What follows belongs to an exercise in optimizing a design on an open flow for small area, a short achievable clock period and few clock cycles; a production flow would make more cautious choices.
RTL that was checked went through simulation tests only; none was proved equivalent to the original.
Not every run is shown, and edits may drop behaviour that the tests do not exercise.
Only the layout flow was run in runs 2, 4 to 9 and 11 to 15; the RTL was not checked for function there.

## flow/design.v

```verilog
module layer1(
input clk,
input reset_n,
input waitrequest,
input readdatavalid,
input [15:0] readdata,
output chipselect,
output [1:0] byteenable,
output reg read_n,
output reg write_n,
output reg [15:0] writedata,
output reg [31:0] address,
input ready,
output reg done
);
	reg [31:0] Adr_Img;
	reg [31:0] Adr_L1;
	reg [31:0] Adr_W1;
   reg [15:0] Data_Img;
	reg signed [15:0] Data_W1;
	reg signed [15:0] Total;
	reg [7:0] state;
	reg [7:0] nextstate;
	reg [15:0] W1_Count;
	reg [15:0] Node_Count;
	localparam IDLE = 0;
	localparam READ_IMG = 1;
	localparam WAIT_IMG = 2;
	localparam ADD = 3;
	localparam WRITE_TO_L1 = 4;
	localparam DONE = 6;
	localparam READ_W1 = 7;
	localparam WAIT_W1 = 8;
	localparam CONT_W1 = 9;
	localparam CONT_L1 = 10;
	localparam Base_Img = 32'd600_000;
	localparam Base_Layer1 = 32'd400_000;
	localparam Base_W1 = 32'd800;
	assign chipselect = 1;
	assign byteenable = 2'b11;
	always @ (posedge clk)
	begin
		state <= nextstate;
		if(reset_n == 0)
		begin
			state <= IDLE;
		end
	end
	always @ (posedge clk)
	begin
		case(state)
			IDLE:
			begin
				W1_Count <= 1;
				Node_Count <= 1;
				Adr_Img <= Base_Img;
				Adr_L1 <= Base_Layer1;
				Adr_W1 <= Base_W1;
				Total <= 0;
			end
			READ_IMG:  
			begin
			end
			WAIT_IMG:  
			begin
				Data_Img <= (readdatavalid) ? readdata : Data_Img;
				Adr_Img <= (readdatavalid) ? Adr_Img + 2 : Adr_Img;
			end
			READ_W1:  
			begin
			end
			WAIT_W1:  
			begin
				Data_W1 <= (readdatavalid) ? readdata : Data_W1;
				Adr_W1 <= (readdatavalid) ? Adr_W1 + 2 : Adr_W1;
			end
			ADD:  
			begin
				Total <= (Data_Img != 0) ? Total + Data_W1 : Total;
			end
			CONT_W1:  
			begin
				W1_Count <= W1_Count + 1;
			end
			WRITE_TO_L1:  
			begin
				Adr_L1 <= (!waitrequest) ? Adr_L1 + 2: Adr_L1;
			end
			CONT_L1:  
			begin
				W1_Count <= 1;
				Total <= 0;
				Adr_Img <= Base_Img;
				Node_Count <= Node_Count + 1;
			end
			DONE:
			begin
			end
		endcase
	end
	always @ (*)
	begin
		read_n = 1;
		write_n = 1;
		address = 0;
		writedata = Total;
		done = 0;
		nextstate = IDLE;
		case(state)
			IDLE:
			begin
				nextstate = (ready) ? READ_IMG : IDLE;
			end
			READ_IMG:
			begin
				read_n = 0;
				write_n = 1;
				address = Adr_Img;
				nextstate = (!waitrequest) ? WAIT_IMG : READ_IMG;
			end
			WAIT_IMG:
			begin
				nextstate = (readdatavalid) ? READ_W1 : WAIT_IMG;
			end
			READ_W1:
			begin
				read_n = 0;
				write_n = 1;
				address = Adr_W1;
				nextstate = (!waitrequest) ? WAIT_W1 : READ_W1;
			end
			WAIT_W1:
			begin
				nextstate = (readdatavalid) ? ADD : WAIT_W1;
			end
			ADD:
			begin
				nextstate = CONT_W1;
			end
			CONT_W1:
			begin
				nextstate = (W1_Count < 784) ? READ_IMG : WRITE_TO_L1;
			end
			WRITE_TO_L1:
			begin
				write_n = 0;
				read_n = 1;
				address = Adr_L1;
				nextstate = (!waitrequest) ? CONT_L1: WRITE_TO_L1;
			end
			CONT_L1:
			begin
				nextstate = (Node_Count < 200) ? READ_IMG : DONE;
			end
			DONE:
			begin
				done = (ready) ? 1 : 0;
				nextstate = (!ready) ? IDLE : DONE;
			end
			default:
			begin
				nextstate = IDLE;
			end
		endcase
	end
endmodule
```

## flow/run.sh

```bash
#!/bin/bash
# synth_recipe.tcl (not shown) runs the flow's synth.tcl, then flattens the netlist and writes it again
# the make line also repeats each setting of config.mk as NAME=value (left out here)
make -C /OpenROAD-flow-scripts/flow DESIGN_CONFIG=/design/flow/config.mk WORK_HOME=/design/flow/orfs CLKGATE_MAP_FILE= SYNTH_SCRIPT=/design/flow/synth_recipe.tcl finish
```

## flow/config.mk

```make
export PLATFORM = sky130hd
export DESIGN_NAME = layer1
export DESIGN_NICKNAME = layer1
export VERILOG_FILES = /design/flow/design.v
export SDC_FILE = /design/flow/constraint.sdc
export NUM_CORES = 4
export LEC_CHECK = 0
export CAP_MARGIN = 20
export CORE_MARGIN = 2
export CORE_UTILIZATION = 40
export PLACE_DENSITY = 0.6
export SLEW_MARGIN = 20
```

## flow/constraint.sdc

```tcl
create_clock -name core_clock -period 5.0 [get_ports {clk}]
set_input_delay 1.0000 -clock core_clock [delete_from_list [all_inputs] [get_ports {clk}]]
set_output_delay 1.0000 -clock core_clock [all_outputs]
set_load 0.01 [all_outputs]
```

==> metrics.cfg, run 1 <==
[outcome]
status=no timing/DRC/antenna violations

[placed_design]
dp_hpwl_um=16900
preCtsSetupSlack_ps=1650
port_buffers=70

[yosys]
synth_area_um2=9820
synth-async-reset-ratio=0
yosys.area_share.simple=0.211
synth_edf_count=173
yosys-top-cells-area=edfxtp_1 (53%), xor2_1 (6.3%), nor2_1 (4.6%)
synth_commonest_cells=edfxtp_1 (173), nor2_1 (120), xor2_1 (71)
synth_flop_cell=edfxtp_1
syn_inst=925
synthMuxAreaShare=0.00446
synth_compound_gate_area_share=0.0929

[layout]
fin_util=0.472
final_layout_size_suffix_gt1_frac=0.0601
buffers=80
final_common_cell=edfxtp_1
nFillCells=2262
antenna_cells=0
syn_to_final_growth_pct=16.2
buf_share=0.0680
reg.largest.list=Adr_Img (31), Adr_L1 (31), Adr_W1 (31)
register_area_um2=5280
multi_input_comb_cells=669
final_cells=1322
nNetsFinal=1028

[clock_network]
clk_pin_slew_worst_paths_ps=60
cts_resized=0
postCtsSetupBuffers=0
cts_hold_buf=0
cts_sinks=177

[sta]
layout_worst_path_cycle_share=0.760
grt_setup_unrepaired=false
slew_headroom=0.373
setup_violations=0
holdWs_ps=593
layout_min_cycle_time_ps=3800

[routing]
first_pass_iters=7
drc=0
wl_per_cell_um=18.3

[die]
initial_utilization=0.406
rows=57

[setup_path]
ff2ff_path_depth=5
path_class=flop to primary output
worstPathArrival_ps=2800
timing.rr.start=Adr_L1[9]$_SDFFCE_PN1P_
critPathRequiredTime_ps=4000

[global_routing]
use_met2=0.288
met3_usage=0.0269

Testbench counts for the RTL of run 1, summed over its fixed seeds: cycles 17,811,748.
### Supply network, run 1

Bar = 50 um. Pins as bars on the die edge.
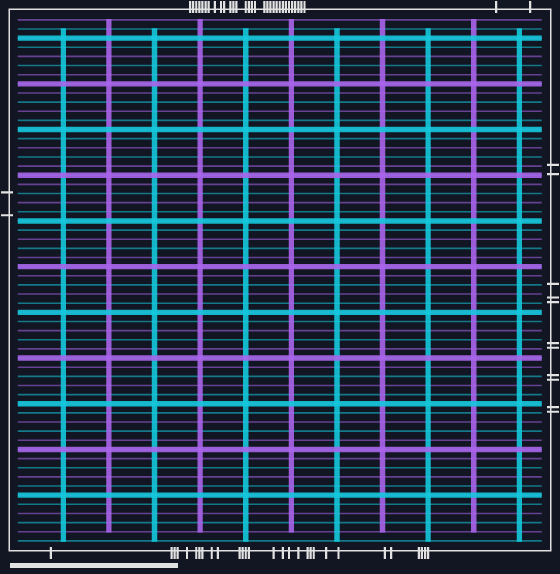
| net | color |
|---|---|
| VSS | cyan |
| VDD | purple |
signal pins: 75
met1 rails: 58
met4 straps: 11

### Placed cells, one color a class, run 1

Bar = 50 um. Fill, decap, tap and diode cells in gray.
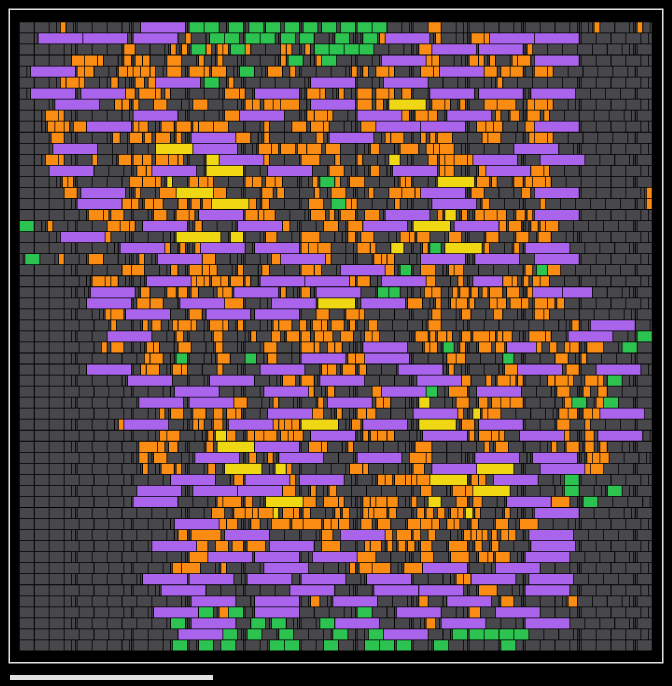
| class | color | cells | share of their area |
|---|---|---|---|
| clock drivers and dummy loads | yellow | 31 | 5.0% |
| remaining logic cells | orange | 710 | 40% |
| registers | purple | 177 | 48% |
| remaining buffers and delay cells | green | 80 | 7.1% |

### Routed clock nets over the placement, run 1

Bar = 50 um.
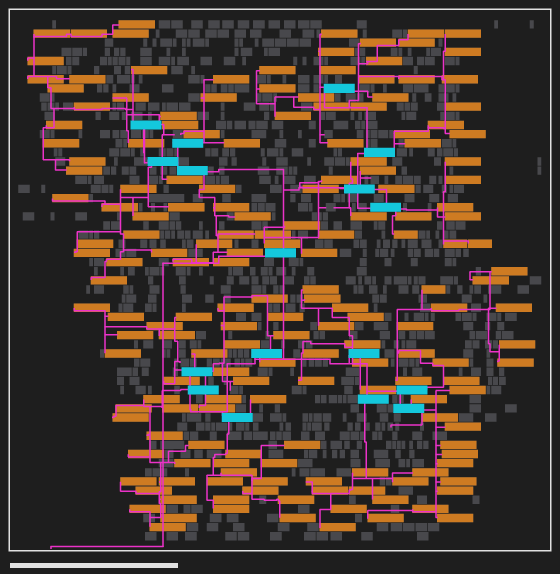
[clock-net drivers] cyan | count: 17
[flip-flops] orange | count: 177
[clock wires] magenta | length: 2,170 um
flops lie: spread over the die
Setup Skew: 13.8 ps

## Run 2: files that changed since run 1, shown whole
==> flow/design.v <==
module layer1(
input clk,
input reset_n,
input waitrequest,
input readdatavalid,
input [15:0] readdata,
output chipselect,
output [1:0] byteenable,
output reg read_n,
output reg write_n,
output reg [15:0] writedata,
output reg [31:0] address,
input ready,
output reg done
);
	localparam K  = 5;           
	localparam KW = 3;           
	localparam M  = 7;           
	localparam MW = 3;           
	localparam [10:0] IC0   = 11'd992;    
	localparam [10:0] ICEND = 11'd1776;   
	localparam [9:0]  WC0   = 10'd320;    
	localparam [9:0]  WCEND = 10'd520;    
	localparam [17:0] WB0   = 18'd400;    
	localparam [17:0] ROW   = 18'd784;    
	assign chipselect = 1'b1;
	assign byteenable = 2'b11;
	reg run;                  
	reg fin;                  
	reg clr;                  
	reg wph;                  
	reg rq_img, rq_wt, rq_wr;
	wire active = rq_img | rq_wt | rq_wr;
	wire acc_ok = active & ~waitrequest;
	reg [10:0] ic;            
	reg [9:0]  wc;            
	reg [17:0] wb;            
	reg [KW-1:0] kk;          
	reg [MW-1:0] ahead;       
	reg [MW-1:0] avail;       
	reg [M-1:0]  mk;          
	reg [7:0] tg;
	reg [3:0] wp, rp;
	reg rdv_q, rtg_q;
	reg [15:0] rd_q;
	reg [15:0] acc [0:K-1];
	wire last_k = (kk == K-1);
	wire zc   = (avail != 0) & ~mk[0];
	wire bc   = rq_wt & last_k & acc_ok;
	wire cons = zc | bc;
	wire img_resp = rdv_q & rtg_q;
	wire wt_resp  = rdv_q & ~rtg_q;
	wire nz = |rd_q;
	wire cons_pre = zc | (rq_wt & last_k);
	wire p_bit    = cons_pre ? mk[1] : mk[0];
	wire p_known  = cons_pre ? (avail > 1) : (avail != 0);
	wire ic_end   = rq_img ? (ic == ICEND - 1) : (ic == ICEND);
	wire [MW:0] ahead_post = ahead + rq_img - cons_pre;
	wire nxt_wt   = (rq_wt & ~last_k) | (p_known & p_bit);
	wire nxt_img  = ~nxt_wt & ~ic_end & (ahead_post < M);
	wire slot = ~active | ~waitrequest;
	wire pass_end = run & ~wph & ~active & (ic == ICEND) & (ahead == 0) &
	                (wp == rp) & ~rdv_q;
	reg [17:0] wb_step;
	always @(*) begin
		if (rq_wt & last_k)
			wb_step = 18'd1 - ROW * (K - 1);
		else if (rq_wt | rq_wr)
			wb_step = ROW;
		else
			wb_step = 18'd1;
	end
	wire wb_en = (rq_wt & acc_ok) | (rq_wr & acc_ok & ~last_k) | (~rq_wt & ~rq_wr & zc);
	integer j;
	always @(posedge clk) begin
		if (!reset_n) begin
			run <= 1'b0;
			fin <= 1'b0;
			clr <= 1'b0;
			wph <= 1'b0;
			rq_img <= 1'b0;
			rq_wt <= 1'b0;
			rq_wr <= 1'b0;
		end else if (!run) begin
			if (fin) begin
				if (!ready) fin <= 1'b0;
			end else if (ready) begin
				run <= 1'b1;
				clr <= 1'b1;
				wph <= 1'b0;
			end
		end else begin
			if (clr) begin
				if (last_k) begin
					clr <= 1'b0;
					rq_img <= 1'b1;
				end
			end else if (slot) begin
				if (wph) begin
					if (last_k) begin
						wph <= 1'b0;
						rq_wr <= 1'b0;
						if (wc == WCEND - 1) begin
							run <= 1'b0;
							fin <= 1'b1;
						end else begin
							rq_img <= 1'b1;
						end
					end
				end else if (pass_end) begin
					wph <= 1'b1;
					rq_wr <= 1'b1;
				end else begin
					rq_wt <= nxt_wt;
					rq_img <= nxt_img;
				end
			end
		end
	end
	always @(posedge clk) begin
		if (!run) begin
			ic <= IC0;
			wc <= WC0;
			wb <= WB0;
			kk <= 0;
			ahead <= 0;
			avail <= 0;
			wp <= 0;
			rp <= 0;
		end else begin
			if (rq_img & acc_ok)
				ic <= ic + 1'b1;
			else if (wph & acc_ok & last_k)
				ic <= IC0;
			if (rq_wr & acc_ok)
				wc <= wc + 1'b1;
			if (wb_en)
				wb <= wb + wb_step;
			if (((rq_wt | rq_wr) & acc_ok) | clr)
				kk <= last_k ? {KW{1'b0}} : kk + 1'b1;
			ahead <= ahead + (rq_img & acc_ok) - cons;
			avail <= avail + img_resp - cons;
			if (readdatavalid)
				rp <= rp + 1'b1;
			if ((rq_img | rq_wt) & acc_ok)
				wp <= wp + 1'b1;
		end
	end
	always @(posedge clk) begin
		if ((rq_img | rq_wt) & acc_ok)
			tg[wp[2:0]] <= rq_img;
		rdv_q <= readdatavalid & run;
		rtg_q <= tg[rp[2:0]];
		rd_q <= readdata;
		for (j = 0; j < M; j = j + 1) begin
			if (img_resp && (avail - cons) == j)
				mk[j] <= nz;
			else if (cons)
				mk[j] <= (j == M - 1) ? 1'b0 : mk[j + 1];
		end
	end
	always @(posedge clk) begin
		if (wt_resp | clr | (rq_wr & acc_ok)) begin
			for (j = 0; j < K - 1; j = j + 1)
				acc[j] <= acc[j + 1];
			acc[K - 1] <= wt_resp ? acc[0] + rd_q : 16'd0;
		end
	end
	always @(*) begin
		read_n = ~(rq_img | rq_wt);
		write_n = ~rq_wr;
		address = ({32{rq_img}} & {12'd0, 8'h92, ic, 1'b0}) |
		          ({32{rq_wt}}  & {13'd0, wb, 1'b0}) |
		          ({32{rq_wr}}  & {12'd0, 9'hC3, wc, 1'b0});
		writedata = acc[0];
		done = fin & ready;
	end
endmodule
==> flow/config.mk <==
export PLATFORM = sky130hd
export DESIGN_NAME = layer1
export DESIGN_NICKNAME = layer1
export VERILOG_FILES = /design/flow/design.v
export SDC_FILE = /design/flow/constraint.sdc
export NUM_CORES = 4
export LEC_CHECK = 0
export ABC_CLOCK_PERIOD_IN_PS = 2500
export CAP_MARGIN = 20
export CORE_MARGIN = 2
export CORE_UTILIZATION = 40
export PLACE_DENSITY = 0.6
export SETUP_SLACK_MARGIN = 2.4
export SLEW_MARGIN = 20
### Wiring by layer, run 2

Bar = 50 um.
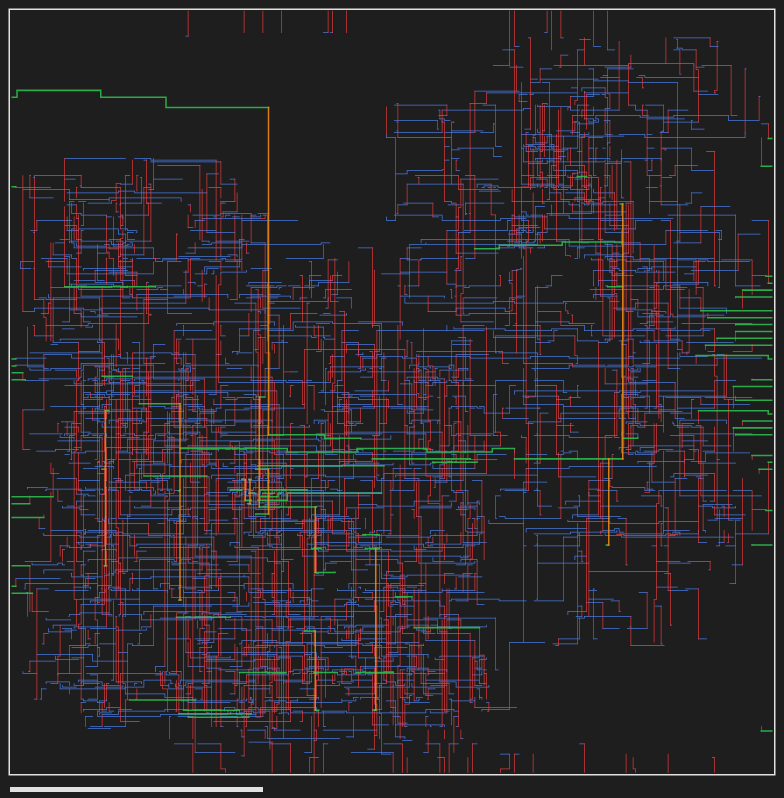
| layer | color | wire length |
|---|---|---|
| M2 | red | 9,030 um |
| M1 | blue | 9,030 um |
| M4 | orange | 301 um |
| M3 | green | 680 um |

### Supply network, run 2

Bar = 50 um. Pins as bars on the die edge.
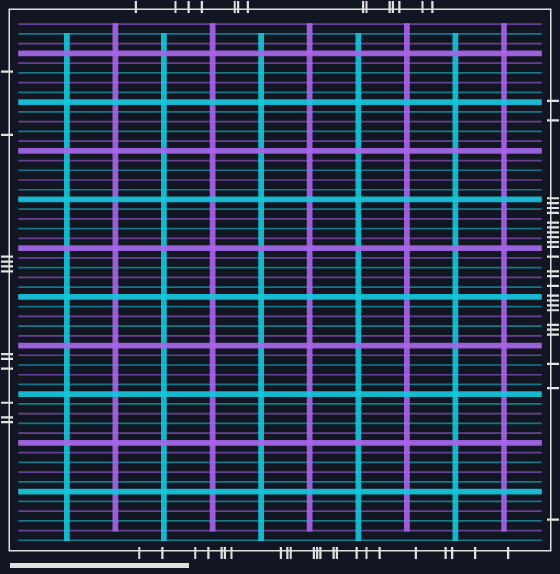
| net | color |
|---|---|
| VSS | cyan |
| VDD | purple |
met4 straps: 10
met1 rails: 54
met5 straps: 10
signal pins: 75
Die H: 151 um
DIE WIDTH: 151 um
core area: 21,100 um^2

### Routed clock nets over the placement, run 2

Bar = 50 um.
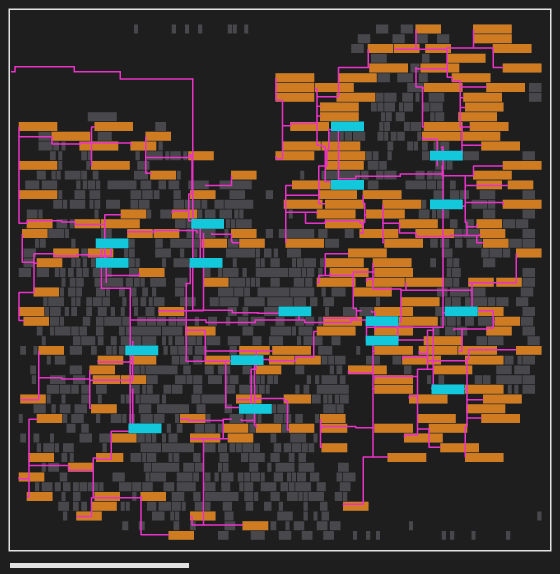
Clk Latency, worst-skew pair: 440 ps

==> metrics.cfg, run 2 <==
[layout]
reg.largest.list=acc (80), wb (18), rd_q (16)
buf_share=0.0826
register_area_um2=4490
final_common_cell=edfxtp_1
final_layout_size_suffix_gt1_frac=0.187
nFillCells=1927
buffers=101
antenna_cells=0
nNetsFinal=982
syn_to_final_growth_pct=23.6
final_cells=1197
fin_util=0.506

[sta]
skew_ps=10.2
slew_headroom=0.376
grt_setup_unrepaired=true
layout_worst_path_cycle_share=0.522
holdWs_ps=414
layout_min_cycle_time_ps=2610
setup_violations=0

[yosys]
synth_commonest_cells=edfxtp_1 (95), dfxtp_1 (81), nand2_1 (78)
yosys-top-cells-area=edfxtp_1 (33%), dfxtp_1 (19%), ha_1 (7.0%)
synth_edf_count=95
synth_area_um2=8630
yosys.area_share.simple=0.160
synthMuxAreaShare=0.0323
synth_flop_cell=edfxtp_1
synth-async-reset-ratio=0
syn_inst=820

[setup_path]
timing.rr.start=kk[0]$_SDFFE_PN0P_
cp_max_fo=6
worstPathArrival_ps=2800
path_class=flop to flop
ff2ff_path_depth=13
critPathRequiredTime_ps=5190

[outcome]
status=no timing/DRC/antenna violations

[placed_design]
preCtsSetupSlack_ps=1340
dp_hpwl_um=12500
port_buffers=58

[routing]
first_pass_iters=5
routed.top_layer=met4
wl_per_cell_um=15.9
drc=0

[global_routing]
use_met2=0.285
met3_usage=0.0304
grt_pass1_vias=6101

[die]
initial_utilization=0.409
rows=53
dieArea_um2=22800

[clock_network]
clk_pin_slew_worst_paths_ps=70
cts_resized=82
cts_hold_buf=0

==> run 2 -> run 3 <==
--- a/flow/design.v
+++ b/flow/design.v
@@ -15,8 +15,8 @@
 );
 	localparam K  = 5;           
 	localparam KW = 3;           
-	localparam M  = 7;           
-	localparam MW = 3;           
+	localparam M  = 8;           
+	localparam MW = 4;           
 	localparam [10:0] IC0   = 11'd992;    
 	localparam [10:0] ICEND = 11'd1776;   
 	localparam [9:0]  WC0   = 10'd320;    
@@ -88,14 +88,11 @@
 				run <= 1'b1;
 				clr <= 1'b1;
 				wph <= 1'b0;
+				rq_img <= 1'b1;
 			end
 		end else begin
-			if (clr) begin
-				if (last_k) begin
-					clr <= 1'b0;
-					rq_img <= 1'b1;
-				end
-			end else if (slot) begin
+			if (clr && wc == WC0 - 1) clr <= 1'b0;
+			if (slot) begin
 				if (wph) begin
 					if (last_k) begin
 						wph <= 1'b0;
@@ -120,7 +117,7 @@
 	always @(posedge clk) begin
 		if (!run) begin
 			ic <= IC0;
-			wc <= WC0;
+			wc <= WC0 - K;
 			wb <= WB0;
 			kk <= 0;
 			ahead <= 0;
@@ -132,11 +129,11 @@
 				ic <= ic + 1'b1;
 			else if (wph & acc_ok & last_k)
 				ic <= IC0;
-			if (rq_wr & acc_ok)
+			if (clr | (rq_wr & acc_ok))
 				wc <= wc + 1'b1;
 			if (wb_en)
 				wb <= wb + wb_step;
-			if (((rq_wt | rq_wr) & acc_ok) | clr)
+			if ((rq_wt | rq_wr) & acc_ok)
 				kk <= last_k ? {KW{1'b0}} : kk + 1'b1;
 			ahead <= ahead + (rq_img & acc_ok) - cons;
 			avail <= avail + img_resp - cons;
==> flow/config.mk (replaced) <==
export PLATFORM = sky130hd
export DESIGN_NAME = layer1
export DESIGN_NICKNAME = layer1
export VERILOG_FILES = /design/flow/design.v
export SDC_FILE = /design/flow/constraint.sdc
export NUM_CORES = 4
export LEC_CHECK = 0
export CAP_MARGIN = 20
export CORE_MARGIN = 2
export CORE_UTILIZATION = 40
export PLACE_DENSITY = 0.6
export SLEW_MARGIN = 20
### Routed clock nets over the placement, run 3

Bar = 50 um.
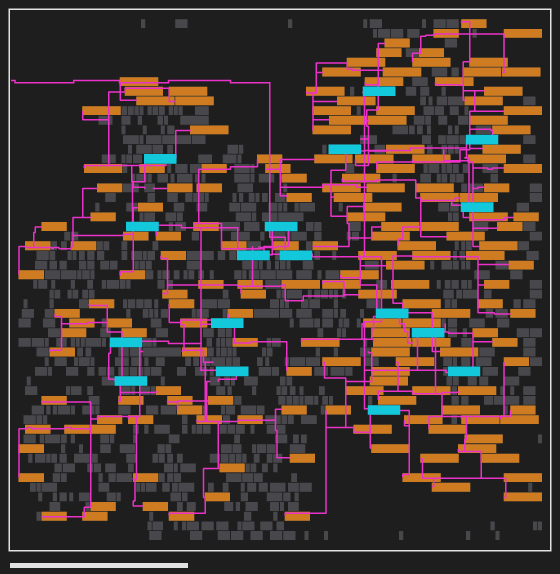
[clock wires] magenta | length: 2,470 um
[flip-flops] orange | count: 179
[clock-net drivers] cyan | count: 17
routed clock nets: 18

### Wiring by layer, run 3

Bar = 50 um.
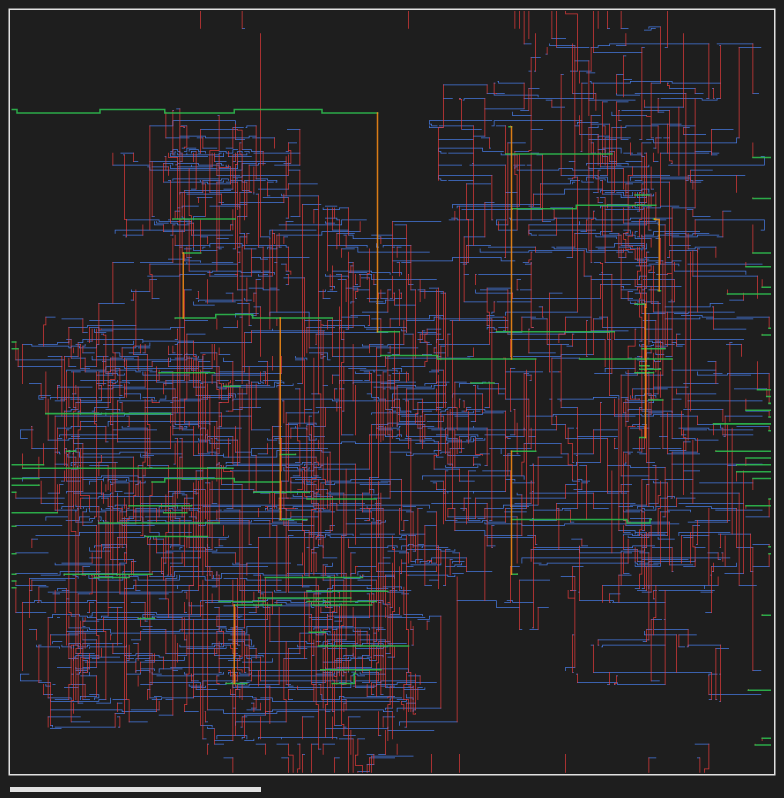
| layer | color | wire length |
|---|---|---|
| M4 | orange | 225 um |
| M2 | red | 8,620 um |
| M1 | blue | 8,780 um |
| M3 | green | 810 um |

### The whole layout, all layers, run 3

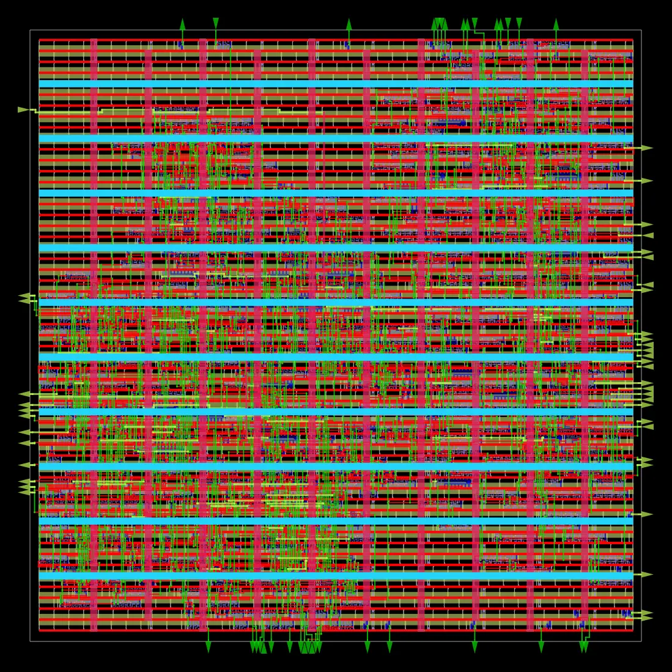
DIE WIDTH: 152 um
# rows: 54
Post-Route WL: 18,400 um
IO Pins: 75
final instance area: 10,100 um^2

==> metrics.cfg, run 3 <==
[routing]
drc=0
first_pass_iters=5
routed.top_layer=met4

[layout]
multi_input_comb_cells=579
fin_util=0.467
antenna_cells=0
final_cells=1179
buf_share=0.0603
final_layout_size_suffix_gt1_frac=0.0834
register_area_um2=4550
nNetsFinal=963

[sta]
layout_worst_path_cycle_share=0.727
slew_headroom=0.307
holdWs_ps=411
grt_setup_unrepaired=false
layout_min_cycle_time_ps=3630

[yosys]
yosys-top-cells-area=edfxtp_1 (33%), dfxtp_1 (19%), ha_1 (7.6%)
synth_flop_cell=edfxtp_1

[placed_design]
port_buffers=58
dp_hpwl_um=12400

[clock_network]
clk_pin_slew_worst_paths_ps=80
cts_sinks=179

[outcome]
status=no timing/DRC/antenna violations

[global_routing]
use_met2=0.258
grt_pass1_vias=5858

[die]
coreArea_um2=21700

[setup_path]
ff2ff_path_depth=13
cp_max_fo=12

Testbench counts for the RTL of run 3, summed over its fixed seeds: cycles 1,131,662.
==> run 3 -> run 4 <==
--- a/flow/design.v
+++ b/flow/design.v
@@ -15,8 +15,8 @@
 );
 	localparam K  = 5;           
 	localparam KW = 3;           
-	localparam M  = 8;           
-	localparam MW = 4;           
+	localparam M  = 7;           
+	localparam MW = 3;           
 	localparam [10:0] IC0   = 11'd992;    
 	localparam [10:0] ICEND = 11'd1776;   
 	localparam [9:0]  WC0   = 10'd320;    
@@ -70,6 +70,10 @@
 		else
 			wb_step = 18'd1;
 	end
+	wire [17:0] wb_sum;
+	bkadd #(18) u_wb_add (.a(wb), .b(wb_step), .s(wb_sum));
+	wire [15:0] acc_sum;
+	bkadd #(16) u_acc_add (.a(acc[0]), .b(rd_q), .s(acc_sum));
 	wire wb_en = (rq_wt & acc_ok) | (rq_wr & acc_ok & ~last_k) | (~rq_wt & ~rq_wr & zc);
 	integer j;
 	always @(posedge clk) begin
@@ -88,11 +92,14 @@
 				run <= 1'b1;
 				clr <= 1'b1;
 				wph <= 1'b0;
-				rq_img <= 1'b1;
 			end
 		end else begin
-			if (clr && wc == WC0 - 1) clr <= 1'b0;
-			if (slot) begin
+			if (clr) begin
+				if (last_k) begin
+					clr <= 1'b0;
+					rq_img <= 1'b1;
+				end
+			end else if (slot) begin
 				if (wph) begin
 					if (last_k) begin
 						wph <= 1'b0;
@@ -117,7 +124,7 @@
 	always @(posedge clk) begin
 		if (!run) begin
 			ic <= IC0;
-			wc <= WC0 - K;
+			wc <= WC0;
 			wb <= WB0;
 			kk <= 0;
 			ahead <= 0;
@@ -129,11 +136,11 @@
 				ic <= ic + 1'b1;
 			else if (wph & acc_ok & last_k)
 				ic <= IC0;
-			if (clr | (rq_wr & acc_ok))
+			if (rq_wr & acc_ok)
 				wc <= wc + 1'b1;
 			if (wb_en)
-				wb <= wb + wb_step;
-			if ((rq_wt | rq_wr) & acc_ok)
+				wb <= wb_sum;
+			if (((rq_wt | rq_wr) & acc_ok) | clr)
 				kk <= last_k ? {KW{1'b0}} : kk + 1'b1;
 			ahead <= ahead + (rq_img & acc_ok) - cons;
 			avail <= avail + img_resp - cons;
@@ -160,7 +167,7 @@
 		if (wt_resp | clr | (rq_wr & acc_ok)) begin
 			for (j = 0; j < K - 1; j = j + 1)
 				acc[j] <= acc[j + 1];
-			acc[K - 1] <= wt_resp ? acc[0] + rd_q : 16'd0;
+			acc[K - 1] <= wt_resp ? acc_sum : 16'd0;
 		end
 	end
 	always @(*) begin
@@ -173,3 +180,36 @@
 		done = fin & ready;
 	end
 endmodule
+module bkadd #(parameter N = 16) (
+	input  [N-1:0] a,
+	input  [N-1:0] b,
+	output reg [N-1:0] s
+);
+	function integer top;
+		input integer n;
+		begin
+			top = 1;
+			while (2 * top < n)
+				top = top * 2;
+		end
+	endfunction
+	localparam integer D0 = top(N) / 2;
+	reg [N-1:0] g, p, t;
+	integer d, i;
+	always @(*) begin
+		g = a & b;
+		t = a ^ b;
+		p = t;
+		for (d = 1; d < N; d = d * 2)
+			for (i = 2 * d - 1; i < N; i = i + 2 * d) begin
+				g[i] = g[i] | (p[i] & g[i - d]);
+				p[i] = p[i] & p[i - d];
+			end
+		for (d = D0; d >= 1; d = d / 2)
+			for (i = 3 * d - 1; i < N; i = i + 2 * d) begin
+				g[i] = g[i] | (p[i] & g[i - d]);
+				p[i] = p[i] & p[i - d];
+			end
+		s = t ^ {g[N-2:0], 1'b0};
+	end
+endmodule
--- a/flow/config.mk
+++ b/flow/config.mk
@@ -5,8 +5,10 @@
 export SDC_FILE = /design/flow/constraint.sdc
 export NUM_CORES = 4
 export LEC_CHECK = 0
+export ABC_CLOCK_PERIOD_IN_PS = 2500
 export CAP_MARGIN = 20
 export CORE_MARGIN = 2
 export CORE_UTILIZATION = 40
 export PLACE_DENSITY = 0.6
+export SETUP_SLACK_MARGIN = 2.4
 export SLEW_MARGIN = 20
### Placed cells, one color a class, run 4

Bar = 50 um. Fill, decap, tap and diode cells in gray.
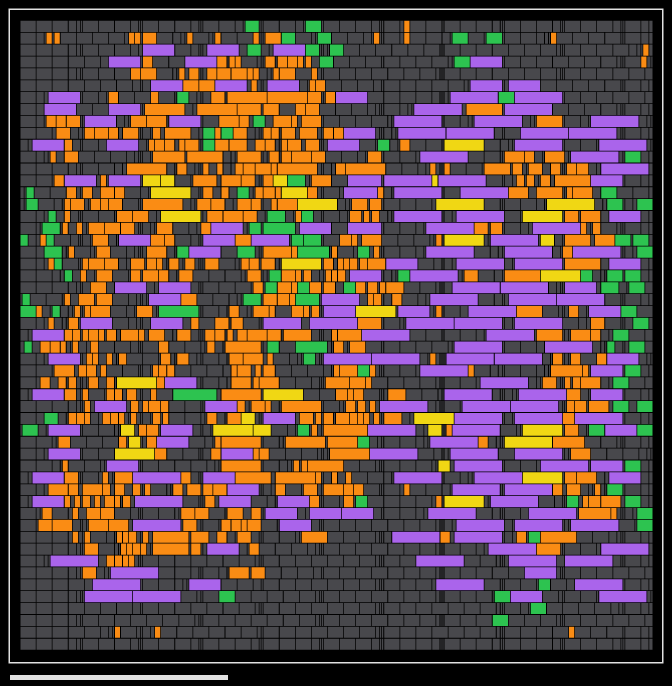
| class | color | cells | share of their area |
|---|---|---|---|
| clock drivers and dummy loads | yellow | 32 | 6.1% |
| remaining logic cells | orange | 534 | 41% |
| registers | purple | 176 | 44% |
| remaining buffers and delay cells | green | 96 | 8.9% |
Seq area share: 0.424
Core Util, Final: 0.506

### The whole layout, all layers, run 4

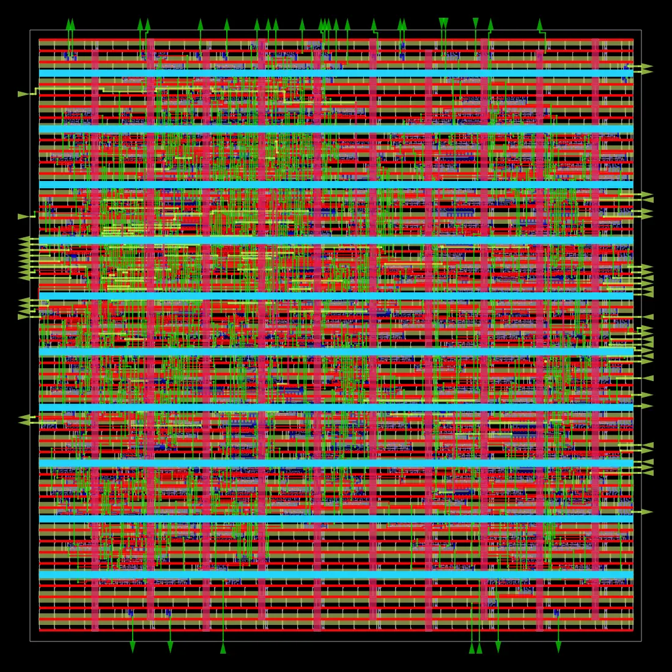
DIE WIDTH: 149 um
final instance area: 10,600 um^2
Die H: 149 um
Post-Route WL: 18,600 um
final cell count without fillers: 1,113

### Wiring by layer, run 4

Bar = 50 um.
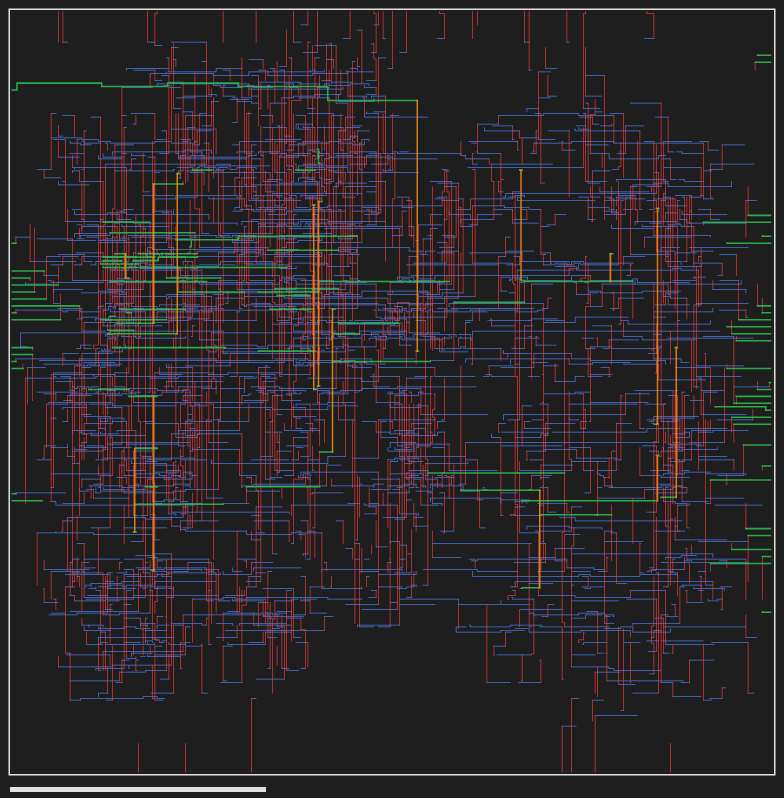
| layer | color | wire length |
|---|---|---|
| M4 | orange | 389 um |
| M3 | green | 914 um |
| M1 | blue | 8,520 um |
| M2 | red | 8,800 um |
Routed WL per cell: 16.7 um
total number of vias: 5,742
GRT Util Overall: 0.170

==> metrics.cfg, run 4 <==
[clock_network]
postCtsSetupBuffers=19
clk_pin_slew_worst_paths_ps=70
cts_sinks=176
cts_resized=80
cts_hold_buf=0
insertion_delay_ps=430

[sta]
holdWs_ps=414
setup_violations=0
grt_setup_unrepaired=true
skew_ps=9.63
layout_worst_path_cycle_share=0.563

[layout]
buf_share=0.0859
reg.largest.list=acc (80), wb (18), rd_q (16)
buffers=96
multi_input_area_share=0.382
nNetsFinal=905
clockBufferCount=18
syn_to_final_growth_pct=25.3
register_area_um2=4490
final_common_cell=edfxtp_1
multi_input_comb_cells=491
final_layout_size_suffix_gt1_frac=0.211
nFillCells=1862

[setup_path]
cp_max_fo=4
timing.rr.start=rq_wt$_SDFFE_PN0P_
ff2ff_path_depth=15
path_class=flop to flop

[global_routing]
met3_usage=0.0401
use_met2=0.274

[placed_design]
gp_congestion=0.851
dp_hpwl_um=12100
preCtsSetupSlack_ps=1270
port_buffers=58

[yosys]
synth_area_um2=8440
yosys-top-cells-area=edfxtp_1 (34%), dfxtp_1 (19%), ha_1 (6.8%)
synth_flop_cell=edfxtp_1
synth_compound_gate_area_share=0.0903
synth_edf_count=95
yosys.area_share.simple=0.149
synthMuxAreaShare=0.0332

[routing]
first_pass_iters=6
drc=0

[die]
coreArea_um2=20900
initial_utilization=0.404
rows=53
dieArea_um2=22300

[outcome]
status=no timing/DRC/antenna violations

==> run 4 -> run 5 <==
--- a/flow/design.v
+++ b/flow/design.v
@@ -41,16 +41,15 @@
 	reg [M-1:0]  mk;          
 	reg [7:0] tg;
 	reg [3:0] wp, rp;
-	reg rdv_q, rtg_q;
-	reg [15:0] rd_q;
 	reg [15:0] acc [0:K-1];
 	wire last_k = (kk == K-1);
 	wire zc   = (avail != 0) & ~mk[0];
 	wire bc   = rq_wt & last_k & acc_ok;
 	wire cons = zc | bc;
-	wire img_resp = rdv_q & rtg_q;
-	wire wt_resp  = rdv_q & ~rtg_q;
-	wire nz = |rd_q;
+	wire rtg      = tg[rp[2:0]];
+	wire img_resp = readdatavalid & rtg;
+	wire wt_resp  = readdatavalid & ~rtg;
+	wire nz = |readdata;
 	wire cons_pre = zc | (rq_wt & last_k);
 	wire p_bit    = cons_pre ? mk[1] : mk[0];
 	wire p_known  = cons_pre ? (avail > 1) : (avail != 0);
@@ -60,7 +59,7 @@
 	wire nxt_img  = ~nxt_wt & ~ic_end & (ahead_post < M);
 	wire slot = ~active | ~waitrequest;
 	wire pass_end = run & ~wph & ~active & (ic == ICEND) & (ahead == 0) &
-	                (wp == rp) & ~rdv_q;
+	                (wp == rp);
 	reg [17:0] wb_step;
 	always @(*) begin
 		if (rq_wt & last_k)
@@ -73,7 +72,7 @@
 	wire [17:0] wb_sum;
 	bkadd #(18) u_wb_add (.a(wb), .b(wb_step), .s(wb_sum));
 	wire [15:0] acc_sum;
-	bkadd #(16) u_acc_add (.a(acc[0]), .b(rd_q), .s(acc_sum));
+	bkadd #(16) u_acc_add (.a(acc[0]), .b(readdata), .s(acc_sum));
 	wire wb_en = (rq_wt & acc_ok) | (rq_wr & acc_ok & ~last_k) | (~rq_wt & ~rq_wr & zc);
 	integer j;
 	always @(posedge clk) begin
@@ -153,9 +152,6 @@
 	always @(posedge clk) begin
 		if ((rq_img | rq_wt) & acc_ok)
 			tg[wp[2:0]] <= rq_img;
-		rdv_q <= readdatavalid & run;
-		rtg_q <= tg[rp[2:0]];
-		rd_q <= readdata;
 		for (j = 0; j < M; j = j + 1) begin
 			if (img_resp && (avail - cons) == j)
 				mk[j] <= nz;
### Placed cells, one color a class, run 5

Bar = 50 um. Fill, decap, tap and diode cells in gray.
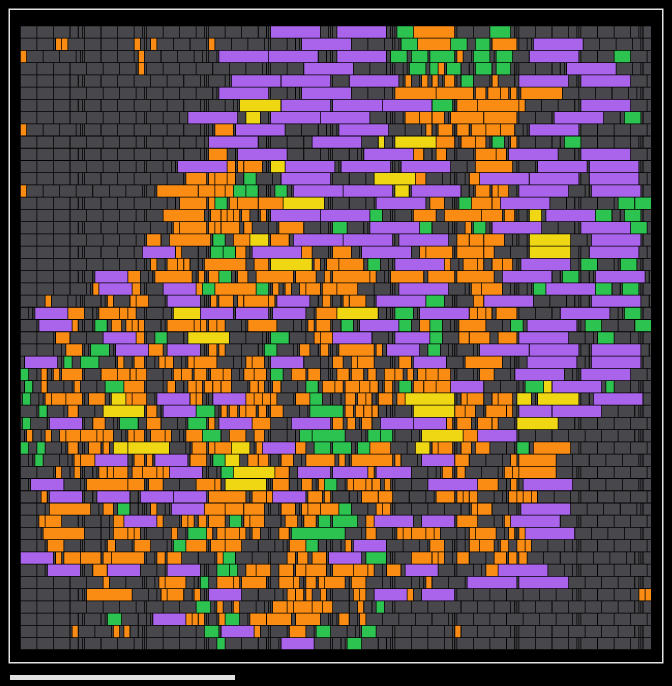
| class | color | cells | share of their area |
|---|---|---|---|
| registers | purple | 158 | 42% |
| remaining logic cells | orange | 543 | 42% |
| clock drivers and dummy loads | yellow | 32 | 5.8% |
| remaining buffers and delay cells | green | 122 | 11% |
final instance area: 10,300 um^2
Seq area share: 0.403
# rows: 51
core area: 19,500 um^2

### Supply network, run 5

Bar = 50 um. Pins as bars on the die edge.
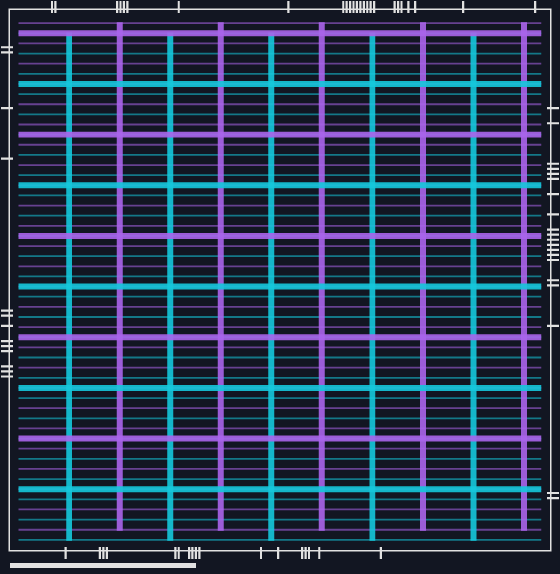
| net | color |
|---|---|
| VDD | purple |
| VSS | cyan |
signal pins: 75
met1 rails: 52

### Routed clock nets over the placement, run 5

Bar = 50 um.
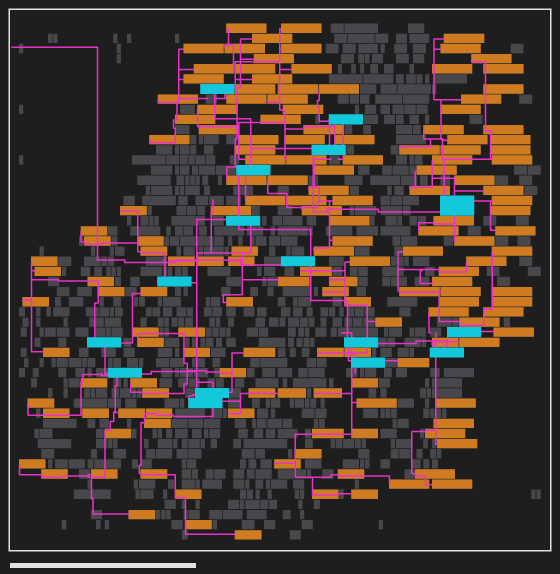
Setup Skew: 12.2 ps

==> metrics.cfg, run 5 <==
[layout]
buffers=122
nNetsFinal=921
clockBufferCount=18
multi_input_comb_cells=494
register_area_um2=4140
buf_share=0.106
syn_to_final_growth_pct=29.3
final_cells=1120
reg.largest.list=acc (80), wb (18), ic (11)
final_common_cell=edfxtp_1
final_layout_size_suffix_gt1_frac=0.242

[die]
dieArea_um2=21000
die_w_um=145
initial_utilization=0.408

[sta]
layout_min_cycle_time_ps=2950
grt_setup_unrepaired=true
layout_worst_path_cycle_share=0.591
slew_headroom=0.401

[clock_network]
cts_sinks=158
insertion_delay_ps=430
clk_pin_slew_worst_paths_ps=70
cts_hold_buf=0
cts_resized=121
postCtsSetupBuffers=38

[routing]
routed.top_layer=met4
first_pass_iters=5
drc=0

[placed_design]
port_buffers=58
preCtsSetupSlack_ps=1080

[yosys]
yosys-top-cells-area=edfxtp_1 (36%), dfxtp_1 (16%), ha_1 (7.1%)
synth-async-reset-ratio=0
synth_area_um2=7950
synth_compound_gate_area_share=0.0933

[setup_path]
ff2ff_path_depth=16
cp_max_fo=3
worstPathArrival_ps=3130
timing.rr.start=kk[0]$_SDFFE_PN0P_
critPathRequiredTime_ps=5180
path_class=input port to flop

[outcome]
status=no timing/DRC/antenna violations

[global_routing]
use_met2=0.285
met3_usage=0.0358

==> run 5 -> run 6 <==
--- a/flow/design.v
+++ b/flow/design.v
@@ -38,20 +38,24 @@
 	reg [KW-1:0] kk;          
 	reg [MW-1:0] ahead;       
 	reg [MW-1:0] avail;       
-	reg [M-1:0]  mk;          
+	reg [M-1:0]  mk;
+	wire [M+1:0] mkx = {mk, 2'b00};
+	wire mk_cur  = mkx[avail + 1];
+	wire mk_nxt  = mkx[avail];
 	reg [7:0] tg;
-	reg [3:0] wp, rp;
+	reg [3:0] nq;             
+	wire [8:0] tgx = {tg, 1'b0};
 	reg [15:0] acc [0:K-1];
 	wire last_k = (kk == K-1);
-	wire zc   = (avail != 0) & ~mk[0];
+	wire zc   = (avail != 0) & ~mk_cur;
 	wire bc   = rq_wt & last_k & acc_ok;
 	wire cons = zc | bc;
-	wire rtg      = tg[rp[2:0]];
+	wire rtg      = tgx[nq];
 	wire img_resp = readdatavalid & rtg;
 	wire wt_resp  = readdatavalid & ~rtg;
 	wire nz = |readdata;
 	wire cons_pre = zc | (rq_wt & last_k);
-	wire p_bit    = cons_pre ? mk[1] : mk[0];
+	wire p_bit    = cons_pre ? mk_nxt : mk_cur;
 	wire p_known  = cons_pre ? (avail > 1) : (avail != 0);
 	wire ic_end   = rq_img ? (ic == ICEND - 1) : (ic == ICEND);
 	wire [MW:0] ahead_post = ahead + rq_img - cons_pre;
@@ -59,7 +63,7 @@
 	wire nxt_img  = ~nxt_wt & ~ic_end & (ahead_post < M);
 	wire slot = ~active | ~waitrequest;
 	wire pass_end = run & ~wph & ~active & (ic == ICEND) & (ahead == 0) &
-	                (wp == rp);
+	                (nq == 0);
 	reg [17:0] wb_step;
 	always @(*) begin
 		if (rq_wt & last_k)
@@ -128,8 +132,7 @@
 			kk <= 0;
 			ahead <= 0;
 			avail <= 0;
-			wp <= 0;
-			rp <= 0;
+			nq <= 0;
 		end else begin
 			if (rq_img & acc_ok)
 				ic <= ic + 1'b1;
@@ -143,21 +146,14 @@
 				kk <= last_k ? {KW{1'b0}} : kk + 1'b1;
 			ahead <= ahead + (rq_img & acc_ok) - cons;
 			avail <= avail + img_resp - cons;
-			if (readdatavalid)
-				rp <= rp + 1'b1;
-			if ((rq_img | rq_wt) & acc_ok)
-				wp <= wp + 1'b1;
+			nq <= nq + ((rq_img | rq_wt) & acc_ok) - readdatavalid;
 		end
 	end
 	always @(posedge clk) begin
 		if ((rq_img | rq_wt) & acc_ok)
-			tg[wp[2:0]] <= rq_img;
-		for (j = 0; j < M; j = j + 1) begin
-			if (img_resp && (avail - cons) == j)
-				mk[j] <= nz;
-			else if (cons)
-				mk[j] <= (j == M - 1) ? 1'b0 : mk[j + 1];
-		end
+			tg <= {tg[6:0], rq_img};
+		if (img_resp)
+			mk <= {mk[M-2:0], nz};
 	end
 	always @(posedge clk) begin
 		if (wt_resp | clr | (rq_wr & acc_ok)) begin
### Supply network, run 6

Bar = 50 um. Pins as bars on the die edge.
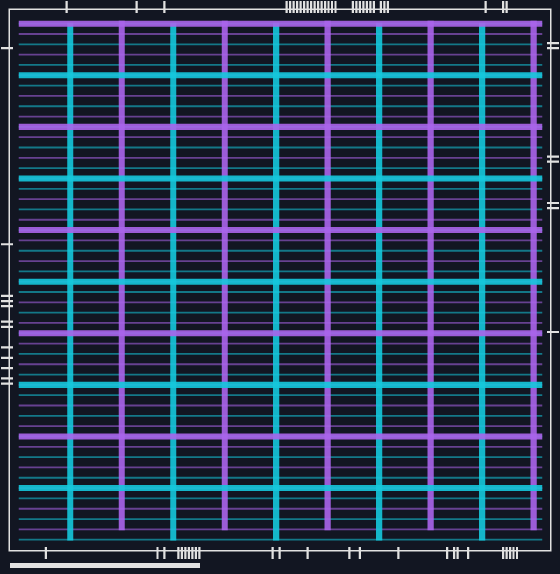
| net | color |
|---|---|
| VSS | cyan |
| VDD | purple |
signal pins: 75
met1 rails: 51
rows: 50
Die H: 142 um
core area: 18,800 um^2
DIE WIDTH: 142 um

### Placed cells, one color a class, run 6

Bar = 50 um. Fill, decap, tap and diode cells in gray.
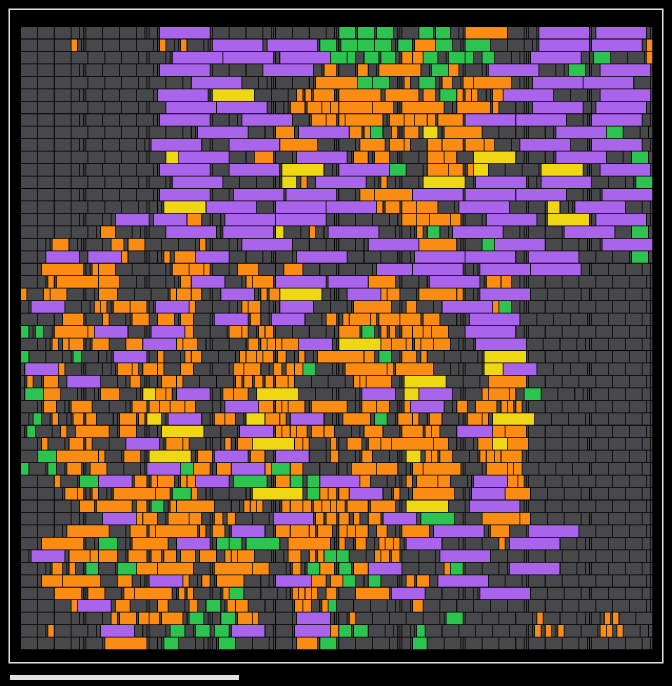
| class | color | cells | share of their area |
|---|---|---|---|
| remaining logic cells | orange | 483 | 42% |
| remaining buffers and delay cells | green | 91 | 8.6% |
| registers | purple | 154 | 43% |
| clock drivers and dummy loads | yellow | 31 | 6.0% |

### The whole layout, all layers, run 6

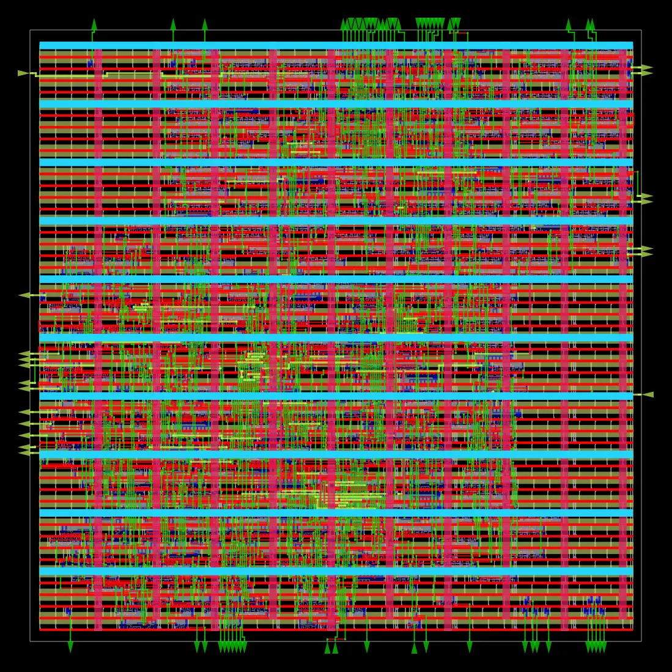
Core Util, Final: 0.518
total die area: 20,300 um^2

==> metrics.cfg, run 6 <==
[die]
rows=50
initial_utilization=0.408

[layout]
nNetsFinal=831
clockBufferCount=17
final_layout_size_suffix_gt1_frac=0.262
multi_input_area_share=0.387
buffers=91
nFillCells=1623
register_area_um2=4050
buf_share=0.0835
final_area_um2=9710
syn_to_final_growth_pct=26.9

[sta]
holdWs_ps=416
skew_ps=10.1
grt_setup_unrepaired=true
setup_violations=0
layout_worst_path_cycle_share=0.586

[placed_design]
gp_congestion=0.875

[routing]
wl_per_cell_um=16.9
first_pass_iters=5

[yosys]
yosys-top-cells-area=edfxtp_1 (37%), dfxtp_1 (15%), ha_1 (7.4%)
synth_flop_cell=edfxtp_1
synth_commonest_cells=edfxtp_1 (95), dfxtp_1 (59), inv_1 (57)
synth_area_um2=7650
synth_compound_gate_area_share=0.103
synthMuxAreaShare=0.0257
synth_edf_count=95

[global_routing]
use_met2=0.272
grt_use_total=0.169
grt_pass1_vias=5091

[setup_path]
ff2ff_path_depth=13
critPathRequiredTime_ps=5290
timing.rr.start=rq_wt$_SDFFE_PN0P_

[clock_network]
postCtsSetupBuffers=27

[outcome]
status=no timing/DRC/antenna violations

==> run 6 -> run 7 <==
--- a/flow/design.v
+++ b/flow/design.v
@@ -13,14 +13,14 @@
 input ready,
 output reg done
 );
-	localparam K  = 5;           
+	localparam K  = 8;           
 	localparam KW = 3;           
 	localparam M  = 7;           
 	localparam MW = 3;           
 	localparam [10:0] IC0   = 11'd992;    
 	localparam [10:0] ICEND = 11'd1776;   
-	localparam [9:0]  WC0   = 10'd320;    
-	localparam [9:0]  WCEND = 10'd520;    
+	localparam [6:0]  Q0    = 7'd40;      
+	localparam [6:0]  QEND  = 7'd65;      
 	localparam [17:0] WB0   = 18'd400;    
 	localparam [17:0] ROW   = 18'd784;    
 	assign chipselect = 1'b1;
@@ -33,7 +33,7 @@
 	wire active = rq_img | rq_wt | rq_wr;
 	wire acc_ok = active & ~waitrequest;
 	reg [10:0] ic;            
-	reg [9:0]  wc;            
+	reg [6:0]  q;             
 	reg [17:0] wb;            
 	reg [KW-1:0] kk;          
 	reg [MW-1:0] ahead;       
@@ -46,7 +46,7 @@
 	reg [3:0] nq;             
 	wire [8:0] tgx = {tg, 1'b0};
 	reg [15:0] acc [0:K-1];
-	wire last_k = (kk == K-1);
+	wire last_k = &kk;
 	wire zc   = (avail != 0) & ~mk_cur;
 	wire bc   = rq_wt & last_k & acc_ok;
 	wire cons = zc | bc;
@@ -73,10 +73,8 @@
 		else
 			wb_step = 18'd1;
 	end
-	wire [17:0] wb_sum;
-	bkadd #(18) u_wb_add (.a(wb), .b(wb_step), .s(wb_sum));
-	wire [15:0] acc_sum;
-	bkadd #(16) u_acc_add (.a(acc[0]), .b(readdata), .s(acc_sum));
+	wire [17:0] wb_sum = wb + wb_step;
+	wire [15:0] acc_sum = acc[0] + readdata;
 	wire wb_en = (rq_wt & acc_ok) | (rq_wr & acc_ok & ~last_k) | (~rq_wt & ~rq_wr & zc);
 	integer j;
 	always @(posedge clk) begin
@@ -107,7 +105,7 @@
 					if (last_k) begin
 						wph <= 1'b0;
 						rq_wr <= 1'b0;
-						if (wc == WCEND - 1) begin
+						if (q == QEND - 1) begin
 							run <= 1'b0;
 							fin <= 1'b1;
 						end else begin
@@ -127,7 +125,7 @@
 	always @(posedge clk) begin
 		if (!run) begin
 			ic <= IC0;
-			wc <= WC0;
+			q <= Q0;
 			wb <= WB0;
 			kk <= 0;
 			ahead <= 0;
@@ -138,12 +136,12 @@
 				ic <= ic + 1'b1;
 			else if (wph & acc_ok & last_k)
 				ic <= IC0;
-			if (rq_wr & acc_ok)
-				wc <= wc + 1'b1;
+			if (rq_wr & acc_ok & last_k)
+				q <= q + 1'b1;
 			if (wb_en)
 				wb <= wb_sum;
 			if (((rq_wt | rq_wr) & acc_ok) | clr)
-				kk <= last_k ? {KW{1'b0}} : kk + 1'b1;
+				kk <= kk + 1'b1;
 			ahead <= ahead + (rq_img & acc_ok) - cons;
 			avail <= avail + img_resp - cons;
 			nq <= nq + ((rq_img | rq_wt) & acc_ok) - readdatavalid;
@@ -167,41 +165,8 @@
 		write_n = ~rq_wr;
 		address = ({32{rq_img}} & {12'd0, 8'h92, ic, 1'b0}) |
 		          ({32{rq_wt}}  & {13'd0, wb, 1'b0}) |
-		          ({32{rq_wr}}  & {12'd0, 9'hC3, wc, 1'b0});
+		          ({32{rq_wr}}  & {12'd0, 9'hC3, q, kk, 1'b0});
 		writedata = acc[0];
 		done = fin & ready;
 	end
 endmodule
-module bkadd #(parameter N = 16) (
-	input  [N-1:0] a,
-	input  [N-1:0] b,
-	output reg [N-1:0] s
-);
-	function integer top;
-		input integer n;
-		begin
-			top = 1;
-			while (2 * top < n)
-				top = top * 2;
-		end
-	endfunction
-	localparam integer D0 = top(N) / 2;
-	reg [N-1:0] g, p, t;
-	integer d, i;
-	always @(*) begin
-		g = a & b;
-		t = a ^ b;
-		p = t;
-		for (d = 1; d < N; d = d * 2)
-			for (i = 2 * d - 1; i < N; i = i + 2 * d) begin
-				g[i] = g[i] | (p[i] & g[i - d]);
-				p[i] = p[i] & p[i - d];
-			end
-		for (d = D0; d >= 1; d = d / 2)
-			for (i = 3 * d - 1; i < N; i = i + 2 * d) begin
-				g[i] = g[i] | (p[i] & g[i - d]);
-				p[i] = p[i] & p[i - d];
-			end
-		s = t ^ {g[N-2:0], 1'b0};
-	end
-endmodule
### Placed cells, one color a class, run 7

Bar = 50 um. Fill, decap, tap and diode cells in gray.
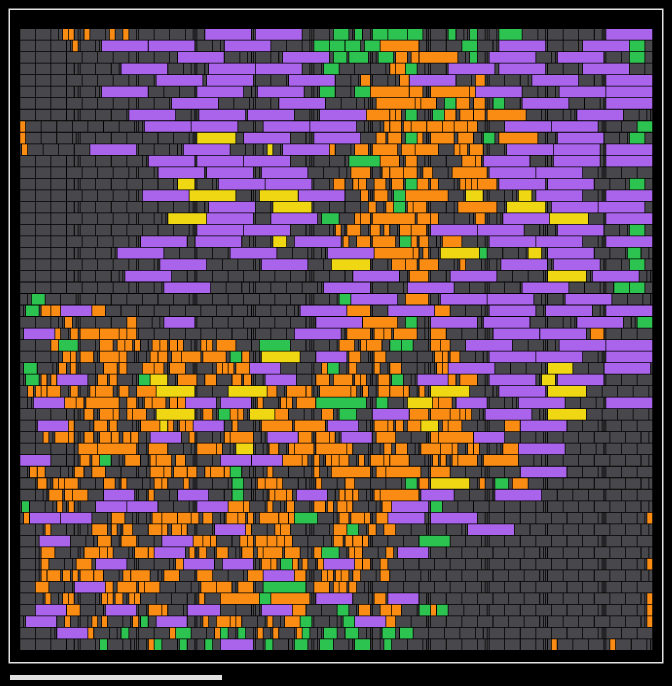
| class | color | cells | share of their area |
|---|---|---|---|
| clock drivers and dummy loads | yellow | 32 | 5.6% |
| remaining logic cells | orange | 524 | 35% |
| remaining buffers and delay cells | green | 102 | 8.6% |
| registers | purple | 199 | 50% |

### The whole layout, all layers, run 7

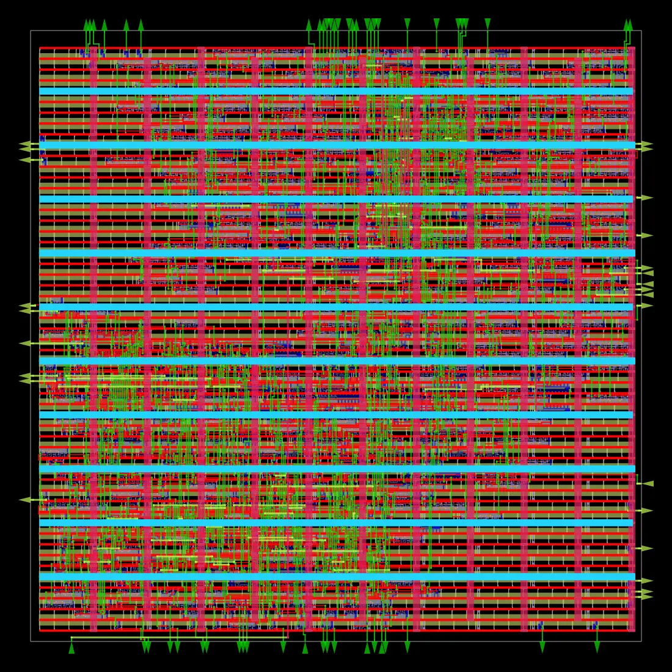
total die area: 23,700 um^2
final cell count without fillers: 1,137

### Routed clock nets over the placement, run 7

Bar = 50 um.
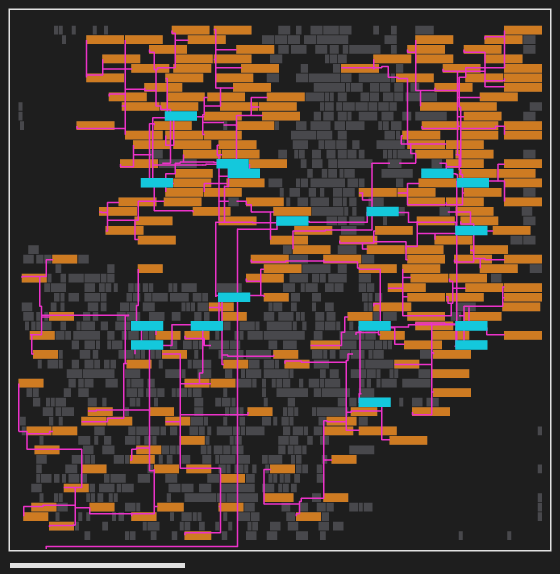
Setup Skew: 22.1 ps

==> metrics.cfg, run 7 <==
[routing]
drc=0
routed_wirelength_um=19100
first_pass_iters=6
routed.top_layer=met4

[clock_network]
postCtsSetupBuffers=21
cts_hold_buf=0
cts_resized=126
cts_sinks=199
insertion_delay_ps=440

[layout]
clockBufferCount=17
final_layout_size_suffix_gt1_frac=0.201
buffers=102
reg.largest.list=acc (128), wb (18), ic (11)
fin_util=0.507
multi_input_area_share=0.323
nFillCells=1900
nNetsFinal=916
buf_share=0.0830

[yosys]
synthMuxAreaShare=0.0203
synth_area_um2=9000
synth_edf_count=143
synth-async-reset-ratio=0
yosys.area_share.simple=0.116
yosys-top-cells-area=edfxtp_1 (48%), dfxtp_1 (12%), ha_1 (6.4%)
synth_flop_cell=edfxtp_1

[die]
die_w_um=154
coreArea_um2=22000

[placed_design]
dp_hpwl_um=12100
port_buffers=58
gp_congestion=0.867

[setup_path]
worstPathArrival_ps=3060
critPathRequiredTime_ps=5340
timing.rr.start=mk[3]$_DFFE_PP_
ff2ff_path_depth=10

[outcome]
status=no timing/DRC/antenna violations

[sta]
setup_violations=0
slew_headroom=0.636
layout_min_cycle_time_ps=2720
holdWs_ps=416

[global_routing]
met3_usage=0.0302
grt_use_total=0.164

==> run 7 -> run 8 <==
--- a/flow/design.v
+++ b/flow/design.v
@@ -50,10 +50,11 @@
 	wire zc   = (avail != 0) & ~mk_cur;
 	wire bc   = rq_wt & last_k & acc_ok;
 	wire cons = zc | bc;
-	wire rtg      = tgx[nq];
-	wire img_resp = readdatavalid & rtg;
-	wire wt_resp  = readdatavalid & ~rtg;
-	wire nz = |readdata;
+	reg rdv_q, rtg_q;
+	reg [15:0] rd_q;
+	wire img_resp = rdv_q & rtg_q;
+	wire wt_resp  = rdv_q & ~rtg_q;
+	wire nz = |rd_q;
 	wire cons_pre = zc | (rq_wt & last_k);
 	wire p_bit    = cons_pre ? mk_nxt : mk_cur;
 	wire p_known  = cons_pre ? (avail > 1) : (avail != 0);
@@ -63,7 +64,7 @@
 	wire nxt_img  = ~nxt_wt & ~ic_end & (ahead_post < M);
 	wire slot = ~active | ~waitrequest;
 	wire pass_end = run & ~wph & ~active & (ic == ICEND) & (ahead == 0) &
-	                (nq == 0);
+	                (nq == 0) & ~rdv_q;
 	reg [17:0] wb_step;
 	always @(*) begin
 		if (rq_wt & last_k)
@@ -74,7 +75,7 @@
 			wb_step = 18'd1;
 	end
 	wire [17:0] wb_sum = wb + wb_step;
-	wire [15:0] acc_sum = acc[0] + readdata;
+	wire [15:0] acc_sum = acc[0] + rd_q;
 	wire wb_en = (rq_wt & acc_ok) | (rq_wr & acc_ok & ~last_k) | (~rq_wt & ~rq_wr & zc);
 	integer j;
 	always @(posedge clk) begin
@@ -150,6 +151,9 @@
 	always @(posedge clk) begin
 		if ((rq_img | rq_wt) & acc_ok)
 			tg <= {tg[6:0], rq_img};
+		rdv_q <= readdatavalid & run;
+		rtg_q <= tgx[nq];
+		rd_q <= readdata;
 		if (img_resp)
 			mk <= {mk[M-2:0], nz};
 	end
### Supply network, run 8

Bar = 50 um. Pins as bars on the die edge.
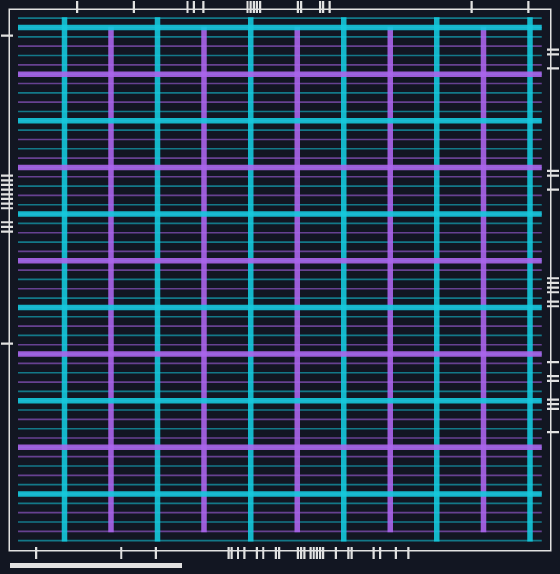
| net | color |
|---|---|
| VSS | cyan |
| VDD | purple |
met5 straps: 11
signal pins: 75
rows: 56
met1 rails: 57
met4 straps: 11

### Placed cells, one color a class, run 8

Bar = 50 um. Fill, decap, tap and diode cells in gray.
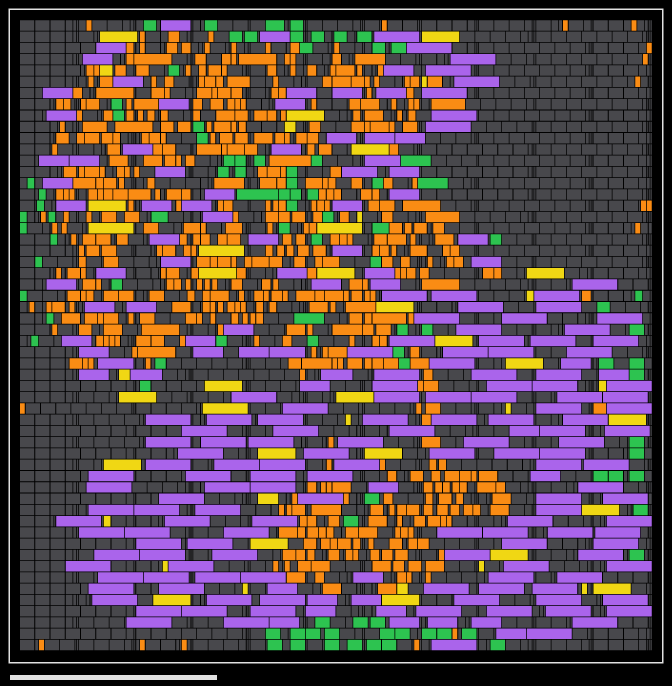
| class | color | cells | share of their area |
|---|---|---|---|
| remaining logic cells | orange | 527 | 33% |
| registers | purple | 217 | 52% |
| clock drivers and dummy loads | yellow | 44 | 7.3% |
| remaining buffers and delay cells | green | 96 | 7.7% |
final instance area: 11,500 um^2
core area: 23,300 um^2
Core Util, Final: 0.496

### Routed clock nets over the placement, run 8

Bar = 50 um.
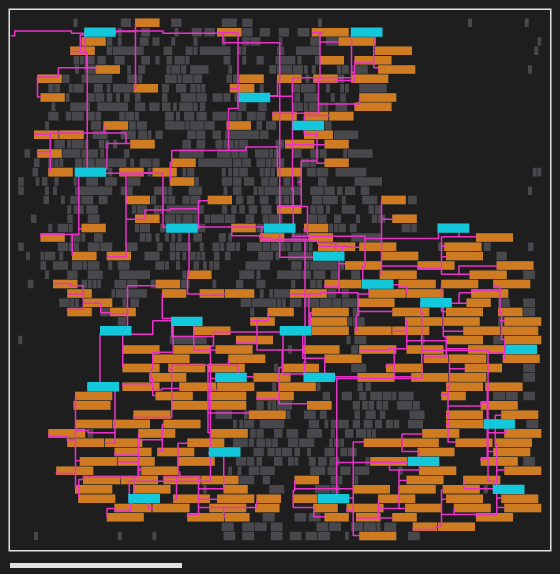
[clock wires] magenta | length: 2,760 um
[clock-net drivers] cyan | count: 24
[flip-flops] orange | count: 217
routed clock nets: 25

==> metrics.cfg, run 8 <==
[outcome]
status=no timing/DRC/antenna violations

[global_routing]
use_met2=0.224
met3_usage=0.0264
grt_pass1_vias=5617

[die]
dieArea_um2=24800
boundaryPins=75
rows=56
die_y_um=157

[layout]
antenna_cells=0
syn_to_final_growth_pct=22.5
buffers=96
final_layout_size_suffix_gt1_frac=0.156
final_cells=1203
final_common_cell=edfxtp_1
clockBufferCount=28
seq_share=0.502
multi_input_area_share=0.301

[yosys]
synth_commonest_cells=edfxtp_1 (143), dfxtp_1 (74), nor2_1 (62)
synth_edf_count=143
yosys-top-cells-area=edfxtp_1 (46%), dfxtp_1 (16%), ha_1 (6.1%)
syn_inst=769
synth_compound_gate_area_share=0.103

[clock_network]
postCtsSetupBuffers=20
cts_hold_buf=0
cts_resized=97
insertion_delay_ps=530
clk_pin_slew_worst_paths_ps=60

[placed_design]
dp_hpwl_um=12200
preCtsSetupSlack_ps=1400

[routing]
route.vias.total=6073
wl_per_cell_um=15.7
drc=0
routed_wirelength_um=18900

[setup_path]
cp_max_fo=2
critPathRequiredTime_ps=5470
path_class=flop to flop

[sta]
layout_min_cycle_time_ps=2730
skew_ps=10.5
slew_headroom=0.379

==> run 8 -> run 9 <==
--- a/flow/design.v
+++ b/flow/design.v
@@ -55,13 +55,15 @@
 	wire img_resp = rdv_q & rtg_q;
 	wire wt_resp  = rdv_q & ~rtg_q;
 	wire nz = |rd_q;
-	wire cons_pre = zc | (rq_wt & last_k);
-	wire p_bit    = cons_pre ? mk_nxt : mk_cur;
-	wire p_known  = cons_pre ? (avail > 1) : (avail != 0);
+	wire av1      = (avail != 0);
+	wire av2      = (avail > 1);
+	wire cons_pre = rq_wt ? last_k : (av1 & ~mk_cur);
+	wire nxt_nz   = av2 & mk_nxt;
+	wire nxt_wt   = rq_wt ? (~last_k | nxt_nz) : (av1 & (mk_cur | nxt_nz));
 	wire ic_end   = rq_img ? (ic == ICEND - 1) : (ic == ICEND);
-	wire [MW:0] ahead_post = ahead + rq_img - cons_pre;
-	wire nxt_wt   = (rq_wt & ~last_k) | (p_known & p_bit);
-	wire nxt_img  = ~nxt_wt & ~ic_end & (ahead_post < M);
+	wire ahead_ok = (rq_img & ~cons_pre) ? (ahead < M - 1) :
+	                (~rq_img & cons_pre) ? 1'b1 : (ahead < M);
+	wire nxt_img  = ~nxt_wt & ~ic_end & ahead_ok;
 	wire slot = ~active | ~waitrequest;
 	wire pass_end = run & ~wph & ~active & (ic == ICEND) & (ahead == 0) &
 	                (nq == 0) & ~rdv_q;
### The whole layout, all layers, run 9

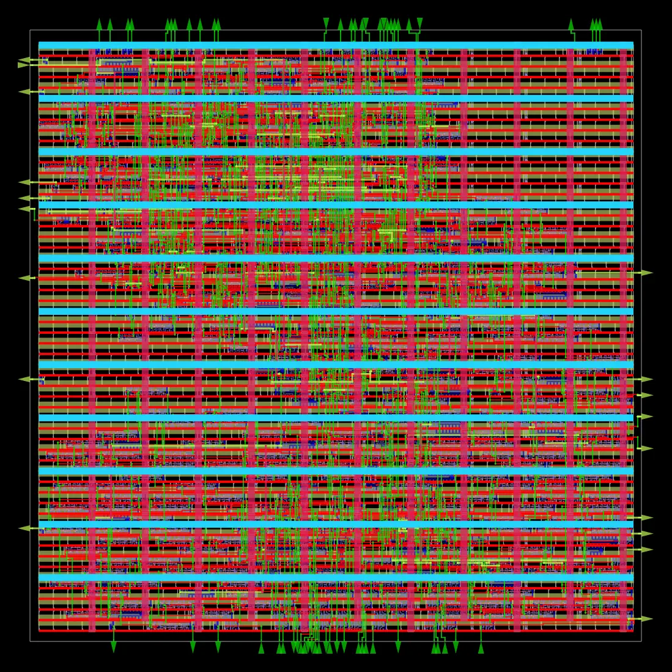
Core Util, Final: 0.509
final instance area: 11,600 um^2

### Routed clock nets over the placement, run 9

Bar = 50 um.
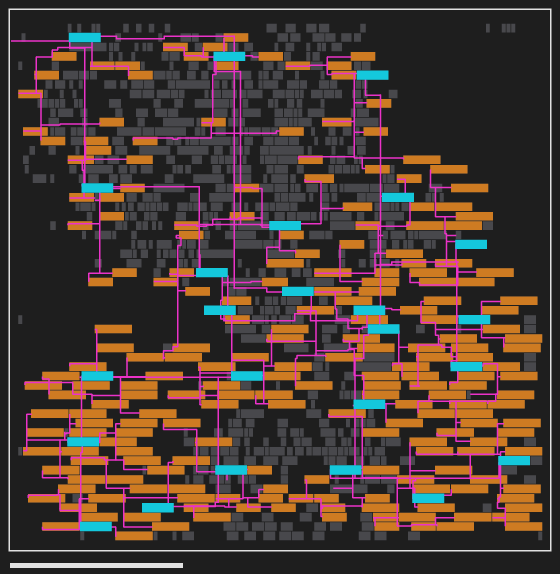
[flip-flops] orange | count: 217
[clock-net drivers] cyan | count: 24
[clock wires] magenta | length: 2,780 um
routed clock nets: 25
flops lie: spread over the die
Clk Latency, worst-skew pair: 520 ps
Setup Skew: 22.2 ps

### Placed cells, one color a class, run 9

Bar = 50 um. Fill, decap, tap and diode cells in gray.
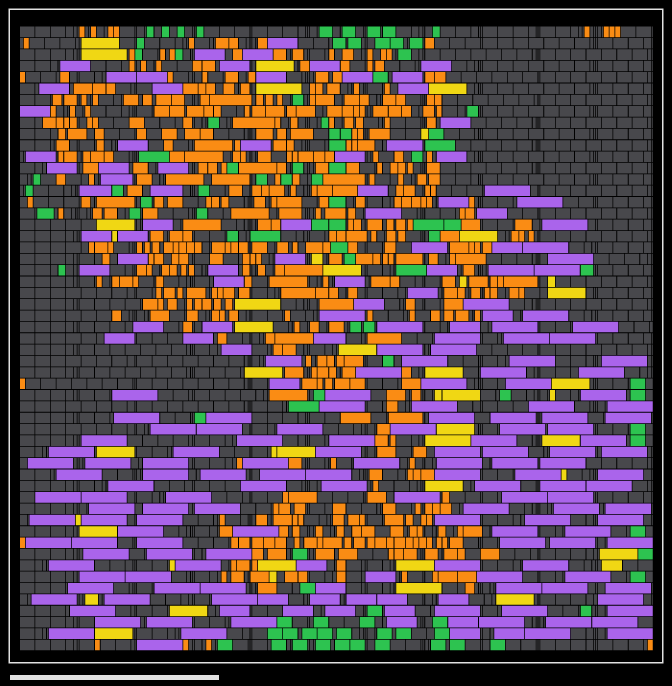
| class | color | cells | share of their area |
|---|---|---|---|
| remaining logic cells | orange | 503 | 33% |
| registers | purple | 217 | 52% |
| remaining buffers and delay cells | green | 97 | 8.1% |
| clock drivers and dummy loads | yellow | 44 | 7.6% |
Seq area share: 0.501
# rows: 55

==> metrics.cfg, run 9 <==
[routing]
routed_wirelength_um=18700
routed.top_layer=met4
first_pass_iters=5
drc=0

[die]
coreArea_um2=22700
boundaryPins=75
initial_utilization=0.408
dieArea_um2=24400

[yosys]
synthMuxAreaShare=0.0212
syn_inst=747
yosys-top-cells-area=edfxtp_1 (46%), dfxtp_1 (16%), ha_1 (5.1%)
synth_area_um2=9270
synth_compound_gate_area_share=0.0957
synth_flop_cell=edfxtp_1
synth-async-reset-ratio=0
synth_edf_count=143

[setup_path]
ff2ff_path_depth=12
critPathRequiredTime_ps=4000
path_class=flop to primary output
worstPathArrival_ps=1710
timing.rr.start=avail[0]$_SDFF_PN0_
cp_max_fo=7

[layout]
reg.largest.list=acc (128), wb (18), rd_q (16)
buffers=97
nFillCells=1989
antenna_cells=0
buf_share=0.0781
clockBufferCount=29
multi_input_area_share=0.303
syn_to_final_growth_pct=24.9
final_layout_size_suffix_gt1_frac=0.187
multi_input_comb_cells=461
register_area_um2=5800

[placed_design]
gp_congestion=0.808
preCtsSetupSlack_ps=1280
port_buffers=58

[sta]
layout_min_cycle_time_ps=2710
layout_worst_path_cycle_share=0.542
grt_setup_unrepaired=true
holdWs_ps=416

[global_routing]
met3_usage=0.0244
use_met2=0.230
grt_pass1_vias=5499
grt_use_total=0.152

[clock_network]
postCtsSetupBuffers=24
cts_hold_buf=0
cts_sinks=217

[outcome]
status=no timing/DRC/antenna violations

==> run 9 -> run 10 <==
--- a/flow/design.v
+++ b/flow/design.v
@@ -50,11 +50,10 @@
 	wire zc   = (avail != 0) & ~mk_cur;
 	wire bc   = rq_wt & last_k & acc_ok;
 	wire cons = zc | bc;
-	reg rdv_q, rtg_q;
-	reg [15:0] rd_q;
-	wire img_resp = rdv_q & rtg_q;
-	wire wt_resp  = rdv_q & ~rtg_q;
-	wire nz = |rd_q;
+	wire rtg      = tgx[nq];
+	wire img_resp = readdatavalid & rtg;
+	wire wt_resp  = readdatavalid & ~rtg;
+	wire nz = |readdata;
 	wire av1      = (avail != 0);
 	wire av2      = (avail > 1);
 	wire cons_pre = rq_wt ? last_k : (av1 & ~mk_cur);
@@ -66,7 +65,7 @@
 	wire nxt_img  = ~nxt_wt & ~ic_end & ahead_ok;
 	wire slot = ~active | ~waitrequest;
 	wire pass_end = run & ~wph & ~active & (ic == ICEND) & (ahead == 0) &
-	                (nq == 0) & ~rdv_q;
+	                (nq == 0);
 	reg [17:0] wb_step;
 	always @(*) begin
 		if (rq_wt & last_k)
@@ -77,7 +76,7 @@
 			wb_step = 18'd1;
 	end
 	wire [17:0] wb_sum = wb + wb_step;
-	wire [15:0] acc_sum = acc[0] + rd_q;
+	wire [15:0] acc_sum = acc[0] + readdata;
 	wire wb_en = (rq_wt & acc_ok) | (rq_wr & acc_ok & ~last_k) | (~rq_wt & ~rq_wr & zc);
 	integer j;
 	always @(posedge clk) begin
@@ -153,9 +152,6 @@
 	always @(posedge clk) begin
 		if ((rq_img | rq_wt) & acc_ok)
 			tg <= {tg[6:0], rq_img};
-		rdv_q <= readdatavalid & run;
-		rtg_q <= tgx[nq];
-		rd_q <= readdata;
 		if (img_resp)
 			mk <= {mk[M-2:0], nz};
 	end
### Routed clock nets over the placement, run 10

Bar = 50 um.
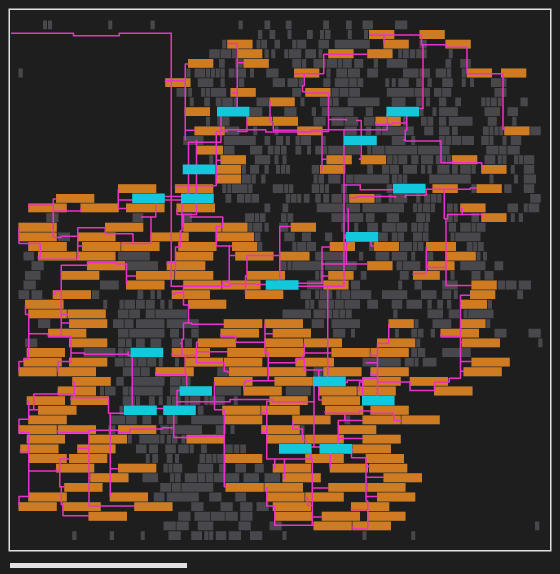
[flip-flops] orange | count: 199
[clock wires] magenta | length: 2,220 um
[clock-net drivers] cyan | count: 17
flops lie: spread over the die
routed clock nets: 18
Clk Latency, worst-skew pair: 430 ps

### Placed cells, one color a class, run 10

Bar = 50 um. Fill, decap, tap and diode cells in gray.
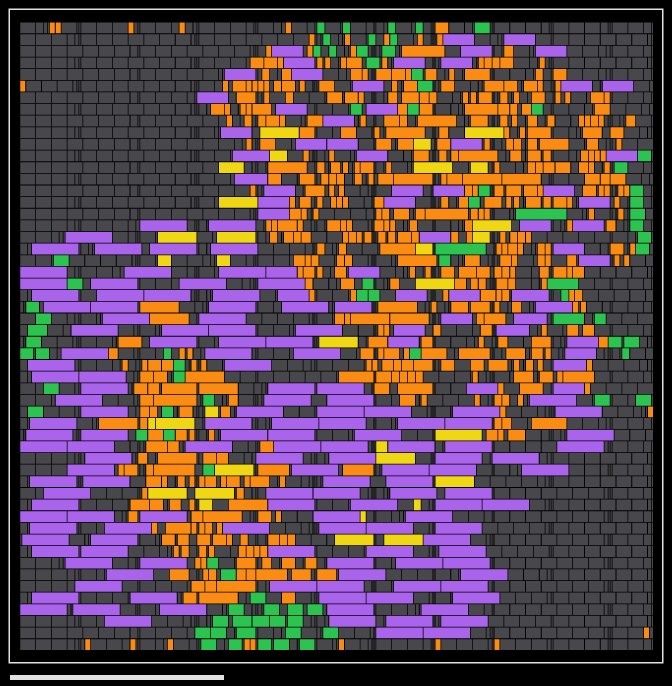
# rows: 54
core area: 21,800 um^2
Core Util, Final: 0.503
Seq area share: 0.497
final instance area: 10,900 um^2

### The whole layout, all layers, run 10

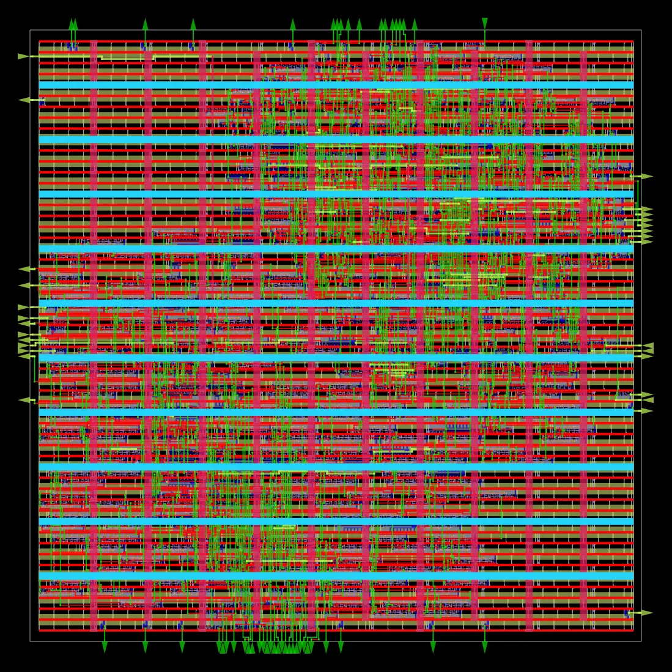
Die H: 152 um
Post-Route WL: 18,400 um
total die area: 23,200 um^2
final cell count without fillers: 1,107

==> metrics.cfg, run 10 <==
[routing]
route.vias.total=5779
drc=0
wl_per_cell_um=16.6

[layout]
syn_to_final_growth_pct=24.1
buffers=84
reg.largest.list=acc (128), wb (18), ic (11)
register_area_um2=5440
antenna_cells=0
final_common_cell=edfxtp_1
nFillCells=1914

[yosys]
yosys-top-cells-area=edfxtp_1 (49%), dfxtp_1 (13%), ha_1 (5.4%)
synthMuxAreaShare=0.0234
synth_edf_count=143

[sta]
slew_headroom=0.316
layout_min_cycle_time_ps=2600
grt_setup_unrepaired=true

[setup_path]
critPathRequiredTime_ps=5080
ff2ff_path_depth=14

[placed_design]
preCtsSetupSlack_ps=1470
gp_congestion=0.812

[clock_network]
cts_sinks=199
cts_resized=105
cts_hold_buf=0
postCtsSetupBuffers=7

[global_routing]
met3_usage=0.0327

[die]
die_w_um=152
initial_utilization=0.405

[outcome]
status=no timing/DRC/antenna violations

Testbench counts for the RTL of run 10, summed over its fixed seeds: cycles 953,835.
==> run 10 -> run 11 <==
--- a/flow/design.v
+++ b/flow/design.v
@@ -39,9 +39,8 @@
 	reg [MW-1:0] ahead;       
 	reg [MW-1:0] avail;       
 	reg [M-1:0]  mk;
-	wire [M+1:0] mkx = {mk, 2'b00};
-	wire mk_cur  = mkx[avail + 1];
-	wire mk_nxt  = mkx[avail];
+	wire mk_cur  = mk[0];
+	wire mk_nxt  = mk[1];
 	reg [7:0] tg;
 	reg [3:0] nq;             
 	wire [8:0] tgx = {tg, 1'b0};
@@ -55,6 +54,10 @@
 	wire wt_resp  = readdatavalid & ~rtg;
 	wire nz = |readdata;
 	wire av1      = (avail != 0);
+	wire [MW-1:0] ahead_inc = ahead + 1'b1;
+	wire [MW-1:0] ahead_dec = ahead - 1'b1;
+	wire [MW-1:0] avail_inc = avail + 1'b1;
+	wire [MW-1:0] avail_dec = avail - 1'b1;
 	wire av2      = (avail > 1);
 	wire cons_pre = rq_wt ? last_k : (av1 & ~mk_cur);
 	wire nxt_nz   = av2 & mk_nxt;
@@ -144,16 +147,27 @@
 				wb <= wb_sum;
 			if (((rq_wt | rq_wr) & acc_ok) | clr)
 				kk <= kk + 1'b1;
-			ahead <= ahead + (rq_img & acc_ok) - cons;
-			avail <= avail + img_resp - cons;
+			if ((rq_img & acc_ok) & ~cons)
+				ahead <= ahead_inc;
+			else if (~(rq_img & acc_ok) & cons)
+				ahead <= ahead_dec;
+			if (img_resp & ~cons)
+				avail <= avail_inc;
+			else if (~img_resp & cons)
+				avail <= avail_dec;
 			nq <= nq + ((rq_img | rq_wt) & acc_ok) - readdatavalid;
 		end
 	end
 	always @(posedge clk) begin
 		if ((rq_img | rq_wt) & acc_ok)
 			tg <= {tg[6:0], rq_img};
-		if (img_resp)
-			mk <= {mk[M-2:0], nz};
+		for (j = 0; j < M; j = j + 1) begin
+			if (cons)
+				mk[j] <= (img_resp && avail == j + 1) ? nz :
+				         (j == M - 1) ? 1'b0 : mk[j + 1];
+			else if (img_resp && avail == j)
+				mk[j] <= nz;
+		end
 	end
 	always @(posedge clk) begin
 		if (wt_resp | clr | (rq_wr & acc_ok)) begin
### Routed clock nets over the placement, run 11

Bar = 50 um.
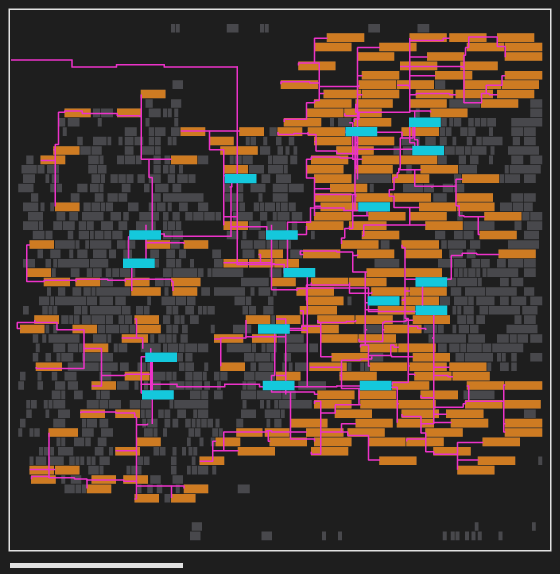
Clk Latency, worst-skew pair: 440 ps
Setup Skew: 12.9 ps

### Placed cells, one color a class, run 11

Bar = 50 um. Fill, decap, tap and diode cells in gray.
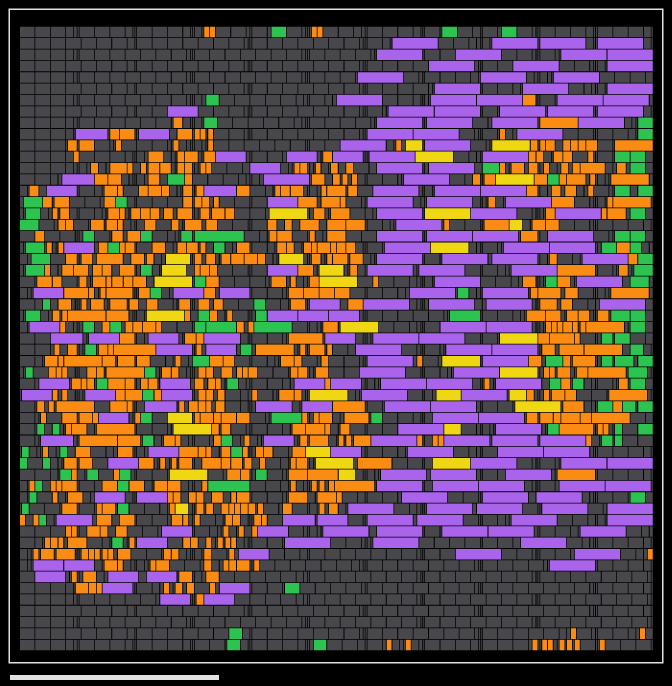
| class | color | cells | share of their area |
|---|---|---|---|
| remaining logic cells | orange | 569 | 37% |
| registers | purple | 199 | 48% |
| clock drivers and dummy loads | yellow | 32 | 5.9% |
| remaining buffers and delay cells | green | 111 | 9.3% |
Core Util, Final: 0.510
# rows: 55

### The whole layout, all layers, run 11

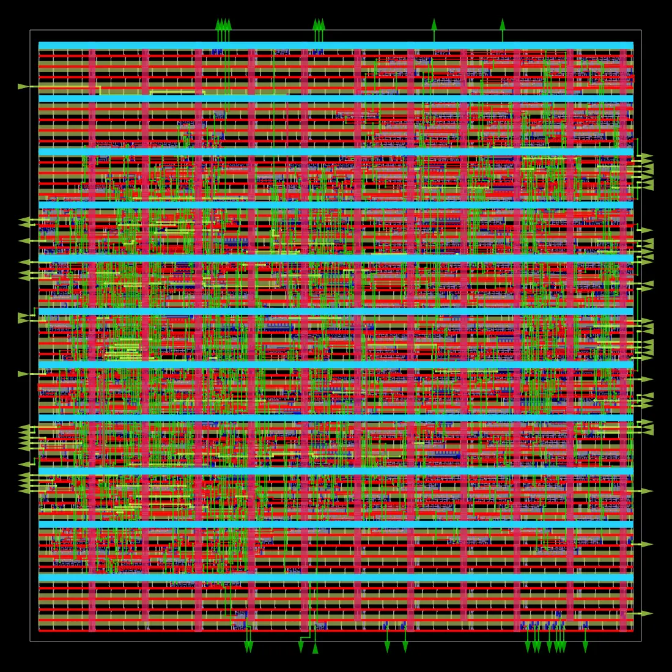
final cell count without fillers: 1,196
final instance area: 11,600 um^2
Die H: 156 um
total die area: 24,400 um^2
Post-Route WL: 19,700 um

==> metrics.cfg, run 11 <==
[clock_network]
cts_sinks=199
postCtsSetupBuffers=20

[placed_design]
port_buffers=58

[yosys]
yosys-top-cells-area=edfxtp_1 (44%), dfxtp_1 (13%), ha_1 (5.5%)
synth_edf_count=137
synth_commonest_cells=edfxtp_1 (137), nor2_1 (69), dfxtp_1 (62)
synth_flop_cell=edfxtp_1
synth-async-reset-ratio=0
synth_area_um2=9270
synthMuxAreaShare=0.0265

[layout]
reg.largest.list=acc (128), wb (18), ic (11)
nFillCells=1974
syn_to_final_growth_pct=24.9
multi_input_comb_cells=523
final_common_cell=edfxtp_1
nNetsFinal=963
seq_share=0.465

[routing]
route.vias.total=6323
wl_per_cell_um=16.5

[outcome]
status=no timing/DRC/antenna violations

[die]
boundaryPins=75

[sta]
slew_headroom=0.644

[global_routing]
grt_use_total=0.163

[setup_path]
ff2ff_path_depth=12
timing.rr.start=rq_wt$_SDFFE_PN0P_
worstPathArrival_ps=1600

==> run 11 -> run 12 <==
==> flow/flow/run.sh (new file) <==
#!/bin/bash
# Layout: the standard flow (standard.sh, synthesis included, unchanged)
# with two resizer choices changed: ports get buf_4 buffers instead of the
# smallest buffer cell, and timing repair may change a cell's footprint when
# it resizes it. The whole make output goes to flow.log; ORFS keeps each
# step's own log under orfs/logs/.
set -euo pipefail
sed 's|"\${@:-finish}"|BUFFER_PORTS_ARGS="-buffer_cell sky130_fd_sc_hd__buf_4" MATCH_CELL_FOOTPRINT=0 "${@:-finish}"|' standard.sh > standard_mod.sh
grep -q 'MATCH_CELL_FOOTPRINT=0' standard_mod.sh
bash standard_mod.sh > flow.log 2>&1
==> flow/standard.sh (new file) <==
#!/bin/bash
# synth_recipe.tcl (not shown) runs the flow's synth.tcl, then flattens the netlist and writes it again
# the make line also repeats each setting of config.mk as NAME=value (left out here)
make -C /OpenROAD-flow-scripts/flow DESIGN_CONFIG=/design/flow/config.mk WORK_HOME=/design/flow/orfs CLKGATE_MAP_FILE= SYNTH_SCRIPT=/design/flow/synth_recipe.tcl "${@:-finish}"
removed: flow/run.sh
### The whole layout, all layers, run 12

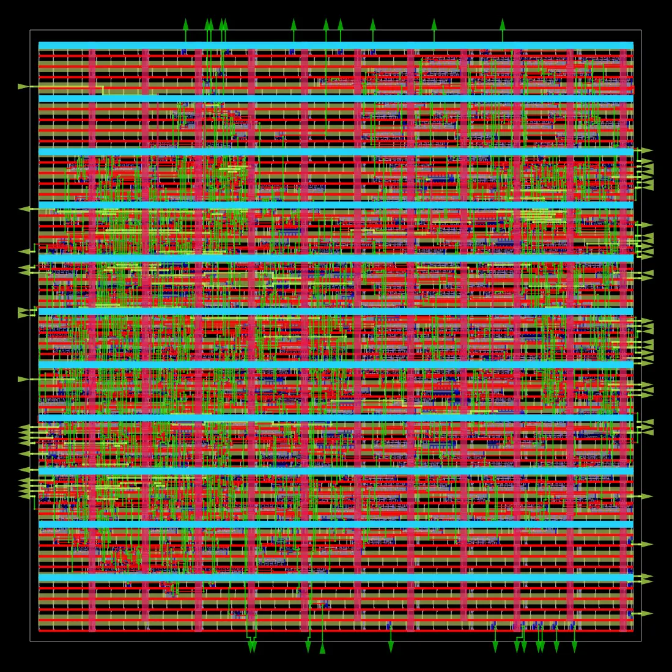
Core Util, Final: 0.482
final cell count without fillers: 1,169

### Placed cells, one color a class, run 12

Bar = 50 um. Fill, decap, tap and diode cells in gray.
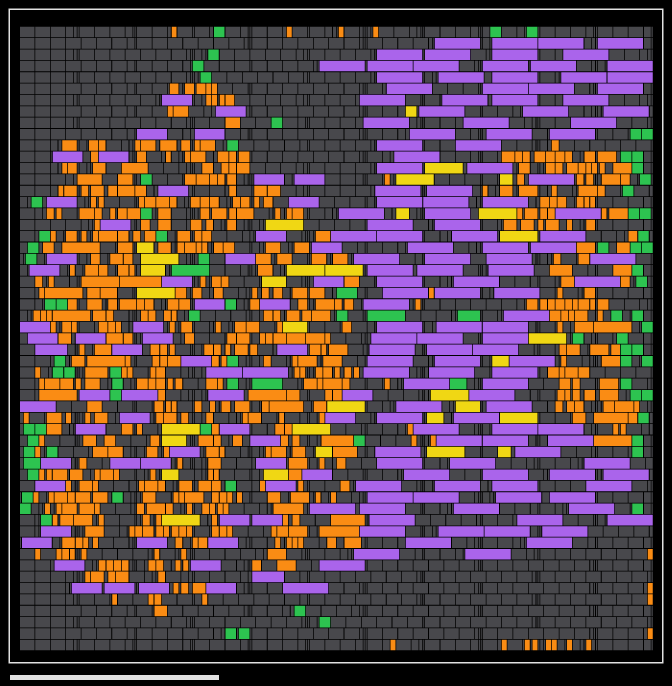
| class | color | cells | share of their area |
|---|---|---|---|
| remaining buffers and delay cells | green | 84 | 6.6% |
| remaining logic cells | orange | 569 | 37% |
| clock drivers and dummy loads | yellow | 32 | 5.8% |
| registers | purple | 199 | 51% |

### Supply network, run 12

Bar = 50 um. Pins as bars on the die edge.
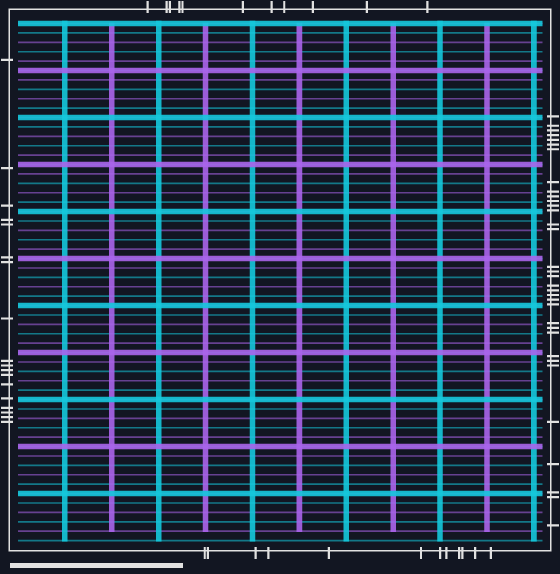
DIE WIDTH: 156 um
core area: 22,700 um^2

==> metrics.cfg, run 12 <==
[outcome]
status=no timing/DRC/antenna violations

[routing]
drc=0
routed_wirelength_um=19200
wl_per_cell_um=16.5
route.vias.total=6250

[global_routing]
use_met2=0.255
grt_use_total=0.158
grt_pass1_vias=5671

[layout]
antenna_cells=0
buffers=84
nFillCells=2072
buf_share=0.0640
final_layout_size_suffix_gt1_frac=0.187

[die]
boundaryPins=75

[yosys]
synth_compound_gate_area_share=0.121
synth-async-reset-ratio=0
synthMuxAreaShare=0.0265
synth_area_um2=9270

[clock_network]
cts_sinks=199
insertion_delay_ps=440

[setup_path]
ff2ff_path_depth=12
critPathRequiredTime_ps=5370
worstPathArrival_ps=2920
timing.rr.start=kk[1]$_SDFFE_PN0P_

[sta]
slew_headroom=0.514
layout_min_cycle_time_ps=2550
grt_setup_unrepaired=true

==> run 12 -> run 13 <==
--- a/flow/design.v
+++ b/flow/design.v
@@ -39,25 +39,22 @@
 	reg [MW-1:0] ahead;       
 	reg [MW-1:0] avail;       
 	reg [M-1:0]  mk;
-	wire mk_cur  = mk[0];
-	wire mk_nxt  = mk[1];
+	wire [M+1:0] mkx = {mk, 2'b00};
+	wire mk_cur  = mkx[avail + 1];
+	wire mk_nxt  = mkx[avail];
 	reg [7:0] tg;
 	reg [3:0] nq;             
-	wire [8:0] tgx = {tg, 1'b0};
+	wire [9:0] tgx = {tg, 2'b00};
+	reg rtg;                  
 	reg [15:0] acc [0:K-1];
 	wire last_k = &kk;
 	wire zc   = (avail != 0) & ~mk_cur;
 	wire bc   = rq_wt & last_k & acc_ok;
 	wire cons = zc | bc;
-	wire rtg      = tgx[nq];
 	wire img_resp = readdatavalid & rtg;
 	wire wt_resp  = readdatavalid & ~rtg;
 	wire nz = |readdata;
 	wire av1      = (avail != 0);
-	wire [MW-1:0] ahead_inc = ahead + 1'b1;
-	wire [MW-1:0] ahead_dec = ahead - 1'b1;
-	wire [MW-1:0] avail_inc = avail + 1'b1;
-	wire [MW-1:0] avail_dec = avail - 1'b1;
 	wire av2      = (avail > 1);
 	wire cons_pre = rq_wt ? last_k : (av1 & ~mk_cur);
 	wire nxt_nz   = av2 & mk_nxt;
@@ -147,27 +144,20 @@
 				wb <= wb_sum;
 			if (((rq_wt | rq_wr) & acc_ok) | clr)
 				kk <= kk + 1'b1;
-			if ((rq_img & acc_ok) & ~cons)
-				ahead <= ahead_inc;
-			else if (~(rq_img & acc_ok) & cons)
-				ahead <= ahead_dec;
-			if (img_resp & ~cons)
-				avail <= avail_inc;
-			else if (~img_resp & cons)
-				avail <= avail_dec;
+			ahead <= ahead + (rq_img & acc_ok) - cons;
+			avail <= avail + img_resp - cons;
 			nq <= nq + ((rq_img | rq_wt) & acc_ok) - readdatavalid;
+			if (readdatavalid)
+				rtg <= (nq > 1) ? tgx[nq] : rq_img;
+			else if (nq == 0)
+				rtg <= rq_img;
 		end
 	end
 	always @(posedge clk) begin
 		if ((rq_img | rq_wt) & acc_ok)
 			tg <= {tg[6:0], rq_img};
-		for (j = 0; j < M; j = j + 1) begin
-			if (cons)
-				mk[j] <= (img_resp && avail == j + 1) ? nz :
-				         (j == M - 1) ? 1'b0 : mk[j + 1];
-			else if (img_resp && avail == j)
-				mk[j] <= nz;
-		end
+		if (img_resp)
+			mk <= {mk[M-2:0], nz};
 	end
 	always @(posedge clk) begin
 		if (wt_resp | clr | (rq_wr & acc_ok)) begin
--- a/flow/config.mk
+++ b/flow/config.mk
@@ -10,5 +10,5 @@
 export CORE_MARGIN = 2
 export CORE_UTILIZATION = 40
 export PLACE_DENSITY = 0.6
-export SETUP_SLACK_MARGIN = 2.4
+export SETUP_SLACK_MARGIN = 2.7
 export SLEW_MARGIN = 20
### Routed clock nets over the placement, run 13

Bar = 50 um.
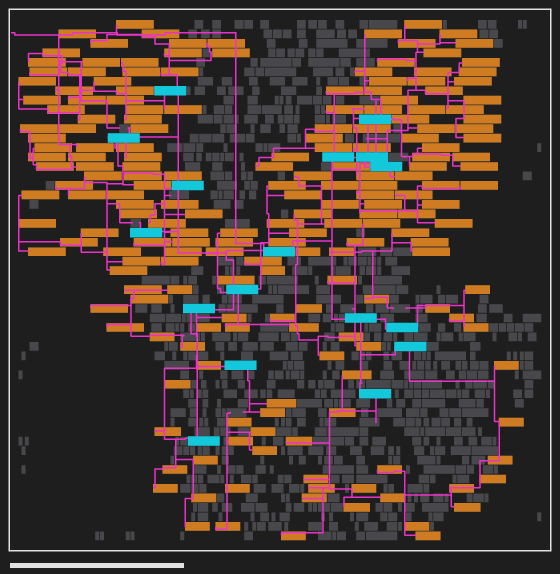
[flip-flops] orange | count: 200
[clock wires] magenta | length: 2,390 um
[clock-net drivers] cyan | count: 17
flops lie: spread over the die
routed clock nets: 18

### Supply network, run 13

Bar = 50 um. Pins as bars on the die edge.
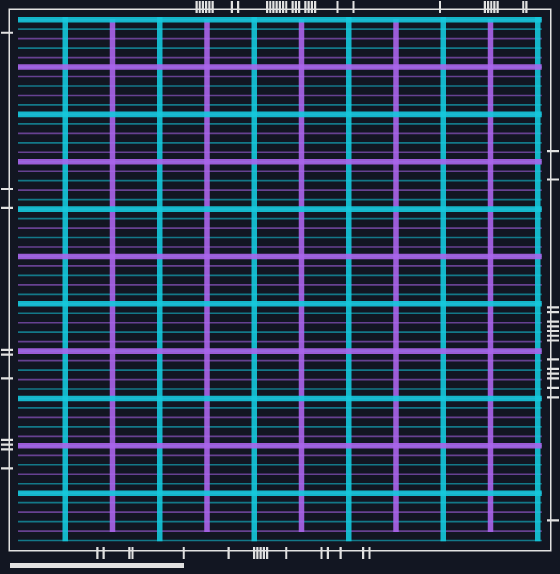
| net | color |
|---|---|
| VDD | purple |
| VSS | cyan |
signal pins: 75
met4 straps: 11
met1 rails: 56
met5 straps: 11
core area: 22,500 um^2
DIE WIDTH: 155 um
Die H: 155 um

### Placed cells, one color a class, run 13

Bar = 50 um. Fill, decap, tap and diode cells in gray.
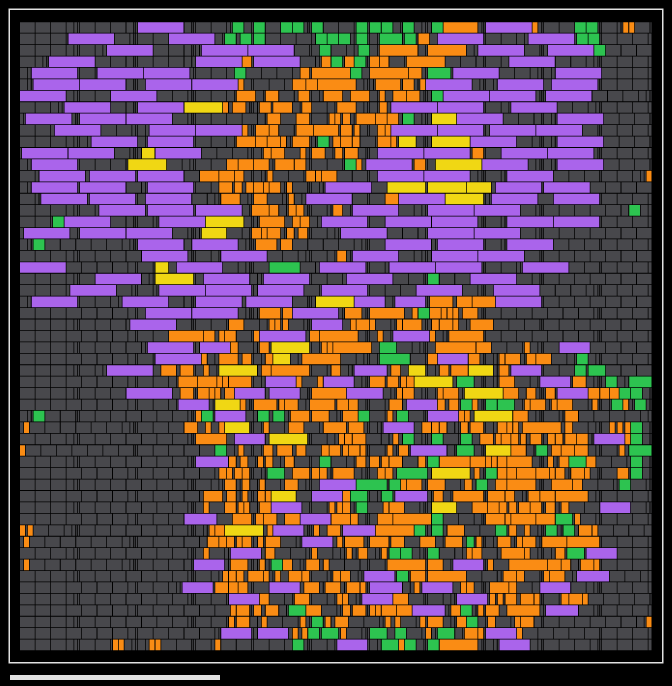
| class | color | cells | share of their area |
|---|---|---|---|
| clock drivers and dummy loads | yellow | 32 | 5.9% |
| registers | purple | 200 | 49% |
| remaining buffers and delay cells | green | 113 | 8.8% |
| remaining logic cells | orange | 527 | 36% |

==> metrics.cfg, run 13 <==
[yosys]
synth_compound_gate_area_share=0.0985
synth_edf_count=144
synthMuxAreaShare=0.0358
yosys.area_share.simple=0.124
synth_flop_cell=edfxtp_1

[setup_path]
critPathRequiredTime_ps=5370
path_class=flop to flop
ff2ff_path_depth=12

[layout]
reg.largest.list=acc (128), wb (18), ic (11)
multi_input_comb_cells=481
multi_input_area_share=0.336
nNetsFinal=923
register_area_um2=5470
buf_share=0.0853
final_cells=1157

[outcome]
status=no timing/DRC/antenna violations

[die]
initial_utilization=0.406
dieArea_um2=24100

[global_routing]
grt_use_total=0.163
use_met2=0.252

[clock_network]
cts_sinks=200

[sta]
slew_headroom=0.508
layout_worst_path_cycle_share=0.506
setup_violations=0

[routing]
first_pass_iters=8
wl_per_cell_um=16.7
route.vias.total=6088

[placed_design]
gp_congestion=0.849

==> run 13 -> run 14 <==
--- a/flow/config.mk
+++ b/flow/config.mk
@@ -10,5 +10,5 @@
 export CORE_MARGIN = 2
 export CORE_UTILIZATION = 40
 export PLACE_DENSITY = 0.6
-export SETUP_SLACK_MARGIN = 2.7
+export SETUP_SLACK_MARGIN = 2.4
 export SLEW_MARGIN = 20
### Placed cells, one color a class, run 14

Bar = 50 um. Fill, decap, tap and diode cells in gray.
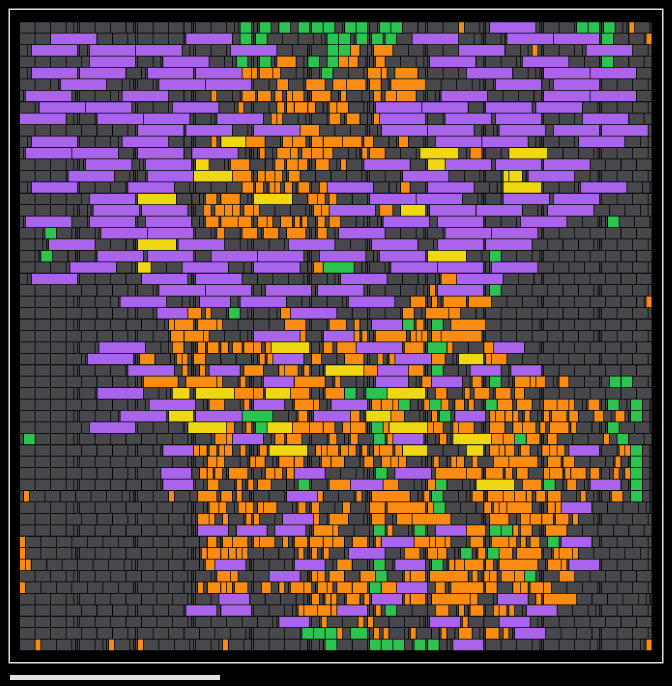
| class | color | cells | share of their area |
|---|---|---|---|
| clock drivers and dummy loads | yellow | 32 | 5.9% |
| registers | purple | 200 | 52% |
| remaining logic cells | orange | 526 | 35% |
| remaining buffers and delay cells | green | 94 | 7.1% |

### Supply network, run 14

Bar = 50 um. Pins as bars on the die edge.
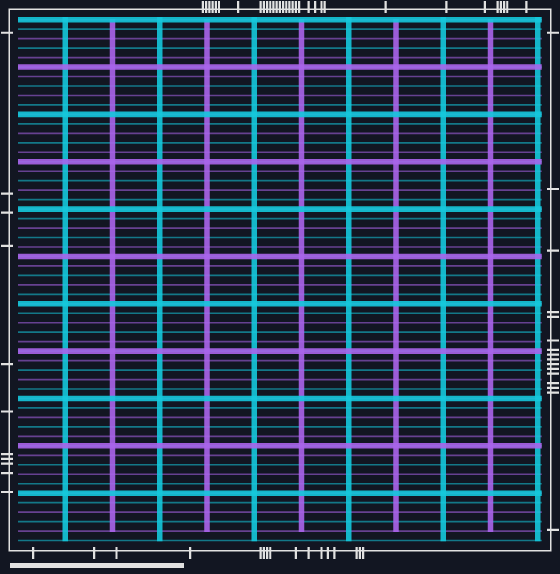

### The whole layout, all layers, run 14

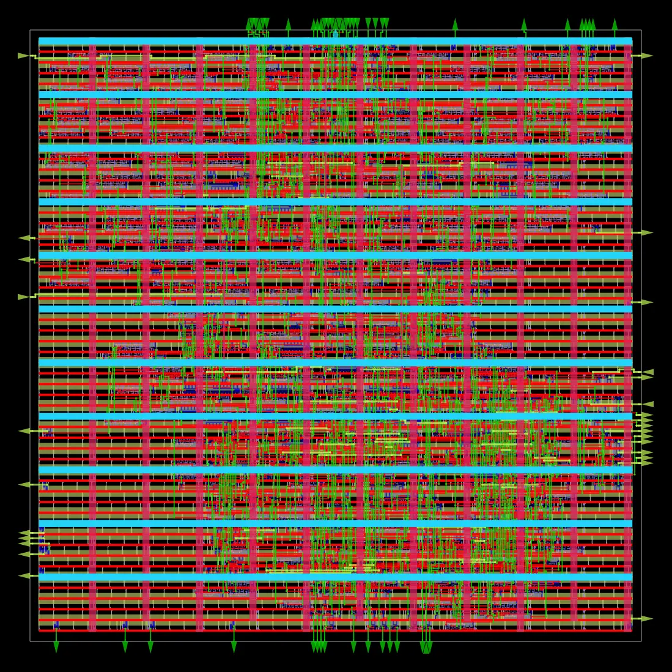
Core Util, Final: 0.484
Post-Route WL: 18,500 um
total die area: 24,100 um^2
final instance area: 10,900 um^2

==> metrics.cfg, run 14 <==
[setup_path]
cp_max_fo=16
critPathRequiredTime_ps=5360
worstPathArrival_ps=3000
path_class=flop to flop
ff2ff_path_depth=11

[clock_network]
cts_sinks=200
cts_resized=28
cts_hold_buf=0
clk_pin_slew_worst_paths_ps=90
insertion_delay_ps=440

[yosys]
synth_compound_gate_area_share=0.0985
yosys.area_share.simple=0.124
syn_inst=757
synth_commonest_cells=edfxtp_1 (144), nor2_1 (67), dfxtp_1 (56)
synthMuxAreaShare=0.0358
synth_edf_count=144
synth_flop_cell=edfxtp_1

[layout]
reg.largest.list=acc (128), wb (18), ic (11)
seq_share=0.502
buf_share=0.0685
nFillCells=1999
multi_input_comb_cells=480
multi_input_area_share=0.323
final_common_cell=edfxtp_1
clockBufferCount=17
final_cells=1137
buffers=94
syn_to_final_growth_pct=19.1
antenna_cells=0

[outcome]
status=no timing/DRC/antenna violations

[die]
initial_utilization=0.406
rows=55
coreArea_um2=22500
boundaryPins=75
die_y_um=155
die_w_um=155

[sta]
slew_headroom=0.521
grt_setup_unrepaired=true
holdWs_ps=414
layout_min_cycle_time_ps=2640
layout_worst_path_cycle_share=0.528
setup_violations=0

[routing]
first_pass_iters=6
drc=0
routed.top_layer=met4
wl_per_cell_um=16.3

[global_routing]
grt_pass1_vias=5408
met3_usage=0.0284
grt_use_total=0.154

[placed_design]
preCtsSetupSlack_ps=1760
dp_hpwl_um=12200

==> run 14 -> run 15 <==
--- a/flow/config.mk
+++ b/flow/config.mk
@@ -8,7 +8,7 @@
 export ABC_CLOCK_PERIOD_IN_PS = 2500
 export CAP_MARGIN = 20
 export CORE_MARGIN = 2
-export CORE_UTILIZATION = 40
-export PLACE_DENSITY = 0.6
-export SETUP_SLACK_MARGIN = 2.4
+export CORE_UTILIZATION = 55
+export PLACE_DENSITY = 0.7
+export SETUP_SLACK_MARGIN = 2.45
 export SLEW_MARGIN = 20
### Routed clock nets over the placement, run 15

Bar = 50 um.
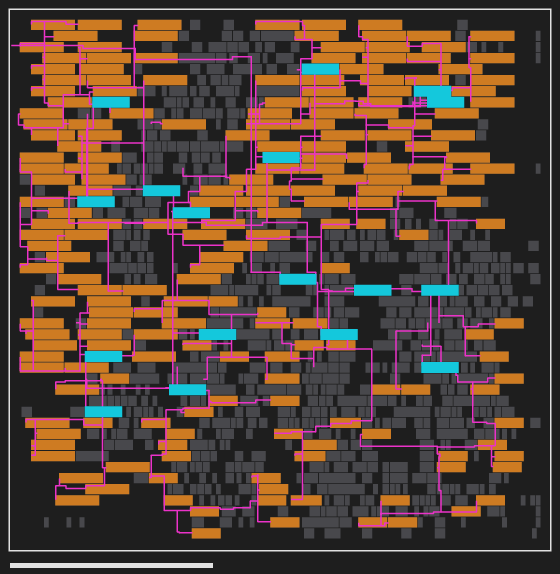
[flip-flops] orange | count: 200
[clock-net drivers] cyan | count: 17
[clock wires] magenta | length: 2,260 um
flops lie: spread over the die
Setup Skew: 12.5 ps

### Supply network, run 15

Bar = 50 um. Pins as bars on the die edge.
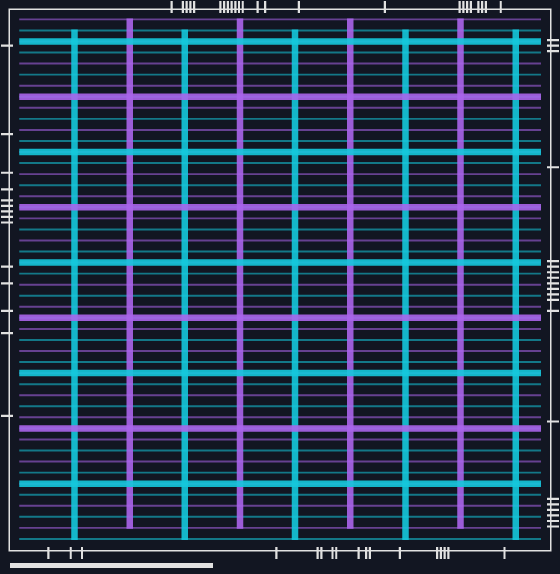
| net | color |
|---|---|
| VSS | cyan |
| VDD | purple |
met1 rails: 48
met4 straps: 9
rows: 47
met5 straps: 9

### The whole layout, all layers, run 15

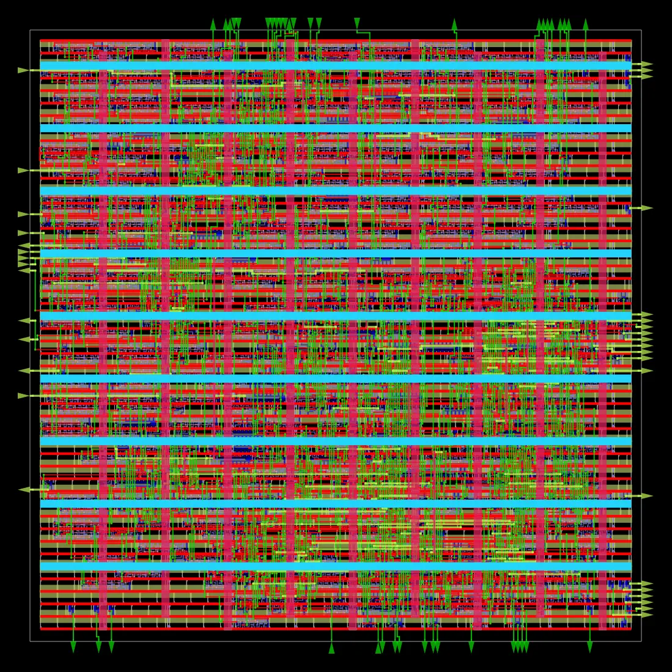
DIE WIDTH: 133 um
total die area: 17,700 um^2
final instance area: 10,900 um^2

==> metrics.cfg, run 15 <==
[layout]
buffers=102
nFillCells=1194
nNetsFinal=910
fin_util=0.665
multi_input_area_share=0.328
register_area_um2=5470

[sta]
setup_violations=0
layout_min_cycle_time_ps=2600
holdWs_ps=412
layout_worst_path_cycle_share=0.520

[global_routing]
met3_usage=0.0475
grt_pass1_vias=5820
grt_use_total=0.215

[setup_path]
worstPathArrival_ps=1600

[clock_network]
cts_sinks=200
cts_resized=22

[die]
boundaryPins=75
initial_utilization=0.557

[yosys]
synth_flop_cell=edfxtp_1
synth-async-reset-ratio=0

[outcome]
status=no timing/DRC/antenna violations


==> layout pictures side by side <==
The whole layout, all layers.
panel A
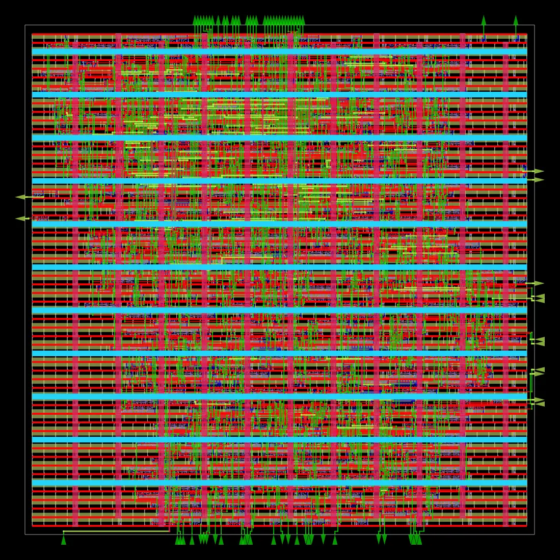
panel B
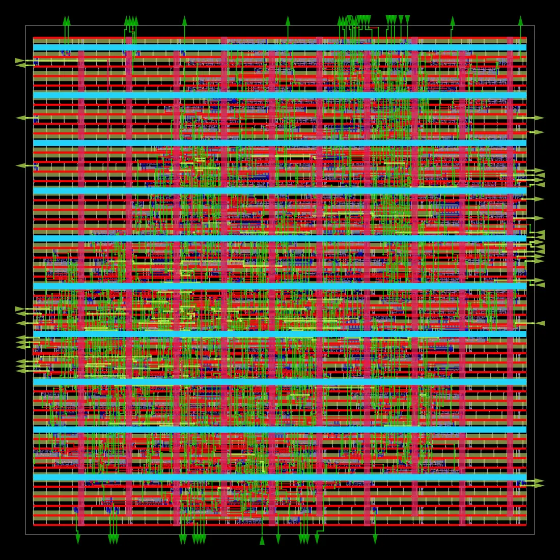
panel C
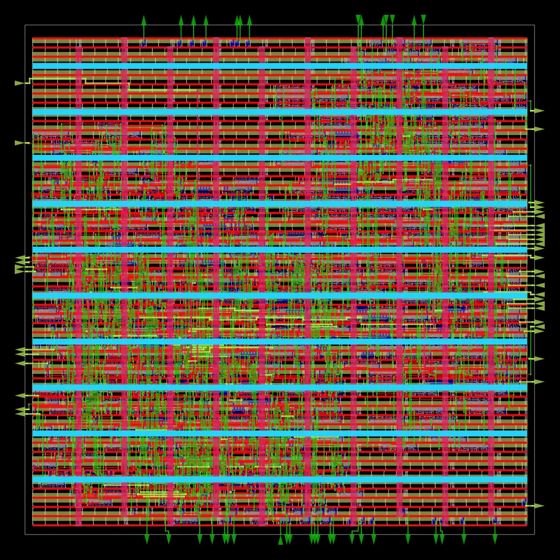
panel D
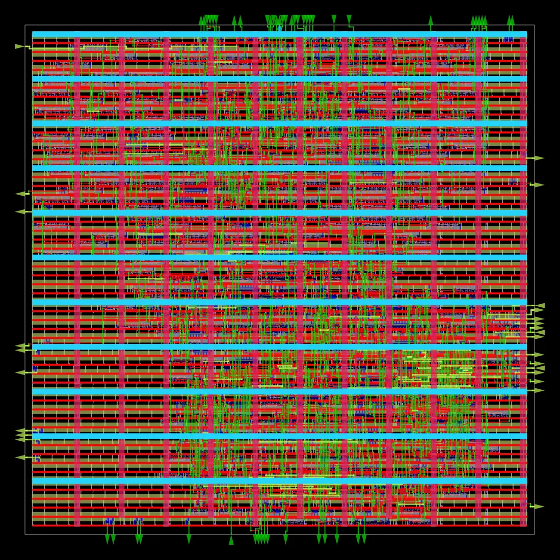
panel E
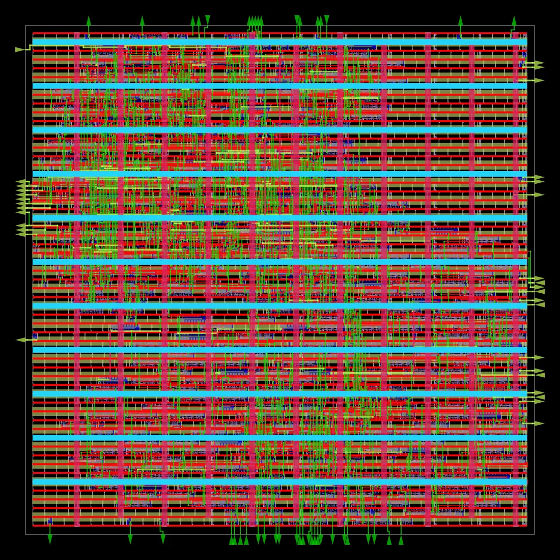
- run 8 = panel E
- run 5 = panel B
- run 2 = panel C
- run 1 = panel A
- run 13 = panel D
Of these, most wire: panel A


==> screenshots <==
Placed cells, one color a class.
Bar = 50 um. Fill, decap, tap and diode cells in gray.
Plate I
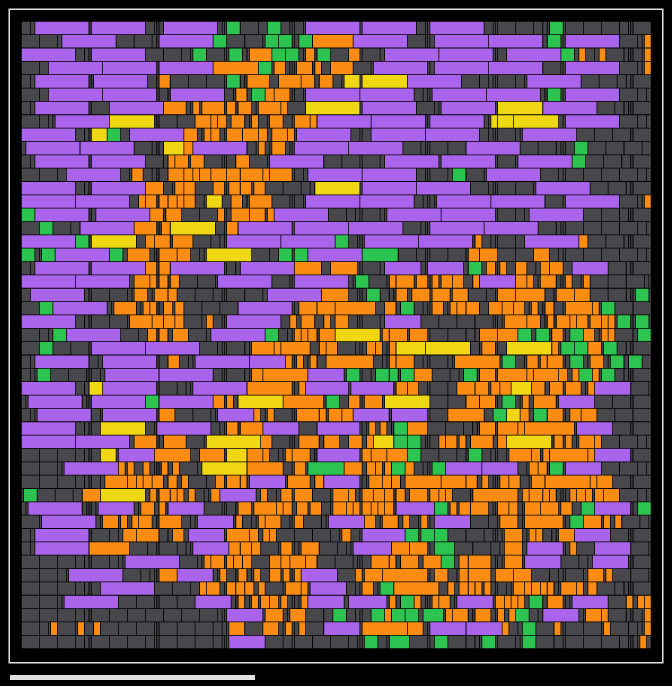
Plate II
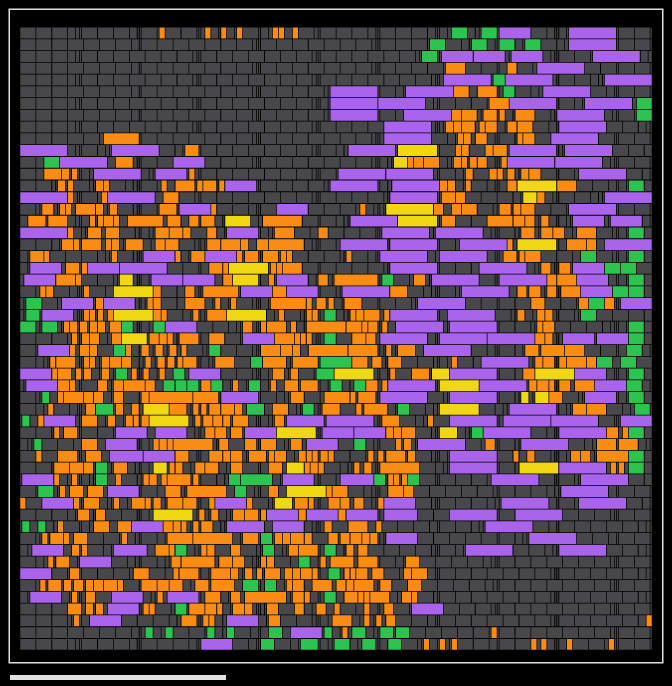
Plate III
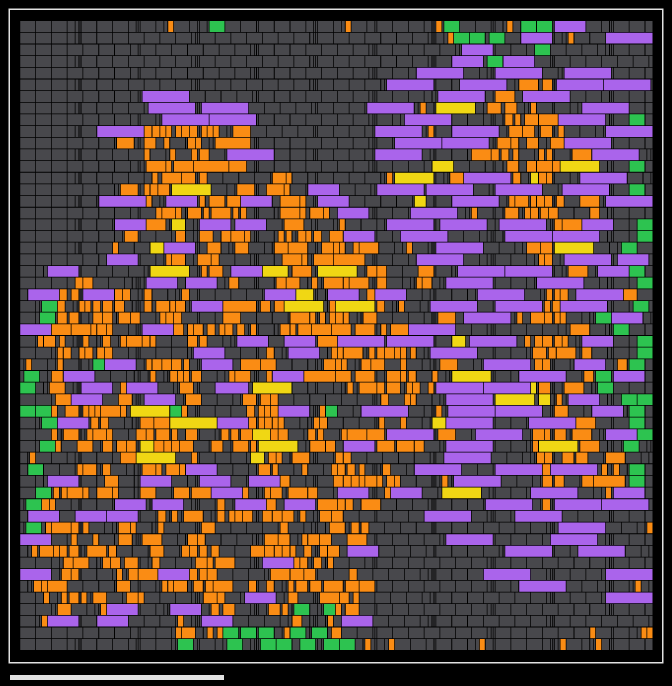
- run 3 = Plate III
- run 2 = Plate II
- run 15 = Plate I
- highest utilization: Plate I
- smallest die: Plate I

Key to Plate II:
| class | color | cells | share of their area |
|---|---|---|---|
| registers | purple | 176 | 44% |
| remaining buffers and delay cells | green | 101 | 8.5% |
| clock drivers and dummy loads | yellow | 32 | 6.0% |
| remaining logic cells | orange | 613 | 42% |

-- re-timing with driven ports --
In the flow no input, the clock included, has a driving cell. The finished layouts below were timed again as built, in two steps. Step 1: set_driving_cell puts a clkbuf_16 on clk and a buf_2 on each other input, an assumption about the parent block. Step 2 moves the port delays by t, midway between the first and last clock arrival at a register: inputs arrive t later, outputs are due t later. That takes back most of the time a late clock gives input paths. a / b / c = ideal ports / drivers / drivers and shift; a / b = the first two.
| run | t (ns) | slack for setup (ns) | worst hold slack (ns) | slew at the worst register clock pin (ns) | pins driven straight from the clock port |
|---|---|---|---|---|---|
| run 1 | 0.474 | 1.198 / 1.149 / 1.623 | 0.593 / 0.593 / 0.593 | 0.07 / 0.07 | 1 |
| run 2 | 0.477 | 2.391 / 2.391 / 1.937 | 0.414 / 0.414 / 0.414 | 0.08 / 0.08 | 1 |
| run 3 | 0.475 | 1.365 / 1.379 / 0.904 | 0.411 / 0.411 / 0.411 | 0.08 / 0.08 | 1 |
| run 4 | 0.470 | 2.184 / 2.184 / 2.042 | 0.414 / 0.414 / 0.414 | 0.07 / 0.07 | 1 |
| run 5 | 0.464 | 2.047 / 2.048 / 1.584 | 0.413 / 0.413 / 0.413 | 0.07 / 0.07 | 1 |
| run 6 | 0.465 | 2.071 / 2.071 / 1.760 | 0.416 / 0.416 / 0.416 | 0.07 / 0.07 | 1 |
| run 7 | 0.475 | 2.276 / 2.276 / 1.861 | 0.416 / 0.416 / 0.416 | 0.09 / 0.09 | 1 |
| run 8 | 0.573 | 2.266 / 2.266 / 1.926 | 0.413 / 0.413 / 0.413 | 0.06 / 0.06 | 1 |
| run 9 | 0.551 | 2.291 / 2.244 / 2.051 | 0.416 / 0.416 / 0.416 | 0.06 / 0.06 | 1 |
| run 10 | 0.468 | 2.397 / 2.390 / 1.948 | 0.415 / 0.415 / 0.415 | 0.08 / 0.08 | 1 |
| run 11 | 0.480 | 2.403 / 2.359 / 2.005 | 0.417 / 0.417 / 0.417 | 0.09 / 0.09 | 1 |
| run 12 | 0.472 | 2.448 / 2.425 / 2.062 | 0.414 / 0.414 / 0.414 | 0.09 / 0.09 | 1 |
| run 13 | 0.477 | 2.469 / 2.465 / 2.174 | 0.415 / 0.415 / 0.415 | 0.09 / 0.09 | 1 |
| run 14 | 0.478 | 2.359 / 2.359 / 2.102 | 0.414 / 0.414 / 0.414 | 0.09 / 0.09 | 1 |
| run 15 | 0.474 | 2.400 / 2.356 / 2.103 | 0.412 / 0.412 / 0.412 | 0.08 / 0.08 | 1 |
After both steps every run listed still meets setup and hold. The setup slack of run 5, which loses most, moves by +0.001 ns with the drivers and by -0.463 ns with both steps.
